From an optimization exercise on the open Yosys and OpenROAD flow, aimed at a short achievable clock period and few clock cycles; shortcuts taken in it are not production practice. In this exercise RTL edits were held to simulation tests only and were not proved equivalent to the original. The series may have gaps, and a smaller design here may also do less where the tests do not look. Power and IR drop assume default switching activity.

===== flow/design.v =====
typedef logic [31:0] rv32i_word;
typedef logic [4:0] rv32i_reg;
typedef logic [3:0] rv32i_mem_wmask;
typedef enum bit [6:0] {
    op_lui   = 7'b0110111,  
    op_auipc = 7'b0010111,  
    op_jal   = 7'b1101111,  
    op_jalr  = 7'b1100111,  
    op_br    = 7'b1100011,  
    op_load  = 7'b0000011,  
    op_store = 7'b0100011,  
    op_imm   = 7'b0010011,  
    op_reg   = 7'b0110011,  
    op_csr   = 7'b1110011   
} rv32i_opcode;
typedef enum bit [2:0] {
    beq  = 3'b000,
    bne  = 3'b001,
    blt  = 3'b100,
    bge  = 3'b101,
    bltu = 3'b110,
    bgeu = 3'b111
} branch_funct3_t;
typedef enum bit [2:0] {
    lb  = 3'b000,
    lh  = 3'b001,
    lw  = 3'b010,
    lbu = 3'b100,
    lhu = 3'b101
} load_funct3_t;
typedef enum bit [2:0] {
    sb = 3'b000,
    sh = 3'b001,
    sw = 3'b010
} store_funct3_t;
typedef enum bit [2:0] {
    add  = 3'b000,  
    sll  = 3'b001,
    slt  = 3'b010,
    sltu = 3'b011,
    axor = 3'b100,
    sr   = 3'b101,  
    aor  = 3'b110,
    aand = 3'b111
} arith_funct3_t;
typedef enum bit [2:0] {
    alu_add = 3'b000,
    alu_sll = 3'b001,
    alu_sra = 3'b010,
    alu_sub = 3'b011,
    alu_xor = 3'b100,
    alu_srl = 3'b101,
    alu_or  = 3'b110,
    alu_and = 3'b111
} alu_ops;
 typedef struct packed {
    logic [6:0] opcode;
    logic [2:0] aluop;
    logic [1:0] pcmux_sel;
    logic cmpmux_sel;
    logic alumux1_sel;
    logic [2:0] alumux2_sel;
    logic [3:0] regfilemux_sel;
    logic [2:0] cmpop;
    logic mem_read;
    logic mem_write;
    logic regfile_load;
    logic mem_resp;
    logic [3:0] mem_byte_enable;
 } rv32i_control_word;
   typedef struct packed {
    logic commit;
	 rv32i_word inst; 
    logic trap; 
	 rv32i_reg rs1_addr; 
	 rv32i_reg rs2_addr; 
	 rv32i_word rs1_rdata; 
	 rv32i_word rs2_rdata; 
    logic load_regfile; 
    rv32i_reg rd_addr; 
    rv32i_word rd_wdata; 
    rv32i_word pc_rdata; 
    rv32i_word pc_wdata; 
    rv32i_word mem_addr; 
    rv32i_mem_wmask mem_rmask; 
    rv32i_mem_wmask mem_wmask; 
    rv32i_word mem_rdata;
    rv32i_word mem_wdata; 
    logic [15:0] errorcode; 
} RVFIMonPacket;
package pcmux;
typedef enum bit [1:0] {
    pc_plus4  = 2'b00
    ,alu_out  = 2'b01
    ,alu_mod2 = 2'b10
} pcmux_sel_t;
endpackage
package marmux;
typedef enum bit {
    pc_out = 1'b0
    ,alu_out = 1'b1
} marmux_sel_t;
endpackage
package cmpmux;
typedef enum bit {
    rs2_out = 1'b0
    ,i_imm = 1'b1
} cmpmux_sel_t;
endpackage
package alumux;
typedef enum bit {
    rs1_out = 1'b0
    ,pc_out = 1'b1
} alumux1_sel_t;
typedef enum bit [2:0] {
    i_imm    = 3'b000
    ,u_imm   = 3'b001
    ,b_imm   = 3'b010
    ,s_imm   = 3'b011
    ,j_imm   = 3'b100
    ,rs2_out = 3'b101
} alumux2_sel_t;
endpackage
package regfilemux;
typedef enum bit [3:0] {
    alu_out   = 4'b0000
    ,br_en    = 4'b0001
    ,u_imm    = 4'b0010
    ,lw       = 4'b0011
    ,pc_plus4 = 4'b0100
    ,lb        = 4'b0101
    ,lbu       = 4'b0110   
    ,lh        = 4'b0111
    ,lhu       = 4'b1000   
} regfilemux_sel_t;
endpackage
module cpu(
    input clk,
    input rst,
    input logic [31:0] inst_rdata,
    input logic [31:0] data_rdata,
    input logic inst_resp,
    input logic data_resp,
    input logic icache_hit,
    input logic dcache_hit,
    output logic inst_read,
    output logic [31:0] inst_addr,
    output logic data_read,
    output logic data_write,
    output logic [3:0] data_mbe,
    output logic [31:0] data_addr,
    output logic [31:0] data_wdata
);
    logic [31:0] pc;
    logic        ifid_v, ifid_btb;
    logic [31:2] ifid_npc;
    logic [31:0] ifid_ins, ifid_pc;
    logic        idex_we, idex_ld, idex_st, idex_br, idex_jalr, idex_pred, idex_bad;
    logic [4:0]  idex_rd;
    logic [2:0]  idex_f3;
    logic [31:0] idex_a, idex_b, idex_sd, idex_pre, idex_alt;
    logic [31:2] idex_pc;
    logic        idex_fa_m, idex_fb_m, idex_fs_m;
    logic        idex_sub, idex_sra;
    logic        idex_r_sum, idex_r_sll, idex_r_slt, idex_r_sltu, idex_r_xor,
                 idex_r_sr, idex_r_or, idex_r_and, idex_r_pre;
    logic        exmem_we, exmem_ld, exmem_st;
    logic [4:0]  exmem_rd;
    logic [2:0]  exmem_f3;
    logic [31:0] exmem_res, exmem_wdata;
    logic [3:0]  exmem_mbe;
    logic        memwb_we;
    logic [4:0]  memwb_rd;
    logic [31:0] memwb_val;
    logic [31:0] rf [1:31];
    logic        wb_v, lb_v, lr_v, mb_v, lb_take, dep_ex, dep_id;
    logic [31:0] wb_addr, wb_data, lr_val;
    logic [3:0]  wb_mbe;
    logic [4:0]  lb_rd, lr_rd;
    logic [2:0]  lb_f3;
    logic        dbusy, d_fetch, d_pre;
    assign mb_v       = wb_v | lb_v;
    assign dbusy      = exmem_ld | exmem_st | mb_v;
    assign data_read  = lb_v | (~wb_v & ((exmem_ld | exmem_st) ? exmem_ld : (d_fetch | d_pre)));
    assign data_write = wb_v | (~lb_v & exmem_st);
    assign data_addr  = mb_v ? {wb_addr[31:2], 2'b00} : (exmem_ld | exmem_st) ? {exmem_res[31:2], 2'b00}
                      : d_fetch ? {pc[31:2], 2'b00} : {pf_line, 5'b0};
    assign data_mbe   = wb_v ? wb_mbe : exmem_mbe;
    assign data_wdata = wb_v ? wb_data : exmem_wdata;
    assign dep_ex  = idex_we & (idex_rd == exmem_rd);
    assign lb_take = exmem_ld & exmem_we & ~mb_v & ~data_resp & ~dep_ex & ~dep_id;
    logic stall;
    assign stall = lb_v ? (exmem_ld | exmem_st)
                 : wb_v ? (exmem_ld | (exmem_st & ~data_resp))
                 : (exmem_ld & ~data_resp & ~lb_take);
    always_ff @(posedge clk) begin
        if (rst) begin
            wb_v <= 1'b0;
            lb_v <= 1'b0;
            lr_v <= 1'b0;
        end else begin
            if (!lb_v && (wb_v ? data_resp : 1'b1)) wb_v <= exmem_st & (wb_v | ~data_resp);
            if (lb_v) lb_v <= ~data_resp;
            else      lb_v <= lb_take;
            lr_v <= lb_v & data_resp;
        end
    end
    always_ff @(posedge clk) begin
        if (!mb_v || (wb_v && data_resp)) begin
            wb_addr <= exmem_res;
            wb_data <= exmem_wdata;
            wb_mbe  <= exmem_mbe;
            lb_rd   <= exmem_rd;
            lb_f3   <= exmem_f3;
        end
        lr_rd  <= lb_rd;
        lr_val <= ld_val;
    end
    logic [31:0] ld_sh, ld_val, mem_val;
    always_comb begin
        ld_sh = data_rdata >> {(lb_v ? wb_addr[1:0] : exmem_res[1:0]), 3'b000};
        case (lb_v ? lb_f3 : exmem_f3)
            3'b000:  ld_val = {{24{ld_sh[7]}}, ld_sh[7:0]};
            3'b001:  ld_val = {{16{ld_sh[15]}}, ld_sh[15:0]};
            3'b100:  ld_val = {24'b0, ld_sh[7:0]};
            3'b101:  ld_val = {16'b0, ld_sh[15:0]};
            default: ld_val = ld_sh;
        endcase
        mem_val = exmem_ld ? ld_val : exmem_res;
    end
    logic [31:0] ex_a, ex_b, ex_sd, ex_sum, ex_sll, ex_sr, ex_res, ex_target;
    logic ex_eq, ex_lt, ex_ltu, ex_taken, ex_redirect;
    logic [31:0] ex_wdata;
    logic [3:0]  ex_mbe;
    always_comb begin
        ex_a  = idex_fa_m ? exmem_res : idex_a;
        ex_b  = idex_fb_m ? exmem_res : idex_b;
        ex_sd = idex_fs_m ? exmem_res : idex_sd;
        ex_sum = ex_a + (ex_b ^ {32{idex_sub}}) + {31'b0, idex_sub};
        ex_eq  = (ex_a == ex_b);
        ex_ltu = (ex_a < ex_b);
        ex_lt  = ($signed(ex_a) < $signed(ex_b));
        ex_sll = ex_a << ex_b[4:0];
        ex_sr  = 32'($signed({idex_sra & ex_a[31], ex_a}) >>> ex_b[4:0]);
        ex_res = ({32{idex_r_sum}}  & ex_sum)
               | ({32{idex_r_sll}}  & ex_sll)
               | ({32{idex_r_slt}}  & {31'b0, ex_lt})
               | ({32{idex_r_sltu}} & {31'b0, ex_ltu})
               | ({32{idex_r_xor}}  & (ex_a ^ ex_b))
               | ({32{idex_r_sr}}   & ex_sr)
               | ({32{idex_r_or}}   & (ex_a | ex_b))
               | ({32{idex_r_and}}  & (ex_a & ex_b))
               | ({32{idex_r_pre}}  & idex_pre);
        case (idex_f3)
            3'b000:  ex_taken = ex_eq;
            3'b001:  ex_taken = ~ex_eq;
            3'b100:  ex_taken = ex_lt;
            3'b101:  ex_taken = ~ex_lt;
            3'b110:  ex_taken = ex_ltu;
            default: ex_taken = ~ex_ltu;
        endcase
        ex_redirect = idex_jalr | idex_bad | (idex_br & (ex_taken ^ idex_pred));
        ex_target   = idex_jalr ? {ex_sum[31:1], 1'b0} : idex_bad ? {idex_pc, 2'b00} : idex_alt;
        ex_wdata = ex_sd << {ex_sum[1:0], 3'b000};
        case (idex_f3[1:0])
            2'b00:   ex_mbe = 4'b0001 << ex_sum[1:0];
            2'b01:   ex_mbe = 4'b0011 << ex_sum[1:0];
            default: ex_mbe = 4'b1111;
        endcase
    end
    logic [6:0]  op;
    logic [2:0]  f3;
    logic [4:0]  rs1, rs2, rd;
    logic is_lui, is_auipc, is_jal, is_jalr, is_br, is_ld, is_st, is_opi, is_op;
    logic use1, use2, id_we, use_imm, pred, spred, btb_ok, id_bad;
    logic [31:0] imm_i, imm_s, imm_b, imm_u, imm_j, imm, timm, id_tgt, id_pc4;
    logic [31:0] rv1, rv2;
    logic lu_stall, id_redirect;
    logic [31:0] id_npc;
    always_comb begin
        op  = ifid_ins[6:0];
        f3  = ifid_ins[14:12];
        rs1 = ifid_ins[19:15];
        rs2 = ifid_ins[24:20];
        rd  = ifid_ins[11:7];
        is_lui   = op == 7'b0110111;
        is_auipc = op == 7'b0010111;
        is_jal   = op == 7'b1101111;
        is_jalr  = op == 7'b1100111;
        is_br    = op == 7'b1100011;
        is_ld    = op == 7'b0000011;
        is_st    = op == 7'b0100011;
        is_opi   = op == 7'b0010011;
        is_op    = op == 7'b0110011;
        use1 = is_jalr | is_br | is_ld | is_st | is_opi | is_op;
        use2 = is_br | is_st | is_op;
        id_we = (rd != 5'd0) & (is_lui | is_auipc | is_jal | is_jalr | is_ld | is_opi | is_op);
        use_imm = is_jalr | is_ld | is_st | is_opi;
        imm_i = {{21{ifid_ins[31]}}, ifid_ins[30:20]};
        imm_s = {{21{ifid_ins[31]}}, ifid_ins[30:25], ifid_ins[11:7]};
        imm_b = {{20{ifid_ins[31]}}, ifid_ins[7], ifid_ins[30:25], ifid_ins[11:8], 1'b0};
        imm_u = {ifid_ins[31:12], 12'h000};
        imm_j = {{12{ifid_ins[31]}}, ifid_ins[19:12], ifid_ins[20], ifid_ins[30:21], 1'b0};
        imm   = is_st ? imm_s : imm_i;
        timm  = is_jal ? imm_j : (is_br ? imm_b : imm_u);
        id_tgt = ifid_pc + timm;
        id_pc4 = ifid_pc + 32'd4;
        spred  = is_jal | (is_br & ifid_ins[31]);
        btb_ok = ifid_btb & (is_br | is_jal);
        id_bad = btb_ok & (ifid_npc != id_tgt[31:2]);
        pred   = btb_ok | spred;
        rv1 = (rs1 == 5'd0) ? 32'd0 : (exmem_we && exmem_rd == rs1) ? mem_val
            : (memwb_we && memwb_rd == rs1) ? memwb_val : rf[rs1];
        rv2 = (rs2 == 5'd0) ? 32'd0 : (exmem_we && exmem_rd == rs2) ? mem_val
            : (memwb_we && memwb_rd == rs2) ? memwb_val : rf[rs2];
        lu_stall = ifid_v & ((idex_ld & ((use1 & rs1 == idex_rd) | (use2 & rs2 == idex_rd)))
                 | (lb_v & ((use1 & rs1 == lb_rd) | (use2 & rs2 == lb_rd) | (id_we & rd == lb_rd)))
                 | (lr_v & ((use1 & rs1 == lr_rd) | (use2 & rs2 == lr_rd) | (id_we & rd == lr_rd))));
        dep_id = ifid_v & exmem_we & ((use1 & rs1 == exmem_rd) | (use2 & rs2 == exmem_rd) | (id_we & rd == exmem_rd));
        id_redirect = ifid_v & ~lu_stall & (ifid_btb ? ~btb_ok : spred);
        id_npc = pred ? id_tgt : id_pc4;
    end
    logic        hold, iv, dv, dsrc, ipm, dpre, pfv, fresp;
    logic        hit_i, hit_d, nhit_i, nhit_d, k_i, k_d, n_i, n_d;
    logic        c_unk, c_seq, f_i, f_d, hold_n, pfv_n, nrdy_n, prot_n;
    logic [26:0] iline, dline, pf_line, p1, p2;
    logic        crossed;
    logic [2:0]  scnt;
    logic [31:0] fdata;
    logic [2:0]  r0, r1, r2, r3;
    always_ff @(posedge clk) begin
        if (rst) begin
            r0 <= 3'd0;
            r1 <= 3'd0;
            r2 <= 3'd0;
            r3 <= 3'd0;
        end else if (dbusy & data_resp) begin
            r0 <= data_addr[7:5];
            r1 <= r0;
            r2 <= r1;
            r3 <= r2;
        end
    end
    assign pf_line = crossed ? p2 : p1;
    logic [2:0] x1, x2;
    logic prot1, prot2;
    assign x1 = pc[7:5] + 3'd1;
    assign x2 = pc[7:5] + 3'd2;
    assign prot1 = (x1 == r0) | (x1 == r1) | (x1 == r2) | (x1 == r3);
    assign prot2 = (x2 == r0) | (x2 == r1) | (x2 == r2) | (x2 == r3);
    assign d_fetch = dsrc;
    assign d_pre   = dpre;
    always_comb begin
        hit_i  = iv & (iline == pc[31:5]);
        hit_d  = dv & (dline == pc[31:5]);
        nhit_i = iv & (iline == pf_line);
        nhit_d = dv & (dline == pf_line);
        fresp  = dsrc ? (~dbusy & data_resp) : (~ipm & inst_resp);
        fdata  = dsrc ? data_rdata : inst_rdata;
        k_i = hit_i | (~ipm & inst_resp);
        k_d = (hit_d | (dsrc & ~dbusy & data_resp)) & ~(dsrc & ~dbusy & ~data_resp);
        n_i = pfv & (nhit_i | (ipm & inst_resp));
        n_d = pfv & (nhit_d | (dpre & ~dbusy & data_resp));
        c_unk = ~stall & (ex_redirect | (~lu_stall & (id_redirect | (fresp & btb_hit))));
        c_seq = ~stall & ~ex_redirect & ~lu_stall & ~id_redirect & fresp & ~btb_hit
              & (pc[4:2] == 3'b111);
        f_i = c_unk ? 1'b0 : c_seq ? n_i : k_i;
        f_d = c_unk ? 1'b0 : c_seq ? n_d : k_d;
        pfv_n  = ~c_unk;
        nrdy_n = ~c_seq & (n_i | n_d);
        prot_n = c_seq ? prot2 : prot1;
        hold_n = stall & (scnt < 3'd7);
    end
    assign inst_read = 1'b1;
    assign inst_addr = ipm ? {pf_line, 5'b0} : pc;
    always_ff @(posedge clk) begin
        p1 <= pc[31:5] + 27'd1;
        p2 <= pc[31:5] + 27'd2;
        crossed <= ~rst & c_seq;
        if (rst) begin
            iv   <= 1'b0;
            dv   <= 1'b0;
            hold <= 1'b0;
            scnt <= 3'd0;
            dsrc <= 1'b0;
            ipm  <= 1'b0;
            dpre <= 1'b0;
            pfv  <= 1'b0;
        end else begin
            hold <= hold_n;
            scnt <= stall ? scnt + 3'd1 : 3'd0;
            dsrc <= ~hold_n & ~f_i & f_d;
            ipm  <= pfv_n & ~nrdy_n & ((f_d & ~f_i & ~hold_n) | (hold_n & (f_i | f_d)));
            dpre <= ~(~hold_n & ~f_i & f_d) & pfv_n & ~nrdy_n & ~prot_n;
            pfv  <= pfv_n;
            if (inst_resp) begin
                iv    <= 1'b1;
                iline <= inst_addr[31:5];
            end
            if (~dbusy & data_read & data_resp) begin
                dv    <= 1'b1;
                dline <= data_addr[31:5];
            end else if (dsrc & ~dbusy & ~data_resp) begin
                dv    <= 1'b0;
            end
        end
    end
    localparam NB = 8;
    logic [NB-1:0] bt_v, bt_hit;
    logic [31:2]   bt_pc [NB];
    logic [31:2]   bt_tg [NB];
    logic [2:0]    bt_ptr;
    logic          u_ins, u_del;
    logic [31:2]   u_pc, u_tg;
    logic          btb_hit;
    logic [31:2]   btb_tgt;
    always_comb begin
        btb_tgt = '0;
        for (int k = 0; k < NB; k++) begin
            bt_hit[k] = bt_v[k] & (bt_pc[k] == pc[31:2]);
            btb_tgt = btb_tgt | ({30{bt_hit[k]}} & bt_tg[k]);
        end
        btb_hit = |bt_hit;
    end
    always_ff @(posedge clk) begin
        if (rst) begin
            bt_v   <= '0;
            bt_ptr <= '0;
            u_ins  <= 1'b0;
            u_del  <= 1'b0;
        end else begin
            if (u_ins) begin
                bt_v[bt_ptr]  <= 1'b1;
                bt_pc[bt_ptr] <= u_pc;
                bt_tg[bt_ptr] <= u_tg;
                bt_ptr        <= bt_ptr + 3'd1;
            end
            if (u_del)
                for (int k = 0; k < NB; k++)
                    if (bt_pc[k] == u_pc) bt_v[k] <= 1'b0;
            if (idex_br | idex_bad) begin
                u_pc <= idex_pc;
                u_tg <= idex_alt[31:2];
                u_ins <= ~stall & idex_br & ~idex_bad & ~idex_pred & ex_taken;
                u_del <= ~stall & (idex_bad | (idex_br & idex_pred & ~ex_taken));
            end else begin
                u_pc <= ifid_pc[31:2];
                u_tg <= id_tgt[31:2];
                u_ins <= ~stall & ~ex_redirect & id_redirect & spred & ~ifid_btb;
                u_del <= 1'b0;
            end
        end
    end
    always_ff @(posedge clk) begin
        if (rst) begin
            pc <= 32'h60;
            ifid_v <= 1'b0;
        end else if (!stall) begin
            if (ex_redirect) begin
                pc <= ex_target;
                ifid_v <= 1'b0;
            end else if (!lu_stall) begin
                ifid_v   <= fresp & ~id_redirect;
                ifid_btb <= btb_hit;
                ifid_npc <= btb_tgt;
                ifid_ins <= fdata;
                ifid_pc  <= pc;
                if (id_redirect)   pc <= id_npc;
                else if (fresp) pc <= btb_hit ? {btb_tgt, 2'b00} : pc + 32'd4;
            end
        end
    end
    logic id_go;
    assign id_go = ifid_v & ~lu_stall & ~ex_redirect;
    always_ff @(posedge clk) begin
        if (rst) begin
            idex_we <= 1'b0; idex_ld <= 1'b0; idex_st <= 1'b0;
            idex_br <= 1'b0; idex_jalr <= 1'b0; idex_bad <= 1'b0;
        end else if (!stall) begin
            idex_we   <= id_go & id_we;
            idex_ld   <= id_go & is_ld;
            idex_st   <= id_go & is_st;
            idex_br   <= id_go & is_br;
            idex_jalr <= id_go & is_jalr;
            idex_bad  <= id_go & id_bad;
        end
    end
    always_ff @(posedge clk) begin
        if (!stall) begin
            idex_pred <= pred;
            idex_pc   <= ifid_pc[31:2];
            idex_rd   <= rd;
            idex_f3   <= f3;
            idex_a    <= rv1;
            idex_b    <= use_imm ? imm : rv2;
            idex_sd   <= rv2;
            idex_pre  <= (is_jal | is_jalr) ? id_pc4 : (is_lui ? imm_u : id_tgt);
            idex_alt  <= pred ? id_pc4 : id_tgt;
            idex_fa_m <= use1 & idex_we & (idex_rd == rs1);
            idex_fb_m <= ~use_imm & use2 & idex_we & (idex_rd == rs2);
            idex_fs_m <= use2 & idex_we & (idex_rd == rs2);
            idex_sub  <= is_br | ((is_op | is_opi) & (f3 == 3'b010 | f3 == 3'b011))
                       | (is_op & f3 == 3'b000 & ifid_ins[30]);
            idex_sra  <= ifid_ins[30];
            idex_r_sum  <= ((is_op | is_opi) & f3 == 3'b000) | is_ld | is_st;
            idex_r_sll  <= (is_op | is_opi) & f3 == 3'b001;
            idex_r_slt  <= (is_op | is_opi) & f3 == 3'b010;
            idex_r_sltu <= (is_op | is_opi) & f3 == 3'b011;
            idex_r_xor  <= (is_op | is_opi) & f3 == 3'b100;
            idex_r_sr   <= (is_op | is_opi) & f3 == 3'b101;
            idex_r_or   <= (is_op | is_opi) & f3 == 3'b110;
            idex_r_and  <= (is_op | is_opi) & f3 == 3'b111;
            idex_r_pre  <= is_lui | is_auipc | is_jal | is_jalr;
        end
    end
    always_ff @(posedge clk) begin
        if (rst) begin
            exmem_we <= 1'b0; exmem_ld <= 1'b0; exmem_st <= 1'b0;
            memwb_we <= 1'b0;
        end else if (!stall) begin
            exmem_we <= idex_we;
            exmem_ld <= idex_ld;
            exmem_st <= idex_st;
            memwb_we <= exmem_we & ~lb_take;
        end
    end
    always_ff @(posedge clk) begin
        if (!stall) begin
            exmem_rd    <= idex_rd;
            exmem_f3    <= idex_f3;
            exmem_res   <= ex_res;
            exmem_wdata <= ex_wdata;
            exmem_mbe   <= ex_mbe;
            memwb_rd    <= exmem_rd;
            memwb_val   <= mem_val;
        end
    end
    always_ff @(posedge clk) begin
        if (memwb_we) rf[memwb_rd] <= memwb_val;
        if (lr_v) rf[lr_rd] <= lr_val;
    end
endmodule

===== flow/run.sh =====
#!/bin/bash
# synth_recipe.tcl (not shown) runs the flow's synth.tcl, then flattens the netlist and writes it again
# the make line also repeats each setting of config.mk as NAME=value (left out here)
make -C /OpenROAD-flow-scripts/flow DESIGN_CONFIG=/design/flow/config.mk WORK_HOME=/design/flow/orfs CLKGATE_MAP_FILE= SYNTH_SCRIPT=/design/flow/synth_recipe.tcl finish

===== flow/config.mk =====
export PLATFORM = sky130hd
export DESIGN_NAME = cpu
export DESIGN_NICKNAME = cpu
export VERILOG_FILES = /design/flow/design.v
export SDC_FILE = /design/flow/constraint.sdc
export NUM_CORES = 4
export LEC_CHECK = 0
export ABC_CLOCK_PERIOD_IN_PS = 4000
export CAP_MARGIN = 20
export CORE_MARGIN = 2
export CORE_UTILIZATION = 40
export SETUP_SLACK_MARGIN = 5
export SLEW_MARGIN = 20

===== flow/constraint.sdc =====
create_clock -name core_clock -period 10.0 [get_ports {clk}]
set_input_delay 2.0000 -clock core_clock [delete_from_list [all_inputs] [get_ports {clk}]]
set_output_delay 2.0000 -clock core_clock [all_outputs]
set_load 0.01 [all_outputs]

**Run 1: register map, names as in the netlist**

Bar = 200 µm. Other sequential cells in the stronger gray, the rest of the logic in the fainter gray.
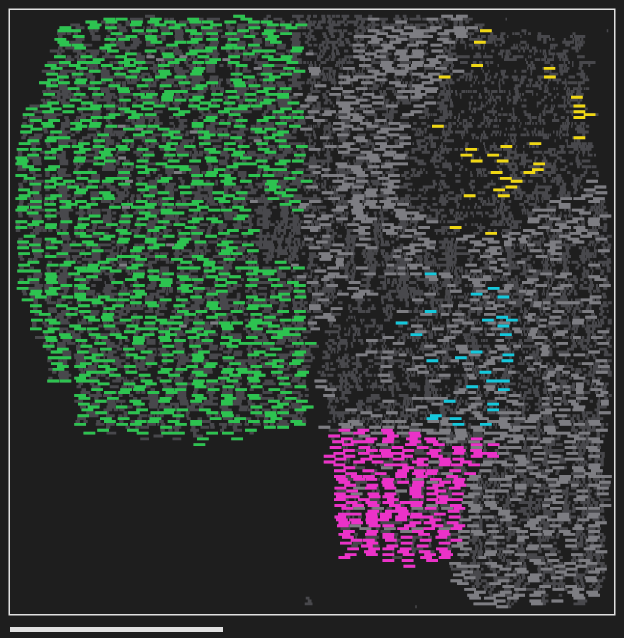
bt_tg -> magenta  # flops 240
rf -> green  # flops 992
idex_pc -> cyan  # flops 30, where east
exmem_res -> yellow  # flops 32, where north-east
register area: 66300 µm²
final core utilization: 0.461
sequential power: 11.4 mW

**Run 1: the metal 1 layer**

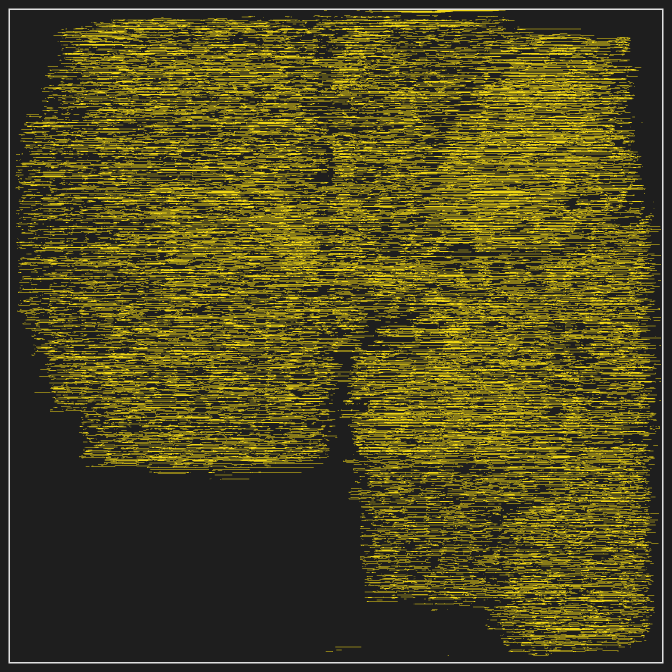
share of all routed wire = 38%
main direction = horizontal
GRT met1 Usage: 0.399
Routed WL: 507 mm

**Run 1: local utilization**

Bar = 200 µm. The die is cut into 28 by 28 equal tiles; black is low, pale yellow is high, 0 to 100% covered.
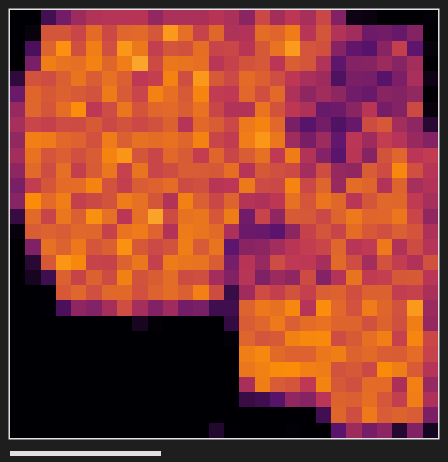
emptiest ninth of the die = south-west
nearly empty tiles = 19%
mean over tiles = 44%
Core Box Area: 315000 µm²
Initial Util: 0.403

==> results by group, run 1 <==
Critical path
  – Delay-heaviest family, CP: buffers and inverters
  – Critical Path End: idex_a[6]
  – Worst Path Required: 10460 ps
  – Most frequent CP cell: buf_4
  – Kind of critical path: primary input to flop
  – CP arrival: 5430 ps
  – Crit Reg-Reg Endpoint: idex_bad
  – Critical path depth: 9
  – Worst path buffer plus inverter count: 5
  – Worst R2R Start: ifid_ins[3]
  – Worst reg2reg setup slack: 5030 ps
  – CP endpoint kind: flop
  – Crit-path cells: clkdlybuf4s50_1 -> buf_4 -> nor3_1 -> nand3_1 -> a31o_2 -> a221o_1 -> buf_4 -> inv_12 -> buf_16
  – CP max FO: 176
  – FF-to-FF path depth: 18
  – CP Launch Point: data_resp
  – CP Launch Type: primary input
  – Slowest CP cell: buf_16

Synth
  – Main combinational cell family by area after synthesis: multiplexers
  – Post-synthesis cell count: 9688
  – Most numerous cell in the Yosys netlist: edfxtp_1
  – Sequential cell area fraction in the yosys report: 0.521
  – Area of the mapped netlist: between 100000 and 150000 µm²
  – Post-synth EDFFs: 2083
  – Top_reg_cell synth: edfxtp_1
  – Synth unique cells: slightly below 100
  – Post-synthesis xor/xnor area fraction: 0.0632
  – Synth Area in Simple Gates: 0.0670
  – Syn Area/Cell: 13.1 µm²
  – Mux share of post-synthesis cell area: 0.227
  – #FFs+latches synth: roughly 2.3k
  – Most frequent cells after synthesis: edfxtp_1 (2083), mux2_2 (1084), clkbuf_1 (655)
  – Ys async rst share: 0
  – Synthesis Warnings: 1
  – Post-synthesis adder-cell area fraction: 0.0167

Finish
  – Non-filler instance count after layout: about 14k
  – Diode count: 18
  – Nets: 9891
  – Non-clock buffer count: 584
  – Design Area, Final: 145000 µm²
  – Sequential cell count: 2265
  – Filler cell count: 28.0k
  – Clkbuf count: roughly 350
  – Multi-input gates: 6401
  – Footprint of the multi-input gates: 58900 µm²
  – Top cell category: sequential cells
  – Layout cells sized above 1: 0.285
  – Commonest non-fill, non-tap cell in the layout: edfxtp_1
  – Non-clock buffer share: 0.0384
  – Multi-input combinational area share: 0.405
  – Seq area share: 0.455
  – Commonest cells after routing, fill and taps aside: edfxtp_1 (2083), mux2_2 (1084), mux4_2 (597)

Power
  – VDD IR max: 0.125 mV
  – Power density over the cells: 184 nW/µm²
  – Int Pwr: 18.8 mW
  – Sw Share: 0.299
  – Total chip power: about 27 mW
  – Power of the combinational group: between 5 and 6 mW
  – Sw power: approximately 8 mW
  – Sequential share of power: 0.427
  – Lkg Pwr: 51.6 nW
  – Largest power group: sequential cells
  – Clock group power: 10.2 mW
  – Gate power share: 0.194
  – Clock Power Share: 0.380

STA
  – Max Fclk: 0.201 GHz
  – Final setup viols: 0
  – Clock skew: roughly 74 ps
  – Pins Over Slew Limit: 0
  – Setup total negative slack: 0 ps
  – Worst slew margin: 0.175
  – Crit share post-route: 0.497
  – Worst Max-Slew Pin Slew: 1200 ps
  – Final min period: 4970 ps
  – Unrepaired setup endpoints after global routing: yes

Placement
  – Hpwl dp: 315 mm
  – Inst Count DP: 13.4k
  – Pre-CTS setup slack: approximately 2700 ps
  – Port bufs: 167
  – GP Congestion: between 0.9 and 1

Clock tree
  – Clock latency (worst-skew pair): 910 ps
  – Clock buffer depth: 4
  – Total CTS buffers: roughly 270
  – Root Buffer Master: clkbuf_16
  – CTS Sinks: about 2.3k
  – CTS tree: done
  – CTS clk-pin slew, worst paths: 60 ps
  – H-tree depth: 5

Worst hold path
  – Hold path depth: 0
  – Min-Delay Endpoint: wb_data[3]

Drt
  – Wire per inst: approximately 36 µm
  – Antenna Violating Nets Remaining: 0
  – DRC: 0
  – Router iterations before antenna repair: 8
  – Vias per inst: between 6 and 7
  – Vias: 90.7k
  – Iteration-0 DRC Markers: 13.1k

Die
  – Well Taps: 4160
  – Die area: around 320000 µm²
  – Top-level port count: 173
  – Site Rows: 206
  – Die height: ~570 µm
  – Die W: 568 µm

Global route
  – Vias in the first global route: 87.3k
  – Largest net degree at the start of global routing: 177
  – Total grt overflow: 0

Run status
  – Status: timing/DRC/antenna clean
Testbench counts for the RTL of run 1, summed over its fixed seeds: cycles 110,867.
==> run 1: cells by family (layout without fill, tap and decap cells) <==
group | count (synthesis) | count (layout)
AOI/OAI and AO/OA | 1459 | 1459
xor gates and xnor gates | 913 | 913
adders and majority gates | 168 | 168
buffers and inverters | 1026 | 1196
DFF | 2265 | 2265
muxes | 2003 | 2003
other | 2 | 21
and+or+nand+nor | 1852 | 1855
==> run 1: repair_timing <==
action,4_1_cts,5_1_grt
gates resized for setup,241,97
setup endpoints to repair,247,220
pin swaps,23,16
setup buffers,66,34
gates cloned,9,6
==> run 1: per-layer routing <==
layer | wire, µm | part of all wire | GRT usage
met2 | 224000 | 0.44 | 0.461
met3 | 57400 | 0.11 | 0.0714
met1 | 191000 | 0.38 | 0.399
met4 | 34800 | 0.069 | 0.173
met5 | 42 | 0.000083 | 0
==> run 1: registers in the layout, indices dropped and copies added (netlist names), 32 cells and up, named ones only <==
register     cells
idex_alt        32
exmem_wdata     32
exmem_res       32
memwb_val       32
lr_val          32
wb_addr         32
idex_b          32
bt_pc          240
wb_data         32
idex_a          32
ifid_ins        32
ifid_pc         32
pc              32
rf             992
idex_sd         32
bt_tg          240
idex_pre        32
**Run 1: finished layout with every layer on**

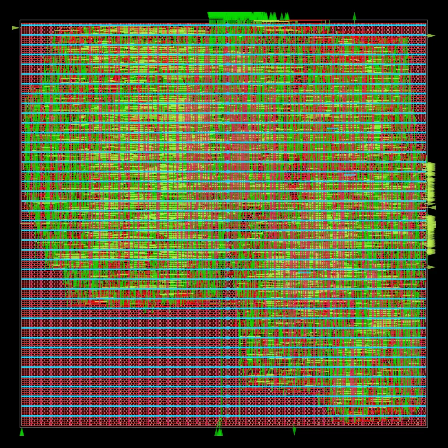

==> run 2, diff against run 1 <==
==> flow/flow/run.sh (new file) <==
#!/bin/bash
set -euo pipefail
bash standard.sh SETUP_SLACK_MARGIN=7 finish > standard.log 2>&1
==> flow/standard.sh (new file) <==
#!/bin/bash
# synth_recipe.tcl (not shown) runs the flow's synth.tcl, then flattens the netlist and writes it again
# the make line also repeats each setting of config.mk as NAME=value (left out here)
make -C /OpenROAD-flow-scripts/flow DESIGN_CONFIG=/design/flow/config.mk WORK_HOME=/design/flow/orfs CLKGATE_MAP_FILE= SYNTH_SCRIPT=/design/flow/synth_recipe.tcl "${@:-finish}"
--- a/flow/config.mk
+++ b/flow/config.mk
@@ -11,3 +11,2 @@
 export CORE_UTILIZATION = 40
-export SETUP_SLACK_MARGIN = 5
 export SLEW_MARGIN = 20
removed: flow/run.sh
**Run 2: finished layout with every layer on**

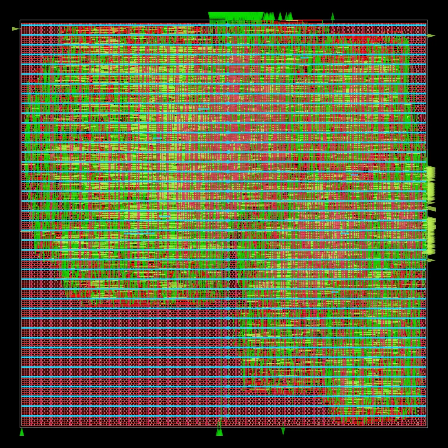
Routed WL: 561 mm
Die W: 568 µm
Design Area, Final: 165000 µm²

**Run 2: sizing map**

Bar = 200 µm.
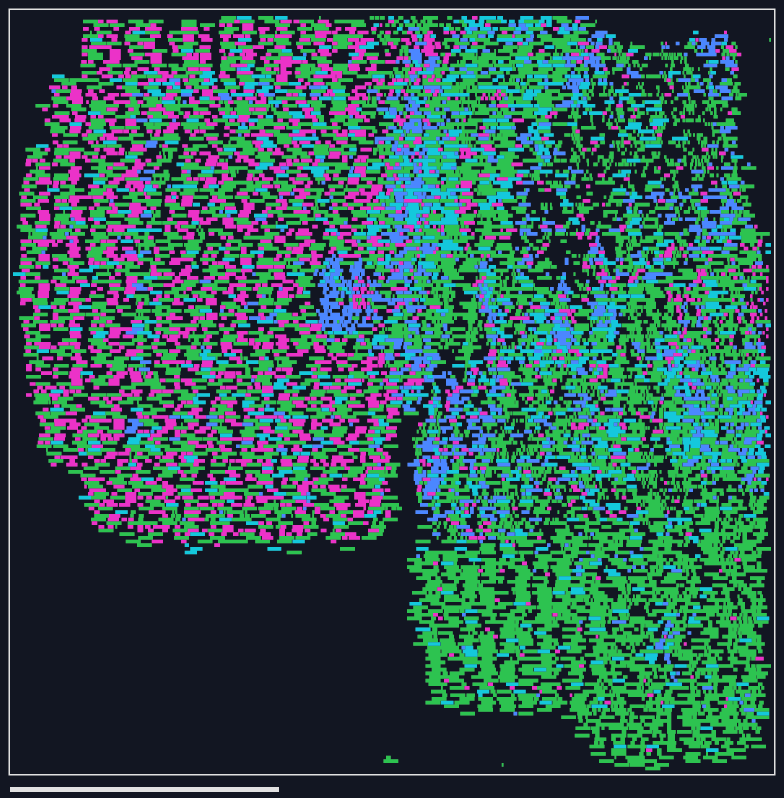
x3 and x4 -> blue  # cells 1264, share 12%, most used buf_4
x6 and larger -> cyan  # cells 1112, share 10%, most used buf_6
x2 -> magenta  # cells 2278, share 21%, most used mux2_2
x1 and smaller -> green  # cells 6147, share 57%, most used edfxtp_1
setup slack after layout: 5140 ps
non-clock buffer count: 1492
Area Growth Syn to Fin: 30.0%

**Run 2: register map, names as in the netlist**

Bar = 200 µm. Other sequential cells in the stronger gray, the rest of the logic in the fainter gray.
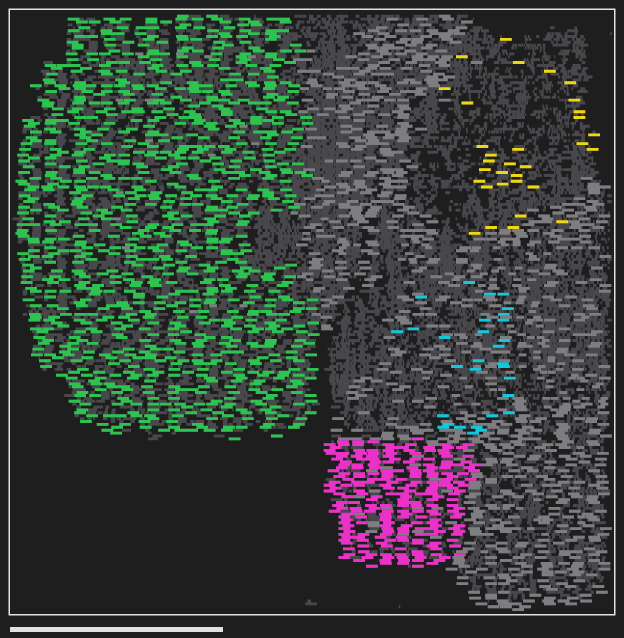
exmem_res -> yellow  # flops 32, where north-east
rf -> green  # flops 992
idex_pc -> cyan  # flops 30, where east
bt_tg -> magenta  # flops 240
not colored = 971
register area: 66300 µm²
Seq area share: 0.402
final core utilization: 0.523

==> results by group, run 2 <==
STA
  – Worst hold margin: 453 ps
  – Final setup viols: 0
  – Worst slew margin: 0.221
  – Final Hold Violating Endpoints: 0
  – Max Fclk: 0.206 GHz
  – Setup total negative slack: 0 ps
  – Unrepaired setup endpoints after global routing: yes
  – Crit share post-route: 0.486
  – Clock skew: 85.0 ps
  – Worst Max-Slew Pin Slew: approximately 1200 ps
  – Final min period: about 4900 ps
  – Pins Over Slew Limit: 0

Synth
  – Yosys top cell by area: edfxtp_1
  – Area of the mapped netlist: approximately 130000 µm²
  – Mux share of post-synthesis cell area: 0.227
  – Post-synthesis adder-cell area fraction: 0.0167
  – Top_reg_cell synth: edfxtp_1
  – Synth unique cells: 98
  – Post-synthesis xor/xnor area fraction: 0.0632
  – Main combinational cell family by area after synthesis: multiplexers
  – Sequential cell area fraction in the yosys report: 0.521
  – Post-synthesis cell count: approximately 9.7k
  – Most numerous cell in the Yosys netlist: edfxtp_1
  – Synthesis Warnings: 1
  – Most frequent cells after synthesis: edfxtp_1 (2083), mux2_2 (1084), clkbuf_1 (655)
  – Top cells by area, synth: edfxtp_1 (49%), mux4_2 (11%), mux2_2 (9.6%)
  – #FFs+latches synth: 2265
  – Post-synth EDFFs: 2083
  – Ys async rst share: 0
  – Synth Area in Simple Gates: 0.0670
  – Syn Area/Cell: 13.1 µm²

Power
  – VDD IR max: between 0.15 and 0.2 mV
  – Sequential power: 11.4 mW
  – Sw Share: 0.310
  – Int Pwr: about 20 mW
  – Lkg Pwr: 59.9 nW
  – Sw power: 8.81 mW
  – Largest power group: sequential cells
  – Gate power share: 0.252
  – Sequential share of power: 0.402
  – Clock group power: 9.84 mW
  – Total chip power: ~28 mW
  – Clock Power Share: 0.347
  – Power of the combinational group: 7.15 mW
  – Power density over the cells: 172 nW/µm²

Critical path
  – Worst Path Required: roughly 11000 ps
  – CP Launch Point: idex_fb_m
  – CP Launch Type: flop
  – Kind of critical path: flop to flop
  – Worst reg2reg setup slack: 5140 ps
  – Worst R2R Start: idex_fb_m
  – CP max FO: 8
  – CP endpoint kind: flop
  – CP arrival: 5670 ps
  – FF-to-FF path depth: 20

Finish
  – Biggest register: rf
  – Nets: 10.8k
  – Commonest non-fill, non-tap cell in the layout: edfxtp_1
  – Layout cells sized above 1: 0.431
  – Non-filler instance count after layout: about 15k
  – Max reg flops: 992
  – Commonest cells after routing, fill and taps aside: edfxtp_1 (2083), mux2_2 (1043), buf_4 (631)
  – Largest registers: rf x992, bt_pc x240, bt_tg x240

Clock tree
  – # Post-CTS Setup Buffers: 632
  – CTS tree: done
  – H-tree depth: 5
  – Clock latency (worst-skew pair): 940 ps
  – CTS clk-pin slew, worst paths: 60 ps
  – Total CTS buffers: around 270
  – Clock buffer depth: 4
  – CTS Sinks: 2265
  – Root Buffer Master: clkbuf_16
  – Post_cts resized: 2252

Die
  – Die area: 322000 µm²
  – Initial Util: 0.403
  – Top-level port count: 173
  – Site Rows: 206
  – Core Box Area: 315000 µm²

Run
  – Max-Cap Viols: 0

Drt
  – Vias per inst: 6.60
  – Uppermost routed layer: met5
  – DRC: 0
  – Iteration-0 DRC Markers: roughly 16k
  – Antenna Violating Nets Remaining: 0
  – Met1 wire length: ~200 mm
  – Wire per inst: 37.4 µm
  – DR WL met3: 71.8 mm
  – Vias: 98.9k
  – Router iterations before antenna repair: 9
  – Met2 wire length: 241 mm

Placement
  – Port bufs: 167
  – GP Congestion: approximately 0.98
  – Hpwl dp: 314 mm
  – Inst Count DP: 13.4k
  – Pre-CTS setup slack: 2830 ps

Global route
  – GRT met1 Usage: 0.426
  – Total grt overflow: 0
  – M2 GR Usage: 0.492
  – Vias in the first global route: 94.2k
  – Largest net degree at the start of global routing: 89
  – Gr busiest metal: met2
  – Initial antenna violation count: 33
  – Met3 Use GR: 0.0911

Worst hold path
  – Min-Delay Endpoint: wb_data[17]
  – Hold path depth: 0

Run status
  – Status: timing/DRC/antenna clean
run 2: cell counts after synthesis:
No cell type changed its count.
run 2: kinds of logic after synthesis:
family / after synthesis
muxes: 2003
xor gates and xnor gates: 913
and+or+nand+nor: 1852
DFF: 2265
buffers and inverters: 1026
adders and majority gates: 168
AOI/OAI and AO/OA: 1459
other: 2
run 2: layout make-up:
| cell class | instances | area (µm²) |
|---|---|---|
| repair inverters | 11 | 233 |
| well taps | 4160 | 5200 |
| flip-flops and latches | 2265 | 66300 |
| inverters | 134 | 541 |
| clock inverters | 135 | 1350 |
| fillers | 25600 | 150000 |
| clock buffers | 345 | 7220 |
| repair buffers | 1492 | 18600 |
| multi-input cells | 6419 | 65600 |
| diodes | 27 | 67.6 |
run 2: worst max-delay path, cell delays in order (launching register included):
cell      delay, ps
edfxtp_1        430
buf_6           140
buf_12          180
mux2i_4         300
ha_4            240
or4_4           540
nand2b_4        230
a211oi_4        350
o41ai_4         130
buf_4           180
buf_4           150
and4_1          240
o21ai_2         170
o41a_4          200
and3_4          210
nand2_4          70
nor3_4          140
buf_12          200
buf_12          140
buf_16          150
mux2_4          310
**Run 2: local utilization**

Bar = 200 µm. The die is cut into 28 by 28 equal tiles; black is low, pale yellow is high, 0 to 100% covered.
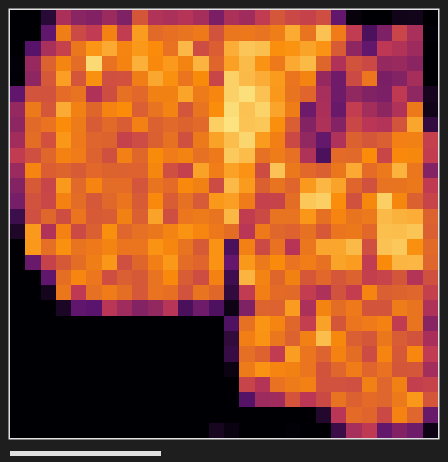

==> run 3, diff against run 2 <==
--- a/flow/design.v
+++ b/flow/design.v
@@ -155,5 +155,5 @@
     logic        ifid_v, ifid_btb;
-    logic [31:2] ifid_npc;
     logic [31:0] ifid_ins, ifid_pc;
-    logic        idex_we, idex_ld, idex_st, idex_br, idex_jalr, idex_pred, idex_bad;
+    logic        idex_we, idex_ld, idex_st, idex_br, idex_jalr, idex_pred;
+    logic        idex_m_eq, idex_m_ne, idex_m_lt, idex_m_ge, idex_m_ltu, idex_m_geu, idex_fca, idex_fcb;
     logic [4:0]  idex_rd;
@@ -183,8 +183,37 @@
     assign dbusy      = exmem_ld | exmem_st | mb_v;
-    assign data_read  = lb_v | (~wb_v & ((exmem_ld | exmem_st) ? exmem_ld : (d_fetch | d_pre)));
+    logic wb_v_n, lb_v_n, exld_n, exst_n, dsrc_n, ipm_n, dpre_n, crossed_n;
+    logic sa_wb, sa_ex, sa_pc, sa_p1, sa_p2, si_pc, si_p1, si_p2, rd_q, sw_wb, sw_ex;
+    always_comb begin
+        wb_v_n = wb_v;
+        if (!lb_v && (wb_v ? data_resp : 1'b1)) wb_v_n = exmem_st & (wb_v | ~data_resp);
+        lb_v_n = lb_v ? ~data_resp : lb_take;
+        exld_n = stall ? exmem_ld : idex_ld;
+        exst_n = stall ? exmem_st : idex_st;
+        if (rst) begin
+            wb_v_n = 1'b0;
+            lb_v_n = 1'b0;
+            exld_n = 1'b0;
+            exst_n = 1'b0;
+        end
+    end
+    always_ff @(posedge clk) begin
+        sa_wb <= wb_v_n | lb_v_n;
+        sa_ex <= ~(wb_v_n | lb_v_n) & (exld_n | exst_n);
+        sa_pc <= ~(wb_v_n | lb_v_n) & ~(exld_n | exst_n) & dsrc_n;
+        sa_p1 <= ~(wb_v_n | lb_v_n) & ~(exld_n | exst_n) & ~dsrc_n & ~crossed_n;
+        sa_p2 <= ~(wb_v_n | lb_v_n) & ~(exld_n | exst_n) & ~dsrc_n & crossed_n;
+        si_pc <= ~ipm_n;
+        si_p1 <= ipm_n & ~crossed_n;
+        si_p2 <= ipm_n & crossed_n;
+        sw_wb <= wb_v_n;
+        sw_ex <= ~wb_v_n;
+        rd_q  <= lb_v_n | (~wb_v_n & ((exld_n | exst_n) ? exld_n : (dsrc_n | dpre_n)));
+    end
+    assign data_read  = rd_q;
     assign data_write = wb_v | (~lb_v & exmem_st);
-    assign data_addr  = mb_v ? {wb_addr[31:2], 2'b00} : (exmem_ld | exmem_st) ? {exmem_res[31:2], 2'b00}
-                      : d_fetch ? {pc[31:2], 2'b00} : {pf_line, 5'b0};
-    assign data_mbe   = wb_v ? wb_mbe : exmem_mbe;
-    assign data_wdata = wb_v ? wb_data : exmem_wdata;
+    assign data_addr  = ({32{sa_wb}} & {wb_addr[31:2], 2'b00}) | ({32{sa_ex}} & {exmem_res[31:2], 2'b00})
+                      | ({32{sa_pc}} & {pc[31:2], 2'b00}) | ({32{sa_p1}} & {p1, 5'b0})
+                      | ({32{sa_p2}} & {p2, 5'b0});
+    assign data_mbe   = ({4{sw_wb}} & wb_mbe) | ({4{sw_ex}} & exmem_mbe);
+    assign data_wdata = ({32{sw_wb}} & wb_data) | ({32{sw_ex}} & exmem_wdata);
     assign dep_ex  = idex_we & (idex_rd == exmem_rd);
@@ -232,2 +261,4 @@
     logic ex_eq, ex_lt, ex_ltu, ex_taken, ex_redirect;
+    logic [31:0] c_a, c_b;
+    logic c_eq, c_lt, c_ltu;
     logic [31:0] ex_wdata;
@@ -253,12 +284,20 @@
                | ({32{idex_r_pre}}  & idex_pre);
+        c_a   = idex_fca ? exmem_res : idex_a;
+        c_b   = idex_fcb ? exmem_res : idex_b;
+        c_eq  = (c_a == c_b);
+        c_ltu = (c_a < c_b);
+        c_lt  = ($signed(c_a) < $signed(c_b));
         case (idex_f3)
-            3'b000:  ex_taken = ex_eq;
-            3'b001:  ex_taken = ~ex_eq;
-            3'b100:  ex_taken = ex_lt;
-            3'b101:  ex_taken = ~ex_lt;
-            3'b110:  ex_taken = ex_ltu;
-            default: ex_taken = ~ex_ltu;
+            3'b000:  ex_taken = c_eq;
+            3'b001:  ex_taken = ~c_eq;
+            3'b100:  ex_taken = c_lt;
+            3'b101:  ex_taken = ~c_lt;
+            3'b110:  ex_taken = c_ltu;
+            default: ex_taken = ~c_ltu;
         endcase
-        ex_redirect = idex_jalr | idex_bad | (idex_br & (ex_taken ^ idex_pred));
-        ex_target   = idex_jalr ? {ex_sum[31:1], 1'b0} : idex_bad ? {idex_pc, 2'b00} : idex_alt;
+        ex_redirect = idex_jalr
+                    | (c_eq & idex_m_eq) | (~c_eq & idex_m_ne)
+                    | (c_lt & idex_m_lt) | (~c_lt & idex_m_ge)
+                    | (c_ltu & idex_m_ltu) | (~c_ltu & idex_m_geu);
+        ex_target   = idex_jalr ? {ex_sum[31:1], 1'b0} : idex_alt;
         ex_wdata = ex_sd << {ex_sum[1:0], 3'b000};
@@ -274,3 +313,3 @@
     logic is_lui, is_auipc, is_jal, is_jalr, is_br, is_ld, is_st, is_opi, is_op;
-    logic use1, use2, id_we, use_imm, pred, spred, btb_ok, id_bad;
+    logic use1, use2, id_we, use_imm, pred, spred, btb_ok;
     logic [31:0] imm_i, imm_s, imm_b, imm_u, imm_j, imm, timm, id_tgt, id_pc4;
@@ -309,3 +348,2 @@
         btb_ok = ifid_btb & (is_br | is_jal);
-        id_bad = btb_ok & (ifid_npc != id_tgt[31:2]);
         pred   = btb_ok | spred;
@@ -372,5 +410,9 @@
         hold_n = stall & (scnt < 3'd7);
+        dsrc_n = ~rst & ~hold_n & ~f_i & f_d;
+        ipm_n  = ~rst & pfv_n & ~nrdy_n & ((f_d & ~f_i & ~hold_n) | (hold_n & (f_i | f_d)));
+        dpre_n = ~rst & ~(~hold_n & ~f_i & f_d) & pfv_n & ~nrdy_n & ~prot_n;
+        crossed_n = ~rst & c_seq;
     end
     assign inst_read = 1'b1;
-    assign inst_addr = ipm ? {pf_line, 5'b0} : pc;
+    assign inst_addr = ({32{si_pc}} & pc) | ({32{si_p1}} & {p1, 5'b0}) | ({32{si_p2}} & {p2, 5'b0});
     always_ff @(posedge clk) begin
@@ -378,3 +420,3 @@
         p2 <= pc[31:5] + 27'd2;
-        crossed <= ~rst & c_seq;
+        crossed <= crossed_n;
         if (rst) begin
@@ -391,5 +433,5 @@
             scnt <= stall ? scnt + 3'd1 : 3'd0;
-            dsrc <= ~hold_n & ~f_i & f_d;
-            ipm  <= pfv_n & ~nrdy_n & ((f_d & ~f_i & ~hold_n) | (hold_n & (f_i | f_d)));
-            dpre <= ~(~hold_n & ~f_i & f_d) & pfv_n & ~nrdy_n & ~prot_n;
+            dsrc <= dsrc_n;
+            ipm  <= ipm_n;
+            dpre <= dpre_n;
             pfv  <= pfv_n;
@@ -431,2 +473,5 @@
         end else begin
+            if (data_write && data_resp)
+                for (int k = 0; k < NB; k++)
+                    if (bt_pc[k] == data_addr[31:2]) bt_v[k] <= 1'b0;
             if (u_ins) begin
@@ -440,7 +485,7 @@
                     if (bt_pc[k] == u_pc) bt_v[k] <= 1'b0;
-            if (idex_br | idex_bad) begin
+            if (idex_br) begin
                 u_pc <= idex_pc;
                 u_tg <= idex_alt[31:2];
-                u_ins <= ~stall & idex_br & ~idex_bad & ~idex_pred & ex_taken;
-                u_del <= ~stall & (idex_bad | (idex_br & idex_pred & ~ex_taken));
+                u_ins <= ~stall & ~idex_pred & ex_taken;
+                u_del <= ~stall & idex_pred & ~ex_taken;
             end else begin
@@ -463,6 +508,2 @@
                 ifid_v   <= fresp & ~id_redirect;
-                ifid_btb <= btb_hit;
-                ifid_npc <= btb_tgt;
-                ifid_ins <= fdata;
-                ifid_pc  <= pc;
                 if (id_redirect)   pc <= id_npc;
@@ -472,2 +513,9 @@
     end
+    always_ff @(posedge clk) begin
+        if (!stall && !lu_stall) begin
+            ifid_btb <= btb_hit;
+            ifid_ins <= fdata;
+            ifid_pc  <= pc;
+        end
+    end
     logic id_go;
@@ -477,3 +525,5 @@
             idex_we <= 1'b0; idex_ld <= 1'b0; idex_st <= 1'b0;
-            idex_br <= 1'b0; idex_jalr <= 1'b0; idex_bad <= 1'b0;
+            idex_br <= 1'b0; idex_jalr <= 1'b0;
+            idex_m_eq <= 1'b0; idex_m_ne <= 1'b0; idex_m_lt <= 1'b0;
+            idex_m_ge <= 1'b0; idex_m_ltu <= 1'b0; idex_m_geu <= 1'b0;
         end else if (!stall) begin
@@ -484,3 +534,8 @@
             idex_jalr <= id_go & is_jalr;
-            idex_bad  <= id_go & id_bad;
+            idex_m_eq  <= id_go & is_br & ((f3 == 3'b000 & ~pred) | (f3 == 3'b001 & pred));
+            idex_m_ne  <= id_go & is_br & ((f3 == 3'b001 & ~pred) | (f3 == 3'b000 & pred));
+            idex_m_lt  <= id_go & is_br & ((f3 == 3'b100 & ~pred) | (f3 == 3'b101 & pred));
+            idex_m_ge  <= id_go & is_br & ((f3 == 3'b101 & ~pred) | (f3 == 3'b100 & pred));
+            idex_m_ltu <= id_go & is_br & ((f3 == 3'b110 & ~pred) | (f3 == 3'b111 & pred));
+            idex_m_geu <= id_go & is_br & ((f3 == 3'b111 & ~pred) | (f3 == 3'b110 & pred));
         end
@@ -499,2 +554,4 @@
             idex_fa_m <= use1 & idex_we & (idex_rd == rs1);
+            idex_fca  <= is_br & idex_we & (idex_rd == rs1);
+            idex_fcb  <= is_br & idex_we & (idex_rd == rs2);
             idex_fb_m <= ~use_imm & use2 & idex_we & (idex_rd == rs2);
**Run 3: local utilization**

Bar = 200 µm. The die is cut into 29 by 29 equal tiles; black is low, pale yellow is high, 0 to 100% covered.
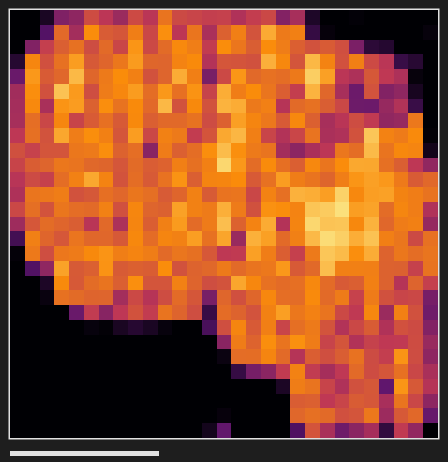
tiles over 75% full = 12%
nearly empty tiles = 20%
emptiest ninth of the die = south-west
fullest tile = 93%
mean over tiles = 49%
Initial Util: 0.402
Core Box Area: 324000 µm²
final core utilization: 0.517

**Run 3: sizing map**

Bar = 200 µm.
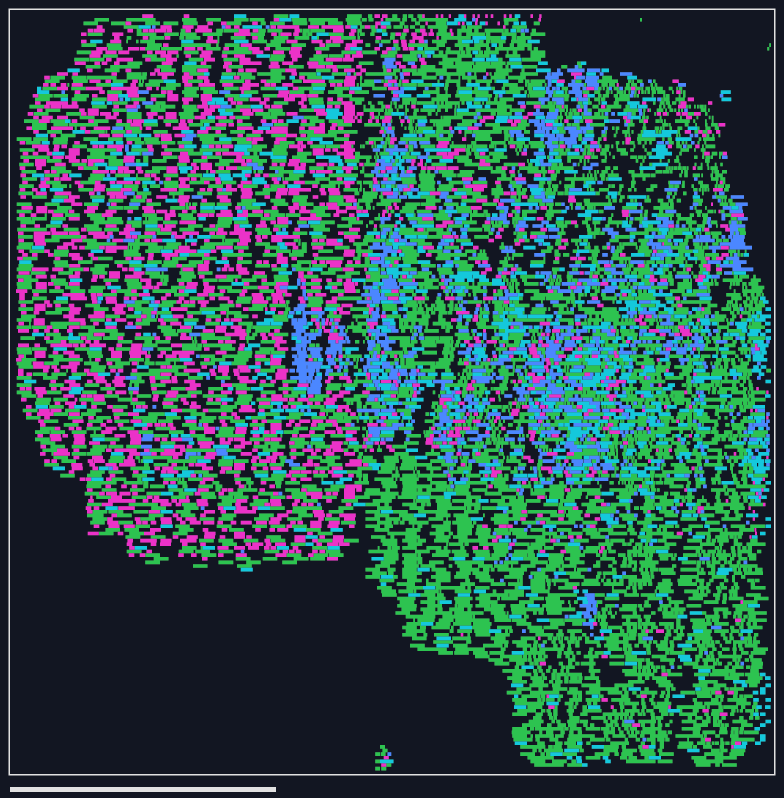
x2 -> magenta  # cells 2260, share 20%, most used mux2_2
x3 and x4 -> blue  # cells 1257, share 11%, most used buf_4
x6 and larger -> cyan  # cells 1128, share 10%, most used buf_6
x1 and smaller -> green  # cells 6435, share 58%, most used edfxtp_1
non-clock buffer count: 1552
setup slack after layout: 5520 ps
Area Growth Syn to Fin: 28.6%
Design Area, Final: 167000 µm²

==> results by group, run 3 <==
Synth
  – Most numerous cell in the Yosys netlist: edfxtp_1
  – Share of the synthesized area in the top cell type: 0.474
  – Top cells by area, synth: edfxtp_1 (47%), mux4_2 (10%), mux2_2 (10%)
  – Ys async rst share: 0
  – Synthesis Warnings: 1
  – Syn Area/Cell: roughly 13 µm²
  – Post-synthesis cell count: 9936
  – Post-synth EDFFs: 2055
  – Top_reg_cell synth: edfxtp_1
  – #FFs+latches synth: 2252
  – Yosys top cell by area: edfxtp_1
  – Sequential cell area fraction in the yosys report: 0.504

Drt
  – Uppermost routed layer: met5
  – Router iterations before antenna repair: 10
  – DR WL met3: 76.6 mm
  – Routed WL: 592 mm
  – Vias: approximately 100k
  – Vias per inst: between 6 and 7
  – DRC: 0
  – Antenna Violating Nets Remaining: 0
  – Wire per inst: 38.4 µm
  – Met1 wire length: a little over 200 mm
  – Iteration-0 DRC Markers: 16.5k

STA
  – Max Fclk: 0.223 GHz
  – Final min period: 4480 ps
  – Crit share post-route: 0.448
  – Worst Max-Slew Pin Slew: 1260 ps
  – Clock skew: ~100 ps
  – Final Hold Violating Endpoints: 0
  – Pins Over Slew Limit: 0
  – Unrepaired setup endpoints after global routing: yes
  – Worst slew margin: 0.160
  – Worst hold margin: ~450 ps

Finish
  – Largest registers: rf x992, bt_pc x240, bt_tg x240
  – Max reg flops: around 990
  – Biggest register: rf
  – Diode count: 15
  – Non-filler instance count after layout: roughly 15k
  – Sequential cell count: 2252
  – Nets: 11.2k
  – Top cell category: multi-input gates
  – Multi-input gates: 6631
  – Clk tree area frac: 0.0504
  – Commonest cells after routing, fill and taps aside: edfxtp_1 (2055), mux2_2 (1096), xnor2_1 (704)
  – Filler cell count: 26.6k
  – Layout cells sized above 1: 0.419
  – Inverters: 179
  – Multi-input combinational area share: 0.406
  – Non-clock buffer share: 0.112

Critical path
  – CP max FO: 5
  – CP endpoint kind: output pin
  – CP max stage delay: 460 ps
  – Delay-heaviest family, CP: buffers and inverters
  – Kind of critical path: flop to output pin
  – Worst R2R Start: si_pc
  – Critical path depth: 6
  – Worst path buffer plus inverter count: 5
  – FF-to-FF path depth: 29
  – Critical Path End: inst_addr[13]
  – CP Launch Type: flop
  – Worst reg2reg setup slack: ~5600 ps
  – CP Launch Point: si_pc
  – Worst Path Required: 8000 ps
  – Most frequent CP cell: buf_6
  – Crit-path cells: buf_12 -> buf_6 -> buf_6 -> a222oi_1 -> inv_1 -> buf_6
  – Crit Reg-Reg Endpoint: iline[14]
  – Slowest CP cell: a222oi_1

Die
  – Die W: 574 µm
  – Die height: roughly 570 µm
  – Top-level port count: 173
  – Well Taps: 4325
  – Site Rows: between 200 and 250
  – Die area: 330000 µm²

Placement
  – Port bufs: 167
  – GP Congestion: 1.01

Power
  – Clock Power Share: 0.375
  – Gate power share: 0.199
  – Lkg Pwr: 61.0 nW
  – Int Pwr: 18.4 mW
  – Sequential share of power: 0.426
  – Largest power group: sequential cells
  – Total chip power: roughly 26 mW
  – Clock group power: between 9 and 10 mW
  – Sw power: 7.59 mW
  – Sw Share: 0.292
  – Power density over the cells: ~160 nW/µm²
  – VDD IR max: ~0.15 mV
  – Power of the combinational group: 5.17 mW

Clock tree
  – CTS Sinks: roughly 2.3k
  – H-tree depth: 5
  – CTS clk-pin slew, worst paths: 60 ps
  – Total CTS buffers: 265
  – Clock buffer depth: 4
  – Clock latency (worst-skew pair): 990 ps
  – CTS tree: done
  – Root Buffer Master: clkbuf_16

Worst hold path
  – Hold path depth: 0
  – Hold Crit Class: flop to flop
  – Min-Delay Endpoint: wb_data[17]

Global route
  – Initial antenna violation count: between 40 and 50
  – Total grt overflow: 0
  – Largest net degree at the start of global routing: 70
  – Gr busiest metal: met2
  – GRT met1 Usage: 0.429
  – M2 GR Usage: 0.507
  – Met3 Use GR: 0.103

Run status
  – Status: timing/DRC/antenna clean

Run
  – Max-Cap Viols: 0
Testbench counts for the RTL of run 3, summed over its fixed seeds: cycles 110,867.
**Run 3: register map, names as in the netlist**

Bar = 200 µm. Other sequential cells in the stronger gray, the rest of the logic in the fainter gray.
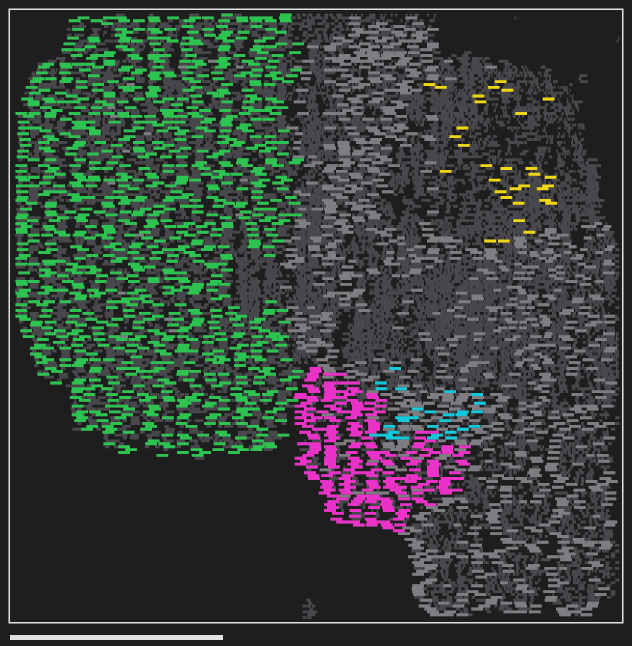
exmem_res -> yellow  # flops 32, where north-east
rf -> green  # flops 992
idex_pc -> cyan  # flops 30
bt_tg -> magenta  # flops 240, where south
not colored = 958
register area: 65800 µm²
Seq area share: 0.393
sequential power: 11.1 mW

==> run 3: worst register-to-register path: cells and delay by family, from the launching register on <==
| kind | cells | cell delay, ps |
|---|---|---|
| AOI/OAI and AO/OA | 1 | 440 |
| DFF | 1 | 370 |
| buffers and inverters | 28 | 3410 |
==> run 3: what timing repair did <==
action	CTS	global route
buffers inserted	741	211
endpoints found under the setup margin	1656	1331
cloned	125	15
resized for setup	1996	590
pin swaps	329	313
==> run 3: kinds of logic (layout without fill, tap and decap cells) <==
family,Yosys count,after routing,synth area share
other cells,2,18,0.0000577
xor+xnor,1109,1109,0.0746
simple gates,1748,1753,0.0634
buf+inv,1064,2197,0.0314
compound gates,1439,1443,0.0751
flops,2252,2252,0.504
fa+ha+maj,200,200,0.0193
mux,2122,2123,0.232
==> run 3: per-stage QoR <==
stage | setup slack, ps | utilization
global route | 5430 | 0.517
floorplan | 5210 | -
CTS | 5610 | 0.502
global placement | 4140 | 0.426
detailed placement | 4130 | 0.426
finish | 5520 | 0.517
**Run 3: finished layout with every layer on**

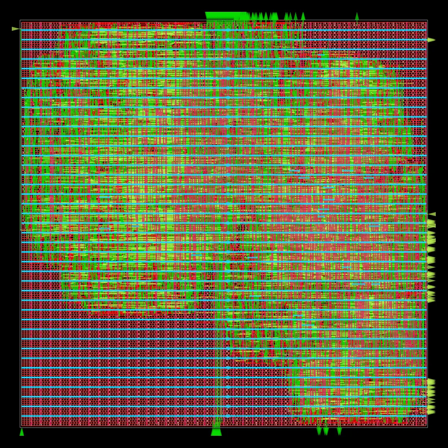

==> run 4, diff against run 3 <==
--- a/flow/design.v
+++ b/flow/design.v
@@ -183,4 +183,4 @@
     assign dbusy      = exmem_ld | exmem_st | mb_v;
-    logic wb_v_n, lb_v_n, exld_n, exst_n, dsrc_n, ipm_n, dpre_n, crossed_n;
-    logic sa_wb, sa_ex, sa_pc, sa_p1, sa_p2, si_pc, si_p1, si_p2, rd_q, sw_wb, sw_ex;
+    logic wb_v_n, lb_v_n, exld_n, exst_n, dsrc_n, ipm_n, dpre_n;
+    logic sa_wb, sa_ex, sa_pc, sa_pf, si_pc, si_pf, rd_q, sw_wb, sw_ex;
     always_comb begin
@@ -202,7 +202,5 @@
         sa_pc <= ~(wb_v_n | lb_v_n) & ~(exld_n | exst_n) & dsrc_n;
-        sa_p1 <= ~(wb_v_n | lb_v_n) & ~(exld_n | exst_n) & ~dsrc_n & ~crossed_n;
-        sa_p2 <= ~(wb_v_n | lb_v_n) & ~(exld_n | exst_n) & ~dsrc_n & crossed_n;
+        sa_pf <= ~(wb_v_n | lb_v_n) & ~(exld_n | exst_n) & ~dsrc_n;
         si_pc <= ~ipm_n;
-        si_p1 <= ipm_n & ~crossed_n;
-        si_p2 <= ipm_n & crossed_n;
+        si_pf <= ipm_n;
         sw_wb <= wb_v_n;
@@ -214,4 +212,3 @@
     assign data_addr  = ({32{sa_wb}} & {wb_addr[31:2], 2'b00}) | ({32{sa_ex}} & {exmem_res[31:2], 2'b00})
-                      | ({32{sa_pc}} & {pc[31:2], 2'b00}) | ({32{sa_p1}} & {p1, 5'b0})
-                      | ({32{sa_p2}} & {p2, 5'b0});
+                      | ({32{sa_pc}} & {pc[31:2], 2'b00}) | ({32{sa_pf}} & {pf_line, 5'b0});
     assign data_mbe   = ({4{sw_wb}} & wb_mbe) | ({4{sw_ex}} & exmem_mbe);
@@ -314,3 +311,3 @@
     logic use1, use2, id_we, use_imm, pred, spred, btb_ok;
-    logic [31:0] imm_i, imm_s, imm_b, imm_u, imm_j, imm, timm, id_tgt, id_pc4;
+    logic [31:0] imm_i, imm_s, imm_b, imm_u, imm_j, imm, id_pc4, tgt_j, tgt_b, tgt_u;
     logic [31:0] rv1, rv2;
@@ -343,4 +340,5 @@
         imm   = is_st ? imm_s : imm_i;
-        timm  = is_jal ? imm_j : (is_br ? imm_b : imm_u);
-        id_tgt = ifid_pc + timm;
+        tgt_j  = ifid_pc + imm_j;
+        tgt_b  = ifid_pc + imm_b;
+        tgt_u  = ifid_pc + imm_u;
         id_pc4 = ifid_pc + 32'd4;
@@ -358,3 +356,3 @@
         id_redirect = ifid_v & ~lu_stall & (ifid_btb ? ~btb_ok : spred);
-        id_npc = pred ? id_tgt : id_pc4;
+        id_npc = ~pred ? id_pc4 : is_jal ? tgt_j : tgt_b;
     end
@@ -363,4 +361,4 @@
     logic        c_unk, c_seq, f_i, f_d, hold_n, pfv_n, nrdy_n, prot_n;
-    logic [26:0] iline, dline, pf_line, p1, p2;
-    logic        crossed;
+    logic [26:0] iline, dline, pf_line;
+    logic        c_seq0;
     logic [2:0]  scnt;
@@ -368,2 +366,4 @@
     logic [2:0]  r0, r1, r2, r3;
+    logic        dwait;
+    always_ff @(posedge clk) dwait <= ~rst & (mb_v | exmem_ld | exmem_st) & ~data_resp;
     always_ff @(posedge clk) begin
@@ -374,3 +374,3 @@
             r3 <= 3'd0;
-        end else if (dbusy & data_resp) begin
+        end else if (dbusy & data_resp & ~dwait) begin
             r0 <= data_addr[7:5];
@@ -381,3 +381,2 @@
     end
-    assign pf_line = crossed ? p2 : p1;
     logic [2:0] x1, x2;
@@ -413,10 +412,8 @@
         dpre_n = ~rst & ~(~hold_n & ~f_i & f_d) & pfv_n & ~nrdy_n & ~prot_n;
-        crossed_n = ~rst & c_seq;
+        c_seq0 = ~stall & ~lu_stall & ~id_redirect & fresp & ~btb_hit & (pc[4:2] == 3'b111);
     end
     assign inst_read = 1'b1;
-    assign inst_addr = ({32{si_pc}} & pc) | ({32{si_p1}} & {p1, 5'b0}) | ({32{si_p2}} & {p2, 5'b0});
+    assign inst_addr = ({32{si_pc}} & pc) | ({32{si_pf}} & {pf_line, 5'b0});
     always_ff @(posedge clk) begin
-        p1 <= pc[31:5] + 27'd1;
-        p2 <= pc[31:5] + 27'd2;
-        crossed <= crossed_n;
+        pf_line <= c_seq0 ? pc[31:5] + 27'd2 : pc[31:5] + 27'd1;
         if (rst) begin
@@ -439,3 +436,3 @@
                 iv    <= 1'b1;
-                iline <= inst_addr[31:5];
+                iline <= ipm ? pf_line : pc[31:5];
             end
@@ -492,3 +489,3 @@
                 u_pc <= ifid_pc[31:2];
-                u_tg <= id_tgt[31:2];
+                u_tg <= is_jal ? tgt_j[31:2] : tgt_b[31:2];
                 u_ins <= ~stall & ~ex_redirect & id_redirect & spred & ~ifid_btb;
@@ -551,4 +548,4 @@
             idex_sd   <= rv2;
-            idex_pre  <= (is_jal | is_jalr) ? id_pc4 : (is_lui ? imm_u : id_tgt);
-            idex_alt  <= pred ? id_pc4 : id_tgt;
+            idex_pre  <= (is_jal | is_jalr) ? id_pc4 : (is_lui ? imm_u : tgt_u);
+            idex_alt  <= pred ? id_pc4 : tgt_b;
             idex_fa_m <= use1 & idex_we & (idex_rd == rs1);
--- a/flow/config.mk
+++ b/flow/config.mk
@@ -10,3 +10,3 @@
 export CORE_MARGIN = 2
-export CORE_UTILIZATION = 40
+export CORE_UTILIZATION = 55
 export SLEW_MARGIN = 20
**Run 4: finished layout with every layer on**

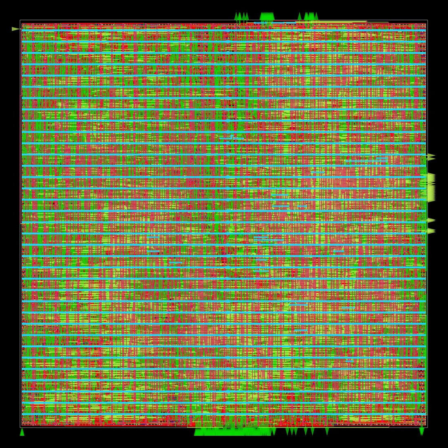
Site Rows: 178
die area: 241000 µm²
Design Area, Final: 169000 µm²
Die W: 491 µm
non-filler instance count after layout: 14.6k

**Run 4: sizing map**

Bar = 100 µm.
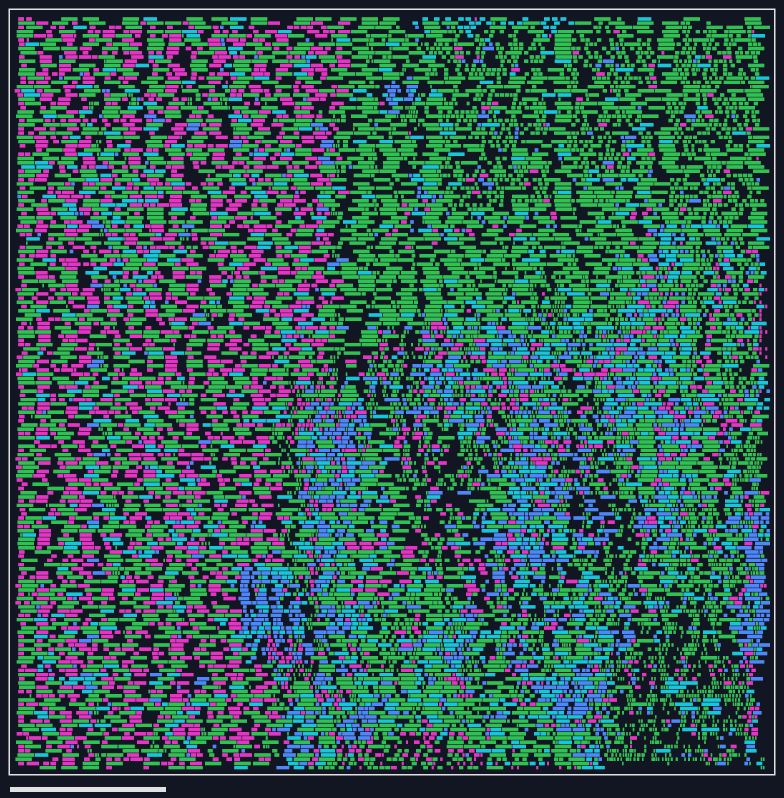
x6 and larger -> cyan  # cells 1135, share 10%, most used buf_6
x1 and smaller -> green  # cells 6425, share 56%, most used edfxtp_1
x2 -> magenta  # cells 2438, share 21%, most used mux2_2
x3 and x4 -> blue  # cells 1403, share 12%, most used buf_4
Area Growth Syn to Fin: 29.3%
non-clock buffer count: 1700
setup slack after layout: 5170 ps

==> results by group, run 4 <==
Run status
  – Status: timing/DRC/antenna clean

Power
  – Sw power: 11.3 mW
  – Power density over the cells: 191 nW/µm²
  – Sw Share: 0.350
  – Lkg Pwr: roughly 62 nW
  – Sequential power: 11.9 mW
  – Power of the combinational group: around 11 mW
  – Gate power share: 0.336
  – Int Pwr: 20.9 mW
  – VDD IR max: 0.246 mV
  – Sequential share of power: 0.370
  – Largest power group: sequential cells
  – Clock Power Share: 0.294

Finish
  – Biggest register: rf
  – Layout cells sized above 1: 0.436
  – Nets: 11.5k
  – Commonest non-fill, non-tap cell in the layout: edfxtp_1
  – Largest registers: rf x992, bt_pc x240, bt_tg x240
  – Footprint of the multi-input gates: 69800 µm²
  – Register area: 65200 µm²
  – Max reg flops: approximately 1000
  – Filler cell count: 15.8k

Clock tree
  – # Post-CTS Setup Buffers: 722
  – Root Buffer Master: clkbuf_16
  – Clock latency (worst-skew pair): about 960 ps
  – H-tree depth: 4
  – Post_cts resized: 2425
  – Clock buffer depth: 3
  – CTS clk-pin slew, worst paths: 60 ps
  – Total CTS buffers: approximately 240

Critical path
  – Critical Path End: pc[31]
  – Kind of critical path: flop to flop
  – CP max stage delay: ~430 ps
  – FF-to-FF path depth: 20
  – CP arrival: between 5000 and 6000 ps
  – CP Launch Type: flop
  – Crit Reg-Reg Endpoint: pc[31]
  – Worst R2R Start: idex_fb_m
  – Worst path buffer plus inverter count: 8
  – Worst Path Required: about 11000 ps
  – CP max FO: 8
  – Worst reg2reg setup slack: 5170 ps
  – Slowest CP cell: xor2_4

Global route
  – Initial antenna violation count: 43
  – Gr busiest metal: met2
  – GRT met1 Usage: 0.590
  – Vias in the first global route: 99.7k
  – Largest net degree at the start of global routing: 77
  – Met3 Use GR: 0.158

Drt
  – Vias: between 100k and 150k
  – Antenna Violating Nets Remaining: 0
  – Vias per inst: 7.30
  – Routed WL: 612 mm
  – Iteration-0 DRC Markers: 18.6k
  – DRC: 0

STA
  – Clock skew: 117 ps
  – Max Fclk: 0.207 GHz
  – Final min period: slightly below 5000 ps
  – Setup total negative slack: 0 ps
  – Worst Max-Slew Pin Slew: ~1300 ps

Placement
  – Inst Count DP: 12.9k
  – Hpwl dp: 337 mm
  – GP Congestion: 1.02
  – Port bufs: between 150 and 200

Synth
  – Post-synth EDFFs: around 2.1k
  – Synthesis Warnings: 1
  – Synth Area in Simple Gates: 0.0678
  – Area of the mapped netlist: 131000 µm²
  – Ys async rst share: 0
  – Post-synthesis adder-cell area fraction: 0.0220
  – Top cells by area, synth: edfxtp_1 (47%), mux2_2 (10%), mux4_2 (10%)
  – Post-synthesis cell count: 10.1k
  – Post-synthesis xor/xnor area fraction: 0.0757
  – Yosys top cell by area: edfxtp_1
  – Synth Area in Compound Gates: 0.0759
  – Top_reg_cell synth: edfxtp_1

Worst hold path
  – Min-Delay Endpoint: wb_data[19]
  – Hold Crit Class: flop to flop
Testbench counts for the RTL of run 4, summed over its fixed seeds: cycles 110,665.
**Run 4: local utilization**

Bar = 100 µm. The die is cut into 25 by 25 equal tiles; black is low, pale yellow is high, 0 to 100% covered.
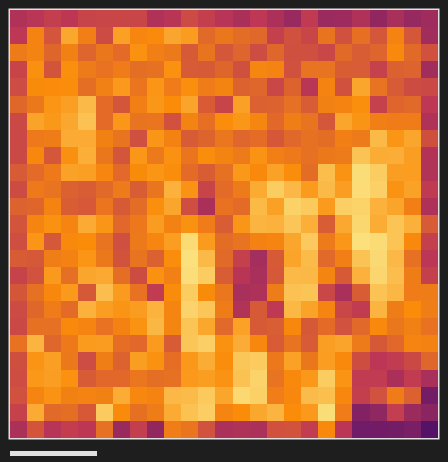
fullest tile = 94%
tiles over 75% full = 32%
mean over tiles = 68%
final core utilization: 0.717
Core Box Area: 236000 µm²
Initial Util: 0.554

## run 4: cell types whose count changed after synthesis, moves of 45 or more
cell,delta
a21oi_1,+51
a22oi_1,+58
o21ai_0,+81
nor2_1,+151
a222oi_1,-86
xnor2_1,+62
mux2i_1,-60
clkbuf_1,+45
a22o_1,+49
## run 4: final cells by class
cell class              count  share of cell area
clock inverters           148              0.0112
diodes                     14            0.000207
inverters                 146             0.00389
multi-input cells        6879               0.414
clock buffers             298              0.0373
repair inverters            7            0.000652
flip-flops and latches   2223               0.386
repair buffers           1700               0.124
well taps                3150              0.0233
## run 4: through the flow
stage          setup WS [ps]  total power [mW]  hold WS [ps]
2_1_floorplan           5380              15.8           403
3_3_place_gp            3280              18.9           436
3_5_place_dp            3240              19.0           441
4_1_cts                 5550              30.7           427
5_1_grt                 5160              32.6           437
6_report                5170              32.2           426
## run 4: layer usage
metal,vias to the layer above,share of wire
li1,41100,-
met1,52800,0.33
met2,9433,0.42
met3,2981,0.14
met4,46,0.11
met5,-,0.00060
**Run 4: register map, names as in the netlist**

Bar = 100 µm. Other sequential cells in the stronger gray, the rest of the logic in the fainter gray.
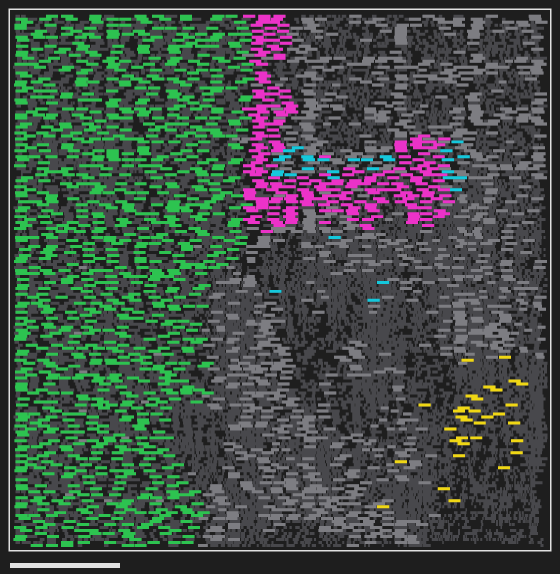

==> run 5, diff against run 4 <==
--- a/flow/design.v
+++ b/flow/design.v
@@ -175,3 +175,3 @@
     logic [31:0] rf [1:31];
-    logic        wb_v, lb_v, lr_v, mb_v, lb_take, dep_ex, dep_id;
+    logic        wb_v, lb_v, lr_v, mb_v, lb_take, dep_ex, dep_id, byp, byp_n, bq, bq_n, exop_n;
     logic [31:0] wb_addr, wb_data, lr_val;
@@ -183,2 +183,3 @@
     assign dbusy      = exmem_ld | exmem_st | mb_v;
+    assign bq         = mb_v & ~byp;
     logic wb_v_n, lb_v_n, exld_n, exst_n, dsrc_n, ipm_n, dpre_n;
@@ -187,6 +188,8 @@
         wb_v_n = wb_v;
-        if (!lb_v && (wb_v ? data_resp : 1'b1)) wb_v_n = exmem_st & (wb_v | ~data_resp);
-        lb_v_n = lb_v ? ~data_resp : lb_take;
+        if (!lb_v && !byp && (wb_v ? data_resp : 1'b1)) wb_v_n = exmem_st & (wb_v | ~data_resp);
+        lb_v_n = lb_v ? (byp | ~data_resp) : lb_take;
         exld_n = stall ? exmem_ld : idex_ld;
         exst_n = stall ? exmem_st : idex_st;
+        byp_n  = stall & (byp | (mb_v & ~data_resp & (exmem_res[31:2] != wb_addr[31:2])
+                                 & (exmem_ld | (exmem_st & lb_v))));
         if (rst) begin
@@ -196,17 +199,21 @@
             exst_n = 1'b0;
+            byp_n  = 1'b0;
         end
+        bq_n   = (wb_v_n | lb_v_n) & ~byp_n;
+        exop_n = exld_n | exst_n;
     end
     always_ff @(posedge clk) begin
-        sa_wb <= wb_v_n | lb_v_n;
-        sa_ex <= ~(wb_v_n | lb_v_n) & (exld_n | exst_n);
-        sa_pc <= ~(wb_v_n | lb_v_n) & ~(exld_n | exst_n) & dsrc_n;
-        sa_pf <= ~(wb_v_n | lb_v_n) & ~(exld_n | exst_n) & ~dsrc_n;
+        byp   <= byp_n;
+        sa_wb <= bq_n;
+        sa_ex <= ~bq_n & exop_n;
+        sa_pc <= ~bq_n & ~exop_n & dsrc_n;
+        sa_pf <= ~bq_n & ~exop_n & ~dsrc_n;
         si_pc <= ~ipm_n;
         si_pf <= ipm_n;
-        sw_wb <= wb_v_n;
-        sw_ex <= ~wb_v_n;
-        rd_q  <= lb_v_n | (~wb_v_n & ((exld_n | exst_n) ? exld_n : (dsrc_n | dpre_n)));
+        sw_wb <= wb_v_n & ~byp_n;
+        sw_ex <= ~(wb_v_n & ~byp_n);
+        rd_q  <= bq_n ? lb_v_n : exop_n ? exld_n : (dsrc_n | dpre_n);
     end
     assign data_read  = rd_q;
-    assign data_write = wb_v | (~lb_v & exmem_st);
+    assign data_write = (wb_v & ~byp) | (exmem_st & (~mb_v | byp));
     assign data_addr  = ({32{sa_wb}} & {wb_addr[31:2], 2'b00}) | ({32{sa_ex}} & {exmem_res[31:2], 2'b00})
@@ -218,3 +225,4 @@
     logic stall;
-    assign stall = lb_v ? (exmem_ld | exmem_st)
+    assign stall = byp ? ~data_resp
+                 : lb_v ? (exmem_ld | exmem_st)
                  : wb_v ? (exmem_ld | (exmem_st & ~data_resp))
@@ -227,6 +235,5 @@
         end else begin
-            if (!lb_v && (wb_v ? data_resp : 1'b1)) wb_v <= exmem_st & (wb_v | ~data_resp);
-            if (lb_v) lb_v <= ~data_resp;
-            else      lb_v <= lb_take;
-            lr_v <= lb_v & data_resp;
+            wb_v <= wb_v_n;
+            lb_v <= lb_v_n;
+            lr_v <= lb_v & ~byp & data_resp;
         end
@@ -234,3 +241,3 @@
     always_ff @(posedge clk) begin
-        if (!mb_v || (wb_v && data_resp)) begin
+        if (!mb_v || (wb_v && !byp && data_resp)) begin
             wb_addr <= exmem_res;
@@ -246,4 +253,4 @@
     always_comb begin
-        ld_sh = data_rdata >> {(lb_v ? wb_addr[1:0] : exmem_res[1:0]), 3'b000};
-        case (lb_v ? lb_f3 : exmem_f3)
+        ld_sh = data_rdata >> {(bq ? wb_addr[1:0] : exmem_res[1:0]), 3'b000};
+        case (bq ? lb_f3 : exmem_f3)
             3'b000:  ld_val = {{24{ld_sh[7]}}, ld_sh[7:0]};
@@ -500,5 +507,8 @@
         end else if (!stall) begin
-            if (ex_redirect) begin
+            if (ex_redirect && !keep) begin
                 pc <= ex_target;
                 ifid_v <= 1'b0;
+            end else if (ex_redirect) begin
+                ifid_v <= fresp;
+                if (fresp) pc <= btb_hit ? {btb_tgt, 2'b00} : pc + 32'd4;
             end else if (!lu_stall) begin
@@ -517,2 +527,4 @@
     end
+    logic keep;
+    assign keep = idex_br & ~lu_stall & (pc[31:2] == idex_alt[31:2]);
     logic id_go;
**Run 5: register map, names as in the netlist**

Bar = 100 µm. Other sequential cells in the stronger gray, the rest of the logic in the fainter gray.
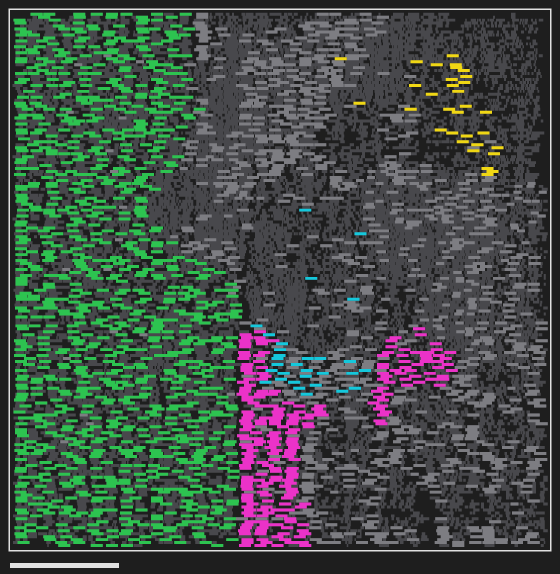
idex_pc -> cyan  # flops 30
rf -> green  # flops 992
exmem_res -> yellow  # flops 32, where north-east
bt_tg -> magenta  # flops 240, where south
register area: 65300 µm²
Seq area share: 0.379
final core utilization: 0.718

**Run 5: sizing map**

Bar = 100 µm.
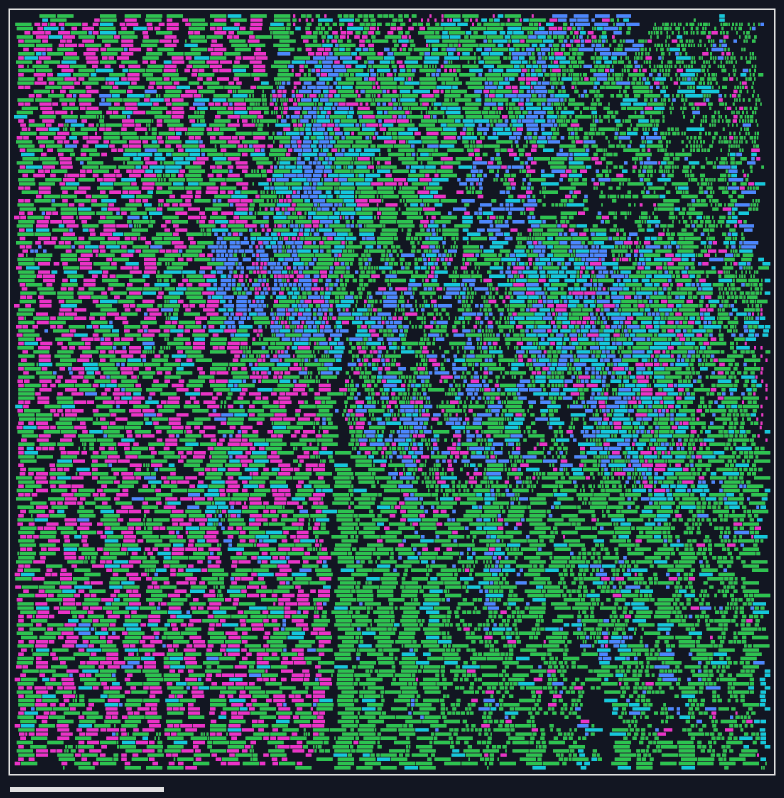
x2 -> magenta  # cells 2442, share 21%, most used mux2_2
x3 and x4 -> blue  # cells 1532, share 13%, most used buf_4
x6 and larger -> cyan  # cells 1185, share 10%, most used buf_6
x1 and smaller -> green  # cells 6734, share 57%, most used edfxtp_1
Design Area, Final: 172000 µm²
Area Growth Syn to Fin: 30.1%
non-clock buffer count: 1870

**Run 5: local utilization**

Bar = 100 µm. The die is cut into 25 by 25 equal tiles; black is low, pale yellow is high, 0 to 100% covered.
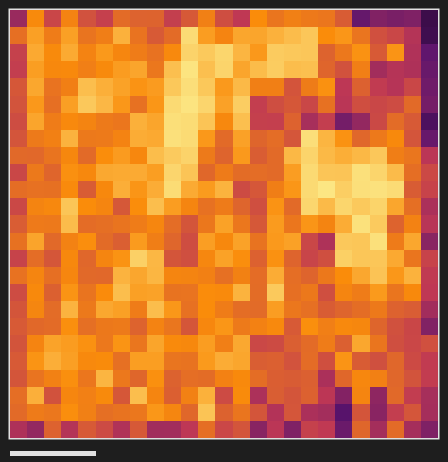
mean over tiles = 69%
tiles over 75% full = 33%
fullest tile = 95%
Core Box Area: 240000 µm²
Initial Util: 0.552

==> results by group, run 5 <==
Global route
  – Total grt overflow: 0
  – Largest net degree at the start of global routing: 67
  – Vias in the first global route: 103k

STA
  – Unrepaired setup endpoints after global routing: yes
  – Clock skew: 80.8 ps
  – Pins Over Slew Limit: 2
  – Crit share post-route: 0.483
  – Worst hold margin: between 400 and 500 ps
  – Setup total negative slack: 0 ps
  – Max Fclk: ~0.21 GHz
  – Final min period: roughly 4800 ps
  – Worst Max-Slew Pin Slew: 1960 ps
  – Final Hold Violating Endpoints: 0
  – Final setup viols: 0
  – Worst slew margin: -0.313

Finish
  – Filler cell count: about 16k
  – Commonest cells after routing, fill and taps aside: edfxtp_1 (2055), mux2_2 (1112), buf_4 (900)
  – Biggest register: rf
  – Max reg flops: 992
  – Largest registers: rf x992, bt_pc x240, bt_tg x240
  – Layout cells sized above 1: 0.434
  – Footprint of the multi-input gates: 71500 µm²
  – Non-filler instance count after layout: 15.1k

Synth
  – Post-synthesis cell count: between 10k and 15k
  – Synth Area in Simple Gates: 0.0730
  – Top cells by area, synth: edfxtp_1 (47%), mux4_2 (10%), mux2_2 (9.7%)
  – Sequential cell area fraction in the yosys report: 0.491
  – Most frequent cells after synthesis: edfxtp_1 (2055), mux2_2 (1140), xnor2_1 (837)
  – Yosys top cell by area: edfxtp_1
  – Top_reg_cell synth: edfxtp_1
  – #FFs+latches synth: roughly 2.2k
  – Post-synth EDFFs: 2055
  – Synth unique cells: 94
  – Share of the synthesized area in the top cell type: 0.466
  – Post-synthesis adder-cell area fraction: 0.0217
  – Post-synthesis xor/xnor area fraction: 0.0771
  – Synth Area in Compound Gates: 0.0802
  – Main combinational cell family by area after synthesis: multiplexers
  – Most numerous cell in the Yosys netlist: edfxtp_1

Drt
  – DR WL met3: 95.4 mm
  – Vias: between 100k and 150k
  – DRC: 0
  – Vias per inst: 7.35
  – Router iterations before antenna repair: 9
  – Uppermost routed layer: met5
  – Iteration-0 DRC Markers: 20.1k
  – Met2 wire length: roughly 260 mm
  – Met1 wire length: 207 mm
  – Antenna Violating Nets Remaining: 0
  – Routed WL: about 630 mm

Run status
  – SO Viols: capacitance limit, slew limit
  – Status: finished with violations

Critical path
  – CP endpoint kind: flop
  – Worst Path Required: 10800 ps
  – CP max stage delay: 500 ps
  – Kind of critical path: flop to flop
  – Crit-path cells: buf_6 -> buf_12 -> mux2_2 -> ha_4 -> nand4_1 -> or4_4 -> buf_6 -> nor3_4 -> buf_4 -> o31ai_2 -> a32oi_2 -> a311oi_4 -> buf_4 -> buf_6 -> a31oi_4 -> buf_12 -> nand2_1 -> nor4_1 -> a31oi_2 -> a221oi_2
  – Delay-heaviest family, CP: simple AND/OR/NAND/NOR gates
  – CP Launch Type: flop
  – CP max FO: 8
  – Worst path buffer plus inverter count: 7
  – Most frequent CP cell: buf_6
  – CP arrival: 5630 ps
  – Slowest CP cell: or4_4

Clock tree
  – Clock buffer depth: 3
  – Clock latency (worst-skew pair): about 960 ps
  – Root Buffer Master: clkbuf_16
  – CTS tree: done
  – Total CTS buffers: 237
  – Post_cts resized: about 2.4k
  – CTS Sinks: 2225
  – CTS clk-pin slew, worst paths: roughly 60 ps
  – H-tree depth: 4

Power
  – Clock Power Share: 0.372
  – Largest power group: sequential cells
  – VDD IR max: 0.175 mV
  – Sequential share of power: 0.429
  – Sw Share: 0.294
  – Int Pwr: 17.8 mW
  – Sequential power: about 11 mW
  – Power of the combinational group: 5.04 mW
  – Power density over the cells: about 150 nW/µm²
  – Gate power share: 0.200
  – Lkg Pwr: between 60 and 70 nW
  – Clock group power: 9.38 mW

Die
  – Die area: approximately 240000 µm²
  – Die height: roughly 490 µm
  – Die W: 495 µm
  – Top-level port count: 173
  – Site Rows: 180

Worst hold path
  – Hold Crit Class: flop to flop

Placement
  – Inst Count DP: roughly 13k
  – Hpwl dp: 351 mm
  – GP Congestion: between 1 and 1.5
  – Port bufs: 167

Run
  – Max-Cap Viols: 1
Testbench counts for the RTL of run 5, summed over its fixed seeds: cycles 109,401.
run 5: changes by cell type after synthesis, sizes merged, moves of 32 or more:
cell and delta:
nor2 +48, o21ai +77, nand2 -61, mux2 -58, nand4 +48, xnor2 +32, inv +48
run 5: metrics by stage:
stage,worst slack [ps],power [mW]
after CTS,5520,24.4
final,5170,25.2
after global routing,5100,25.6
after global placement,3330,14.3
after floorplan,5240,12.8
after detailed placement,3250,14.4
run 5: layer usage:
layer,vias up,GRT usage
met5,-,0
met4,36,0.417
met3,3131,0.163
met2,10400,0.697
met1,54800,0.617
li1,42600,-
run 5: layout make-up:
class	instances	area share
tap	3185	0.0231
timing repair inverter	14	0.00189
clock inverter	115	0.00893
clock buffer	337	0.0383
multi-input combinational	7139	0.415
sequential	2225	0.379
timing repair buffer	1870	0.129
inverter	193	0.00470
antenna	23	0.000334
run 5: path summary, 6_finish.rpt:
path,endpoint,slack [ps],cells after the start,startpoint
max,pc[27],5170,20,idex_fca
min,wb_data[19],450,0,exmem_wdata[19]
max reg2reg,pc[27],5170,20,idex_fca
min reg2reg,wb_data[19],450,0,exmem_wdata[19]
**Run 5: the metal 1 layer**

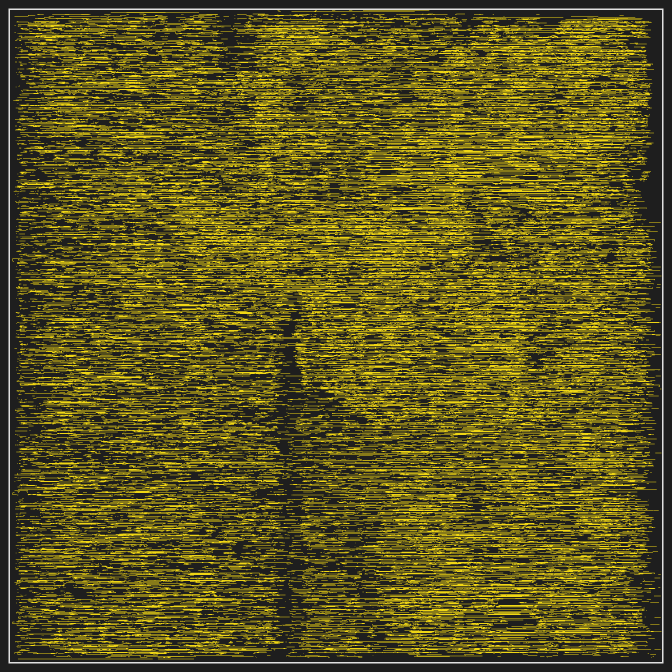

==> run 6, diff against run 5 <==
--- a/flow/design.v
+++ b/flow/design.v
@@ -156,3 +156,3 @@
     logic [31:0] ifid_ins, ifid_pc;
-    logic        idex_we, idex_ld, idex_st, idex_br, idex_jalr, idex_pred;
+    logic        idex_we, idex_ld, idex_st, idex_br, idex_jalr, idex_pred, idex_auipc;
     logic        idex_m_eq, idex_m_ne, idex_m_lt, idex_m_ge, idex_m_ltu, idex_m_geu, idex_fca, idex_fcb;
@@ -321,3 +321,4 @@
     logic lu_stall, id_redirect;
-    logic [31:0] id_npc;
+    logic [31:0] id_npc, jr_tgt;
+    logic        jr_early;
     always_comb begin
@@ -362,4 +363,6 @@
         dep_id = ifid_v & exmem_we & ((use1 & rs1 == exmem_rd) | (use2 & rs2 == exmem_rd) | (id_we & rd == exmem_rd));
-        id_redirect = ifid_v & ~lu_stall & (ifid_btb ? ~btb_ok : spred);
-        id_npc = ~pred ? id_pc4 : is_jal ? tgt_j : tgt_b;
+        jr_early = ifid_v & is_jalr & idex_auipc & idex_we & (idex_rd == rs1);
+        jr_tgt   = idex_pre + imm_i;
+        id_redirect = ifid_v & ~lu_stall & ((ifid_btb ? ~btb_ok : spred) | jr_early);
+        id_npc = jr_early ? {jr_tgt[31:1], 1'b0} : ~pred ? id_pc4 : is_jal ? tgt_j : tgt_b;
     end
@@ -534,3 +537,3 @@
             idex_we <= 1'b0; idex_ld <= 1'b0; idex_st <= 1'b0;
-            idex_br <= 1'b0; idex_jalr <= 1'b0;
+            idex_br <= 1'b0; idex_jalr <= 1'b0; idex_auipc <= 1'b0;
             idex_m_eq <= 1'b0; idex_m_ne <= 1'b0; idex_m_lt <= 1'b0;
@@ -542,3 +545,4 @@
             idex_br   <= id_go & is_br;
-            idex_jalr <= id_go & is_jalr;
+            idex_jalr <= id_go & is_jalr & ~jr_early;
+            idex_auipc <= id_go & is_auipc;
             idex_m_eq  <= id_go & is_br & ((f3 == 3'b000 & ~pred) | (f3 == 3'b001 & pred));
--- a/flow/config.mk
+++ b/flow/config.mk
@@ -10,3 +10,3 @@
 export CORE_MARGIN = 2
-export CORE_UTILIZATION = 55
+export CORE_UTILIZATION = 40
 export SLEW_MARGIN = 20
**Run 6: the metal 1 layer**

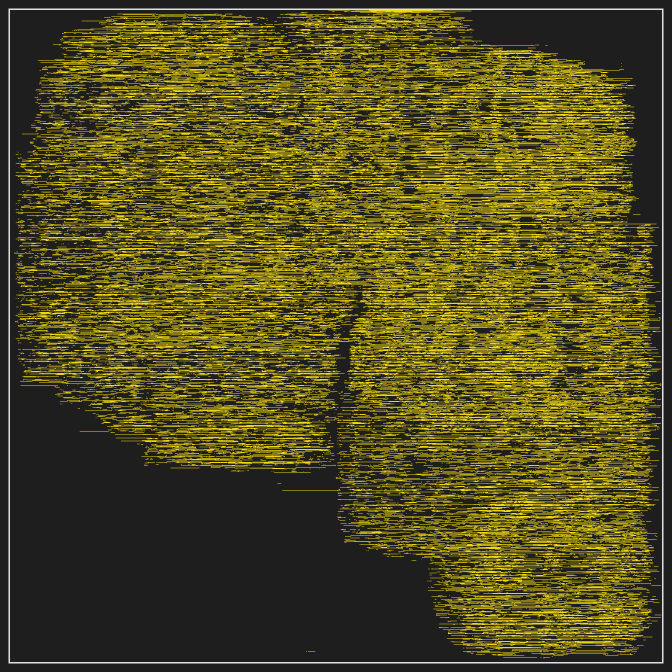
longest straight run = 98.9 µm
main direction = horizontal
wire length on this layer = 216 mm
share of all routed wire = 35%
vias: 109k
Routed WL: 619 mm
GRT met1 Usage: 0.440

**Run 6: register map, names as in the netlist**

Bar = 200 µm. Other sequential cells in the stronger gray, the rest of the logic in the fainter gray.
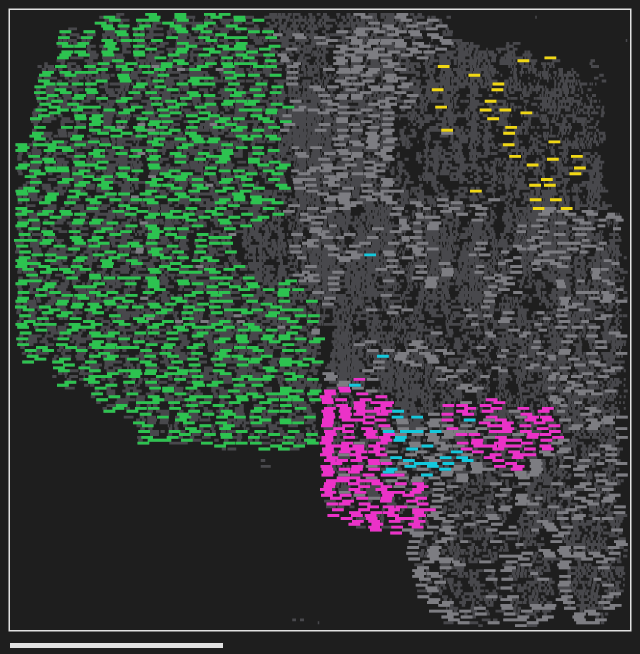
bt_tg -> magenta  # flops 240
idex_pc -> cyan  # flops 30
rf -> green  # flops 992
exmem_res -> yellow  # flops 32, where north-east
sequential power: 11.0 mW
Seq area share: 0.377
register area: 65300 µm²

**Run 6: sizing map**

Bar = 200 µm.
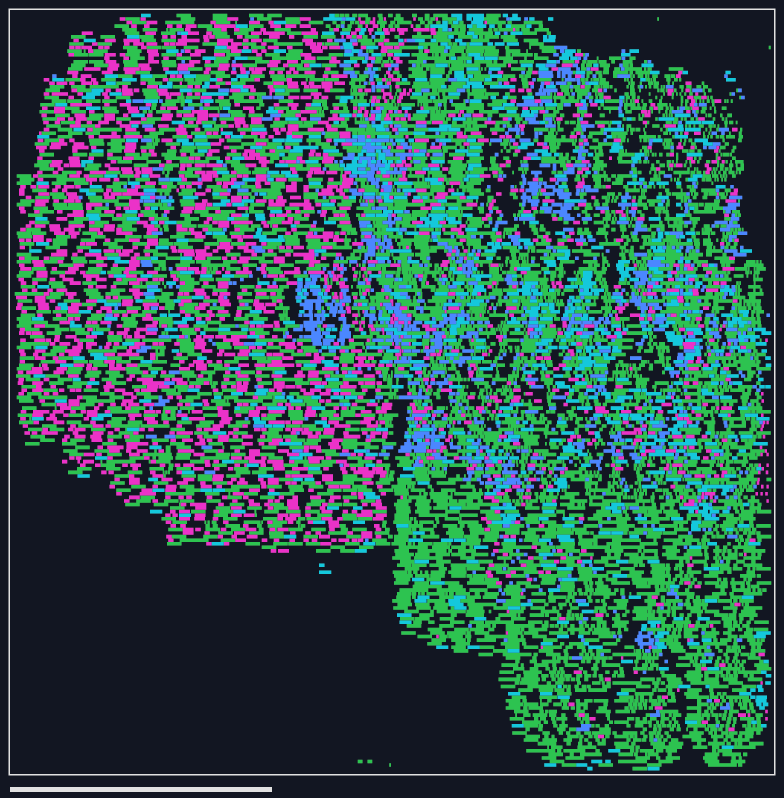
x1 and smaller -> green  # cells 6965, share 59%, most used edfxtp_1
x6 and larger -> cyan  # cells 1146, share 9.7%, most used clkbuf_16
x2 -> magenta  # cells 2401, share 20%, most used mux2_2
x3 and x4 -> blue  # cells 1295, share 11%, most used buf_4
Area Growth Syn to Fin: 29.4%
setup slack after layout: 5350 ps
non-clock buffer count: 1669

==> results by group, run 6 <==
Synth
  – Share of the synthesized area in the top cell type: 0.462
  – Syn Area/Cell: 12.6 µm²
  – Most numerous cell in the Yosys netlist: edfxtp_1
  – Synth Area in Simple Gates: 0.0717
  – Mux share of post-synthesis cell area: 0.222
  – Sequential cell area fraction in the yosys report: 0.487
  – Area of the mapped netlist: 134000 µm²
  – Main combinational cell family by area after synthesis: multiplexers
  – Top_reg_cell synth: edfxtp_1
  – Top cells by area, synth: edfxtp_1 (46%), mux4_2 (10%), mux2_2 (9.7%)
  – Post-synthesis adder-cell area fraction: 0.0243
  – Post-synthesis xor/xnor area fraction: 0.0778
  – Yosys top cell by area: edfxtp_1
  – Synth Area in Compound Gates: 0.0835

Die
  – Die height: ~580 µm
  – Top-level port count: between 150 and 200
  – Die W: 582 µm

STA
  – Pins Over Slew Limit: 0
  – Final min period: 4650 ps
  – Clock skew: 107 ps
  – Unrepaired setup endpoints after global routing: yes
  – Worst hold margin: 451 ps
  – Worst Max-Slew Pin Slew: 1280 ps
  – Worst slew margin: 0.143

Clock tree
  – Root Buffer Master: clkbuf_16
  – Post_cts resized: 2256
  – CTS Sinks: 2226
  – Total CTS buffers: 266
  – CTS clk-pin slew, worst paths: 60 ps
  – Clock latency (worst-skew pair): roughly 950 ps
  – H-tree depth: 5
  – CTS tree: done
  – Clock buffer depth: 4

Run status
  – Status: timing/DRC/antenna clean

Power
  – Sequential share of power: 0.416
  – Clock Power Share: 0.382
  – Power of the combinational group: 5.31 mW
  – Gate power share: 0.202
  – Clock group power: a little over 10 mW
  – Sw power: 7.78 mW
  – VDD IR max: 0.113 mV
  – Total chip power: between 20 and 30 mW
  – Sw Share: 0.296

Drt
  – DR WL met3: 83.3 mm
  – Met1 wire length: about 220 mm
  – Met2 wire length: 263 mm
  – DRC: 0

Critical path
  – Delay-heaviest family, CP: compound AO/OA/AOI/OAI gates
  – Crit-path cells: buf_12 -> mux2i_4 -> buf_12 -> or3_4 -> nand2_4 -> fa_2 -> nor2b_2 -> o31a_1 -> o41a_1 -> a41o_1 -> o41a_1 -> a221o_1 -> a31o_2 -> a21o_1 -> nand2_2 -> mux2i_4 -> nand3_2 -> a31oi_1
  – CP max FO: 6
  – CP endpoint kind: flop
  – Worst path buffer plus inverter count: 2
  – CP arrival: 5490 ps
  – Worst reg2reg setup slack: approximately 5300 ps
  – Crit Reg-Reg Endpoint: pc[30]

Finish
  – Non-filler instance count after layout: 16.2k
  – Commonest cells after routing, fill and taps aside: edfxtp_1 (2055), mux2_2 (1125), xnor2_1 (840)
  – Largest registers: rf x992, bt_pc x240, bt_tg x240
  – Nets: 11.9k

Worst hold path
  – Hold Crit Class: flop to flop

Placement
  – Hpwl dp: 351 mm
  – Port bufs: 167
  – GP Congestion: between 0.9 and 1

Global route
  – Vias in the first global route: 102k
  – Total grt overflow: 0
Testbench counts for the RTL of run 6, summed over its fixed seeds: cycles 109,070.
-- run 6: changes by cell type after synthesis, sizes merged, moves of 27 or more --
cell,previous run,this run
nand2,557,653
nor2,584,531
nand4,263,222
o21ai,393,360
ha,223,252
xnor2,837,866
a21oi,474,441
clkbuf,735,708
-- run 6: cell type report --
class | instances | area [µm²]
Antenna cell | 34 | 85.1
Clock buffer | 333 | 7210
Clock inverter | 145 | 1570
Fill cell | 27500 | 160000
Inverter | 187 | 753
Multi-Input combinational cell | 7247 | 71500
Sequential cell | 2226 | 65300
Tap cell | 4387 | 5490
Timing Repair Buffer | 1669 | 21200
-- run 6: worst min-delay path by stage --
stage / from / end / slack (ps) / cells after the start
after detailed placement: exmem_wdata[20] / wb_data[20] / 440 / 0
after global routing: exmem_wdata[9] / wb_data[9] / 460 / 0
after floorplan: pc[11] / ifid_pc[11] / 400 / 0
final: exmem_wdata[3] / wb_data[3] / 450 / 0
after CTS: idex_m_geu / idex_m_geu / 450 / 2
after global placement: exmem_wdata[11] / wb_data[11] / 440 / 0
-- run 6: routing by layer --
metal  vias to the layer above  global-route usage
met5                         -                   0
met4                        18               0.251
met3                      2291               0.107
met2                      8918               0.510
met1                     54600               0.440
li1                      42800                   -
**Run 6: finished layout with every layer on**

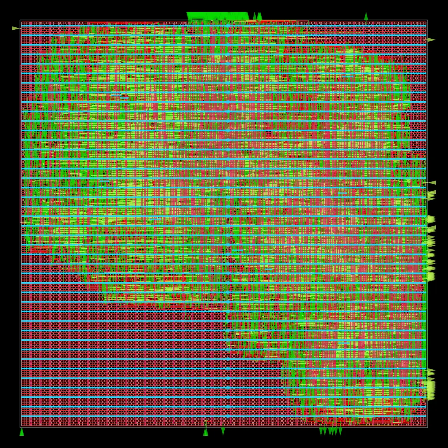

==> run 7, diff against run 6 <==
==> flow/flow/run.sh (replaced) <==
#!/bin/bash
set -euo pipefail
bash standard.sh SETUP_SLACK_MARGIN=6 finish > standard.log 2>&1
**Run 7: finished layout with every layer on**

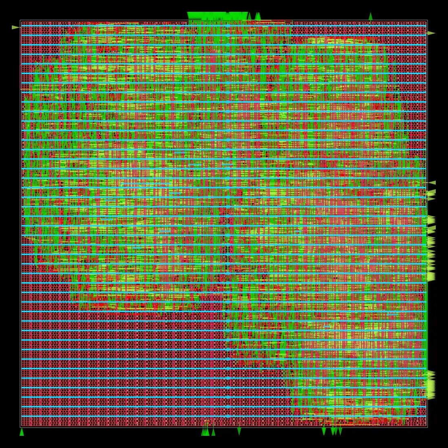
Die W: 582 µm
Design Area, Final: 160000 µm²
final core utilization: 0.481
Routed WL: 590 mm
top-level port count: 173

**Run 7: sizing map**

Bar = 200 µm.
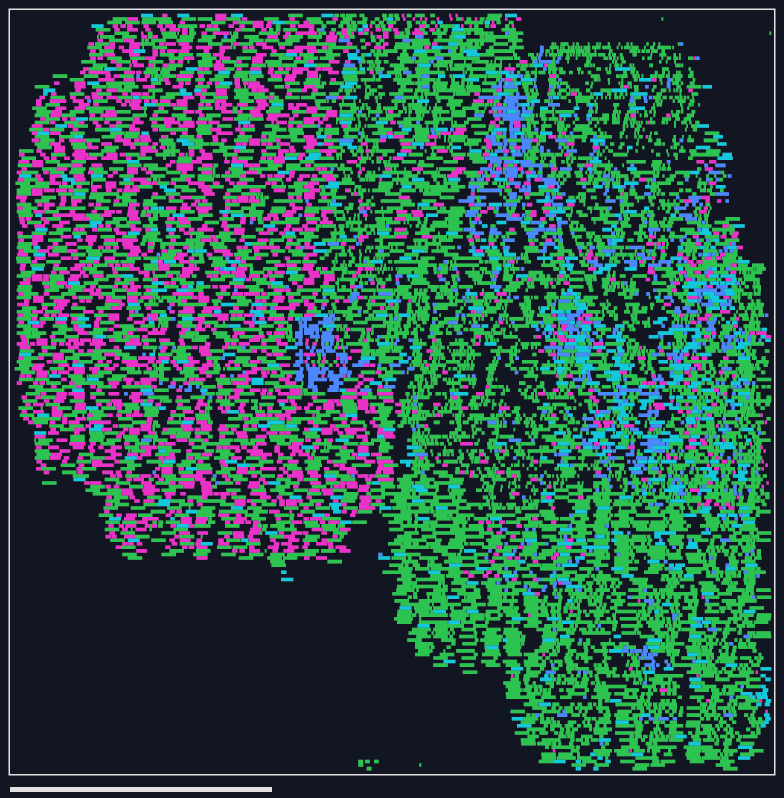
x2 -> magenta  # cells 2134, share 19%, most used mux2_2
x3 and x4 -> blue  # cells 874, share 7.8%, most used buf_4
x1 and smaller -> green  # cells 7489, share 67%, most used edfxtp_1
x6 and larger -> cyan  # cells 712, share 6.4%, most used clkbuf_16
Area Growth Syn to Fin: 19.8%
setup slack after layout: 5420 ps
non-clock buffer count: 1074

==> results by group, run 7 <==
Global route
  – Vias in the first global route: 98.8k
  – Total grt overflow: 0
  – Largest net degree at the start of global routing: 125
  – Gr busiest metal: met2
  – Met3 Use GR: 0.0941
  – GRT met1 Usage: 0.421
  – M2 GR Usage: 0.502
  – Initial antenna violation count: 50

Synth
  – Share of the synthesized area in the top cell type: 0.462
  – Most frequent cells after synthesis: edfxtp_1 (2055), mux2_2 (1148), xnor2_1 (866)
  – Sequential cell area fraction in the yosys report: 0.487
  – Area of the mapped netlist: 134000 µm²
  – Synthesis Warnings: 1
  – Top_reg_cell synth: edfxtp_1
  – Yosys top cell by area: edfxtp_1
  – Top cells by area, synth: edfxtp_1 (46%), mux4_2 (10%), mux2_2 (9.7%)
  – #FFs+latches synth: 2226
  – Synth unique cells: 96
  – Syn Area/Cell: 12.6 µm²
  – Post-synth EDFFs: between 2k and 2.5k
  – Post-synthesis cell count: ~11k
  – Most numerous cell in the Yosys netlist: edfxtp_1
  – Ys async rst share: 0

Power
  – Lkg Pwr: around 58 nW
  – Power of the combinational group: 4.48 mW
  – VDD IR max: 0.141 mV
  – Sequential share of power: 0.434
  – Int Pwr: 17.9 mW
  – Total chip power: ~25 mW
  – Sw Share: 0.293
  – Gate power share: 0.177
  – Sequential power: 11.0 mW
  – Clock group power: 9.83 mW
  – Largest power group: sequential cells
  – Power density over the cells: 158 nW/µm²
  – Sw power: 7.41 mW

Placement
  – Inst Count DP: 14.5k
  – GP Congestion: 0.989
  – Hpwl dp: 354 mm
  – Port bufs: 167

Finish
  – Largest registers: rf x992, bt_pc x240, bt_tg x240
  – Clk tree area frac: 0.0536
  – Max reg flops: 992
  – Inverters: around 190
  – Register area: 65300 µm²
  – Layout cells sized above 1: 0.332
  – Non-filler instance count after layout: 15.6k
  – Commonest cells after routing, fill and taps aside: edfxtp_1 (2055), mux2_2 (1139), xnor2_1 (851)
  – Commonest non-fill, non-tap cell in the layout: edfxtp_1
  – Multi-input gates: 7244
  – Multi-input combinational area share: 0.424
  – Seq area share: 0.408
  – Non-clock buffer share: 0.0757
  – Biggest register: rf
  – Clkbuf count: between 300 and 400
  – Top cell category: multi-input gates

Run status
  – Status: timing/DRC/antenna clean

Drt
  – Iteration-0 DRC Markers: 15.6k
  – Vias per inst: 6.57
  – Wire per inst: 37.8 µm
  – Router iterations before antenna repair: 8
  – Vias: 103k
  – Uppermost routed layer: met5
  – Met2 wire length: 256 mm
  – Antenna Violating Nets Remaining: 0
  – DR WL met3: 70.8 mm
  – DRC: 0
  – Met1 wire length: 212 mm

Clock tree
  – Clock latency (worst-skew pair): ~950 ps
  – CTS clk-pin slew, worst paths: 60 ps
  – CTS tree: done
  – CTS Sinks: 2226
  – Root Buffer Master: clkbuf_16
  – Total CTS buffers: 266
  – H-tree depth: 5
  – Clock buffer depth: 4

Critical path
  – CP max FO: 6
  – CP arrival: ~5400 ps
  – CP endpoint kind: flop
  – Most frequent CP cell: buf_6
  – Worst Path Required: 10810 ps
  – Kind of critical path: flop to flop
  – CP max stage delay: 480 ps
  – Delay-heaviest family, CP: compound AO/OA/AOI/OAI gates
  – Crit-path cells: buf_6 -> buf_16 -> mux2_4 -> ha_4 -> nand4_1 -> and4bb_2 -> and3_4 -> o31a_1 -> buf_6 -> nor3_4 -> a311oi_4 -> buf_12 -> a31oi_4 -> buf_12 -> buf_6 -> and2_4 -> a2111o_1 -> and4_4 -> o211a_1 -> a221oi_2
  – Slowest CP cell: edfxtp_1
  – CP Launch Type: flop

STA
  – Pins Over Slew Limit: 0
  – Clock skew: 123 ps
  – Max Fclk: 0.218 GHz
  – Crit share post-route: 0.458
  – Worst slew margin: 0.188
  – Final min period: 4580 ps
  – Final setup viols: 0
  – Final Hold Violating Endpoints: 0
  – Worst hold margin: 457 ps
  – Unrepaired setup endpoints after global routing: yes
  – Setup total negative slack: 0 ps

Die
  – Site Rows: 212
  – Die area: 339000 µm²
  – Well Taps: 4387

Worst hold path
  – Hold Crit Class: flop to flop

Run
  – Max-Cap Viols: 0
**Run 7: local utilization**

Bar = 200 µm. The die is cut into 29 by 29 equal tiles; black is low, pale yellow is high, 0 to 100% covered.
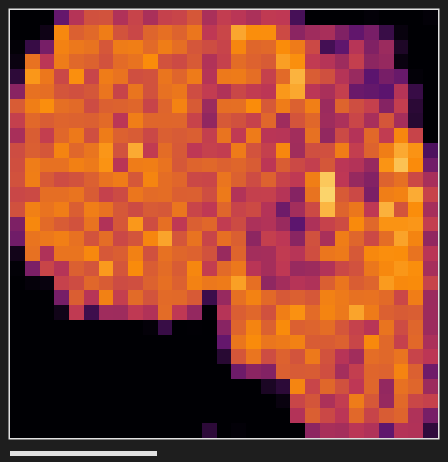
fullest tile = 91%
mean over tiles = 46%
emptiest ninth of the die = south-west
tiles over 75% full = 4.6%
Core Box Area: 333000 µm²
Initial Util: 0.401

[run 7: cell types whose count changed in the layout (fill, tap and decap cells not counted), moves of 51 or more]
cell     before  now
buf_4       764  563
buf_6       296  136
a21oi_1     292  404
buf_16      132   25
o21ai_0     200  301
buf_12      241  143
a21oi_2      91   29
mux2i_4      89   35
mux2i_1     212  263
[run 7: cells by family (layout without fill, tap and decap cells)]
| family | Yosys count | in the layout | share of synthesized area |
|---|---|---|---|
| other cells | 2 | 30 | 0.0000562 |
| buf+inv | 1134 | 1739 | 0.0330 |
| mux | 2082 | 2082 | 0.222 |
| simple gates | 2020 | 2021 | 0.0717 |
| flops | 2226 | 2226 | 0.487 |
| compound gates | 1692 | 1693 | 0.0835 |
| xor+xnor | 1188 | 1188 | 0.0778 |
| fa+ha+maj | 257 | 257 | 0.0243 |
[run 7: final timing paths]
path / end / cells after the start / start / slack, ps
max: rd_q / 20 / idex_fca / 5420
min: wb_data[31] / 0 / exmem_wdata[31] / 460
max reg2reg: rd_q / 20 / idex_fca / 5420
min reg2reg: wb_data[31] / 0 / exmem_wdata[31] / 460
**Run 7: register map, names as in the netlist**

Bar = 200 µm. Other sequential cells in the stronger gray, the rest of the logic in the fainter gray.
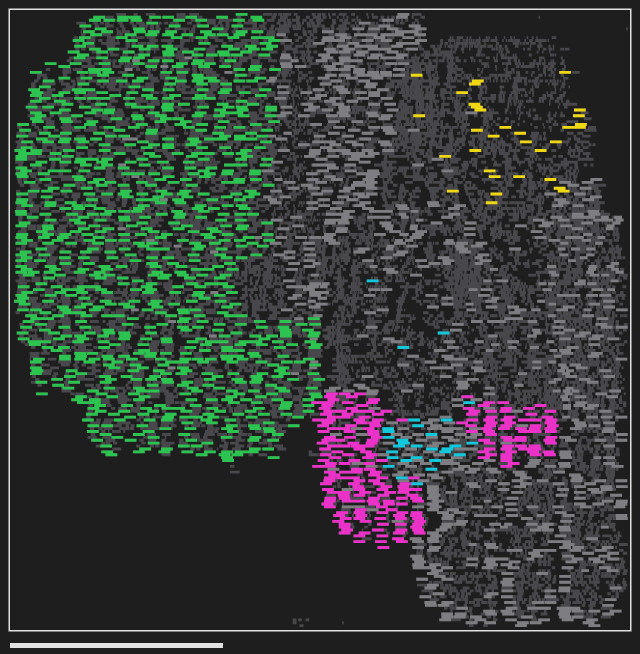

==> run 8, diff against run 7 <==
--- a/flow/design.v
+++ b/flow/design.v
@@ -158,2 +158,17 @@
     logic        idex_m_eq, idex_m_ne, idex_m_lt, idex_m_ge, idex_m_ltu, idex_m_geu, idex_fca, idex_fcb;
+    logic        idex_kill;
+    logic        idex_we_r, idex_ld_r, idex_st_r, idex_br_r, idex_jalr_r, idex_auipc_r;
+    logic        idex_m_eq_r, idex_m_ne_r, idex_m_lt_r, idex_m_ge_r, idex_m_ltu_r, idex_m_geu_r;
+    assign idex_we = idex_we_r & ~idex_kill;
+    assign idex_ld = idex_ld_r & ~idex_kill;
+    assign idex_st = idex_st_r & ~idex_kill;
+    assign idex_br = idex_br_r & ~idex_kill;
+    assign idex_jalr = idex_jalr_r & ~idex_kill;
+    assign idex_auipc = idex_auipc_r & ~idex_kill;
+    assign idex_m_eq = idex_m_eq_r & ~idex_kill;
+    assign idex_m_ne = idex_m_ne_r & ~idex_kill;
+    assign idex_m_lt = idex_m_lt_r & ~idex_kill;
+    assign idex_m_ge = idex_m_ge_r & ~idex_kill;
+    assign idex_m_ltu = idex_m_ltu_r & ~idex_kill;
+    assign idex_m_geu = idex_m_geu_r & ~idex_kill;
     logic [4:0]  idex_rd;
@@ -410,4 +425,4 @@
         n_d = pfv & (nhit_d | (dpre & ~dbusy & data_resp));
-        c_unk = ~stall & (ex_redirect | (~lu_stall & (id_redirect | (fresp & btb_hit))));
-        c_seq = ~stall & ~ex_redirect & ~lu_stall & ~id_redirect & fresp & ~btb_hit
+        c_unk = ~stall & ~lu_stall & (id_redirect | (fresp & btb_hit));
+        c_seq = ~stall & ~lu_stall & ~id_redirect & fresp & ~btb_hit
               & (pc[4:2] == 3'b111);
@@ -451,3 +466,3 @@
                 dline <= data_addr[31:5];
-            end else if (dsrc & ~dbusy & ~data_resp) begin
+            end else if (dsrc & ~dbusy & ~data_resp & hit_d) begin
                 dv    <= 1'b0;
@@ -533,22 +548,23 @@
     logic id_go;
-    assign id_go = ifid_v & ~lu_stall & ~ex_redirect;
+    assign id_go = ifid_v & ~lu_stall;
     always_ff @(posedge clk) begin
         if (rst) begin
-            idex_we <= 1'b0; idex_ld <= 1'b0; idex_st <= 1'b0;
-            idex_br <= 1'b0; idex_jalr <= 1'b0; idex_auipc <= 1'b0;
-            idex_m_eq <= 1'b0; idex_m_ne <= 1'b0; idex_m_lt <= 1'b0;
-            idex_m_ge <= 1'b0; idex_m_ltu <= 1'b0; idex_m_geu <= 1'b0;
+            idex_we_r <= 1'b0; idex_kill <= 1'b0; idex_ld_r <= 1'b0; idex_st_r <= 1'b0;
+            idex_br_r <= 1'b0; idex_jalr_r <= 1'b0; idex_auipc_r <= 1'b0;
+            idex_m_eq_r <= 1'b0; idex_m_ne_r <= 1'b0; idex_m_lt_r <= 1'b0;
+            idex_m_ge_r <= 1'b0; idex_m_ltu_r <= 1'b0; idex_m_geu_r <= 1'b0;
         end else if (!stall) begin
-            idex_we   <= id_go & id_we;
-            idex_ld   <= id_go & is_ld;
-            idex_st   <= id_go & is_st;
-            idex_br   <= id_go & is_br;
-            idex_jalr <= id_go & is_jalr & ~jr_early;
-            idex_auipc <= id_go & is_auipc;
-            idex_m_eq  <= id_go & is_br & ((f3 == 3'b000 & ~pred) | (f3 == 3'b001 & pred));
-            idex_m_ne  <= id_go & is_br & ((f3 == 3'b001 & ~pred) | (f3 == 3'b000 & pred));
-            idex_m_lt  <= id_go & is_br & ((f3 == 3'b100 & ~pred) | (f3 == 3'b101 & pred));
-            idex_m_ge  <= id_go & is_br & ((f3 == 3'b101 & ~pred) | (f3 == 3'b100 & pred));
-            idex_m_ltu <= id_go & is_br & ((f3 == 3'b110 & ~pred) | (f3 == 3'b111 & pred));
-            idex_m_geu <= id_go & is_br & ((f3 == 3'b111 & ~pred) | (f3 == 3'b110 & pred));
+            idex_kill <= ex_redirect;
+            idex_we_r   <= id_go & id_we;
+            idex_ld_r   <= id_go & is_ld;
+            idex_st_r   <= id_go & is_st;
+            idex_br_r   <= id_go & is_br;
+            idex_jalr_r <= id_go & is_jalr & ~jr_early;
+            idex_auipc_r <= id_go & is_auipc;
+            idex_m_eq_r  <= id_go & is_br & ((f3 == 3'b000 & ~pred) | (f3 == 3'b001 & pred));
+            idex_m_ne_r  <= id_go & is_br & ((f3 == 3'b001 & ~pred) | (f3 == 3'b000 & pred));
+            idex_m_lt_r  <= id_go & is_br & ((f3 == 3'b100 & ~pred) | (f3 == 3'b101 & pred));
+            idex_m_ge_r  <= id_go & is_br & ((f3 == 3'b101 & ~pred) | (f3 == 3'b100 & pred));
+            idex_m_ltu_r <= id_go & is_br & ((f3 == 3'b110 & ~pred) | (f3 == 3'b111 & pred));
+            idex_m_geu_r <= id_go & is_br & ((f3 == 3'b111 & ~pred) | (f3 == 3'b110 & pred));
         end
**Run 8: register map, names as in the netlist**

Bar = 200 µm. Other sequential cells in the stronger gray, the rest of the logic in the fainter gray.
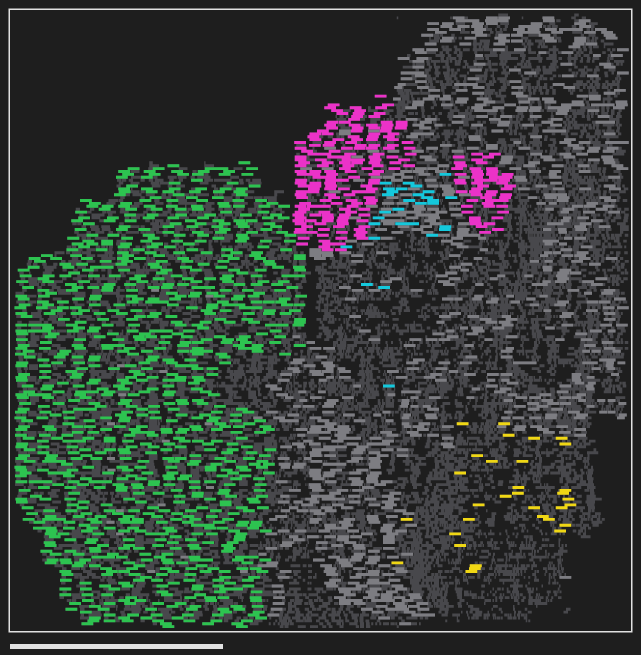
rf -> green  # flops 992
bt_tg -> magenta  # flops 240, where north
idex_pc -> cyan  # flops 30
exmem_res -> yellow  # flops 32, where south-east
not colored = 933
sequential power: 10.8 mW
register area: 65300 µm²
final core utilization: 0.480
Seq area share: 0.408

**Run 8: local utilization**

Bar = 200 µm. The die is cut into 29 by 29 equal tiles; black is low, pale yellow is high, 0 to 100% covered.
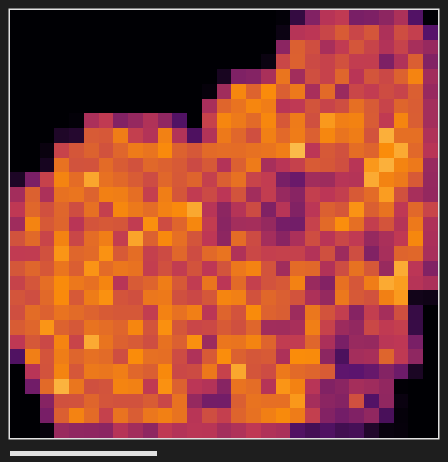
emptiest ninth of the die = north-west
fullest tile = 85%
tiles over 75% full = 3.9%
nearly empty tiles = 18%
Core Box Area: 333000 µm²
Initial Util: 0.402

**Run 8: the metal 1 layer**

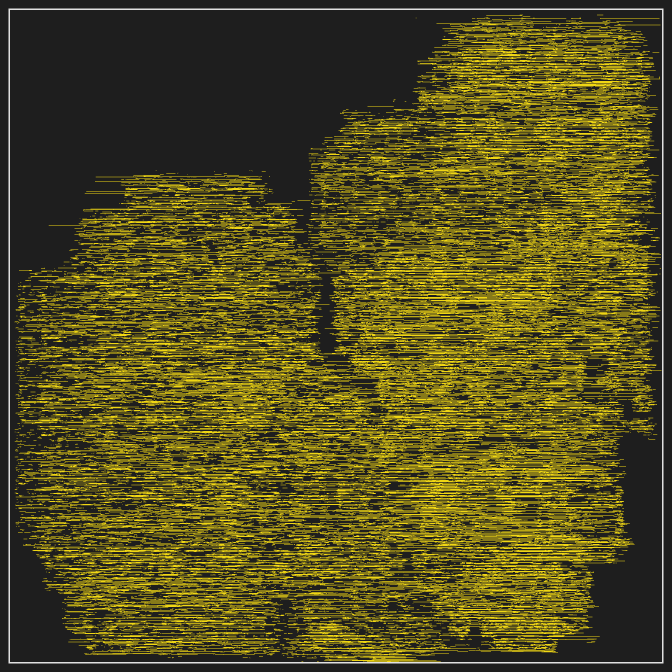
share of all routed wire = 37%
longest straight run = 152 µm
nets with wire on the layer = 10865
main direction = horizontal
Routed WL: 594 mm
vias: 104k
GRT met1 Usage: 0.434

==> results by group, run 8 <==
Die
  – Top-level port count: 173

Critical path
  – CP max stage delay: 470 ps

Synth
  – Top cells by area, synth: edfxtp_1 (46%), mux4_2 (10%), mux2_2 (9.4%)
  – Synthesis Warnings: 1
  – Syn Area/Cell: 12.5 µm²

STA
  – Setup slack after layout: 5630 ps

Drt
  – Met1 wire length: around 220 mm

Power
  – Lkg Pwr: between 50 and 60 nW

Global route
  – Initial antenna violation count: 44

Run status
  – Status: timing/DRC/antenna clean

Finish
  – Nets: between 10k and 15k
Testbench counts for the RTL of run 8, summed over its fixed seeds: cycles 107,975.
run 8: final cells by class:
type                            count  area [µm²]  area share
Antenna cell                       21        52.6    0.000328
Clock buffer                      340        7290      0.0455
Clock inverter                    143        1460     0.00910
Inverter                          168         673     0.00421
Multi-Input combinational cell   7328       68000       0.425
Sequential cell                  2227       65300       0.408
Tap cell                         4387        5490      0.0343
Timing Repair Buffer             1072       11700      0.0731
Timing Repair inverter              3        37.5    0.000235
run 8: power breakdown:
| part | internal (mW) | switching [mW] |
|---|---|---|
| logic | 1.58 | 2.44 |
| registers | 10.4 | 0.389 |
| clock network | 5.76 | 4.21 |

==> screenshots <==
The metal 1 layer.
shot_01.png
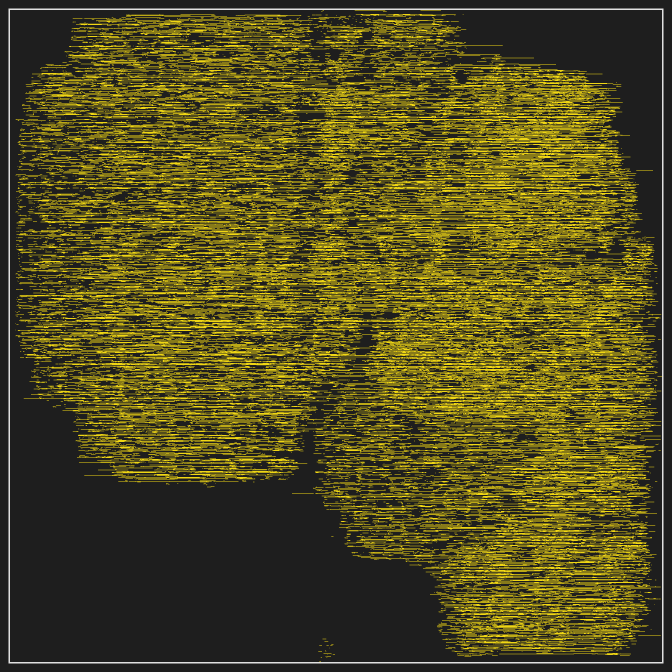
shot_02.png
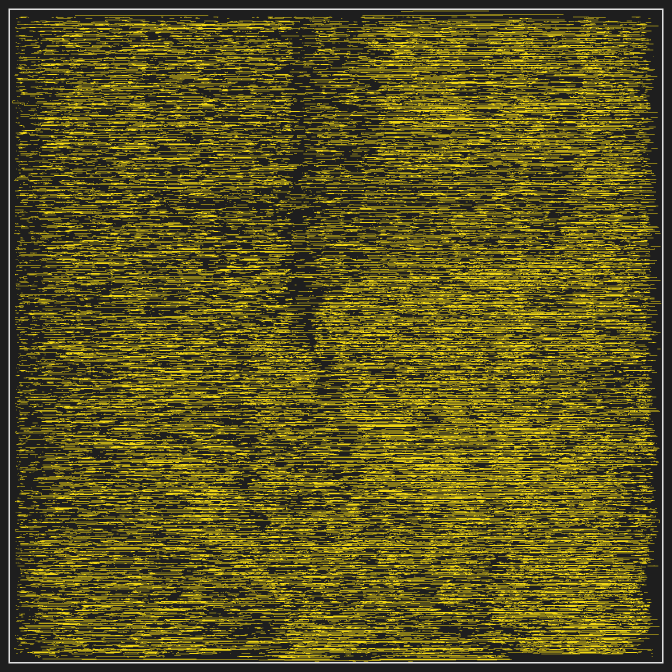
shot_01.png: run 3
shot_02.png: run 4

==> what the ideal ports hide <==
In the flow no input, the clock included, has a driving cell. The finished layouts below were timed again as built, in two steps. Step 1: set_driving_cell puts a clkbuf_16 on clk and a buf_2 on each other input, an assumption about the parent block. Step 2 adds t to the input delays and takes it off the output delays; t is the mean of the earliest and latest rising clock arrival at the registers after step 1. Input paths then give back, and output paths get back, about the clock's delay inside the block. Three values: ideal, step 1, step 2; two values: the first two.
run | t (ns) | setup slack, ns | worst slew at a driven data input, ns | cell pins on the clock port's net
run 1 | 0.974 | 5.027 / 4.953 / 4.128 | 0.05 | 1
run 2 | 1.001 | 5.144 / 5.144 / 5.144 | 0.08 | 1
run 3 | 1.022 | 5.521 / 5.430 / 5.160 | 0.16 | 1
run 4 | 0.997 | 5.167 / 5.167 / 5.046 | 0.30 | 1
run 5 | 1.022 | 5.173 / 5.173 / 4.950 | 0.08 | 1
run 6 | 1.004 | 5.348 / 5.326 / 4.800 | 0.06 | 1
run 7 | 1.010 | 5.422 / 5.329 / 4.743 | 0.04 | 1
run 8 | 1.018 | 5.631 / 5.532 / 5.061 | 0.08 | 1
The setup slack of run 1, which loses most, moves by -0.074 ns with the drivers and by -0.899 ns with both steps.
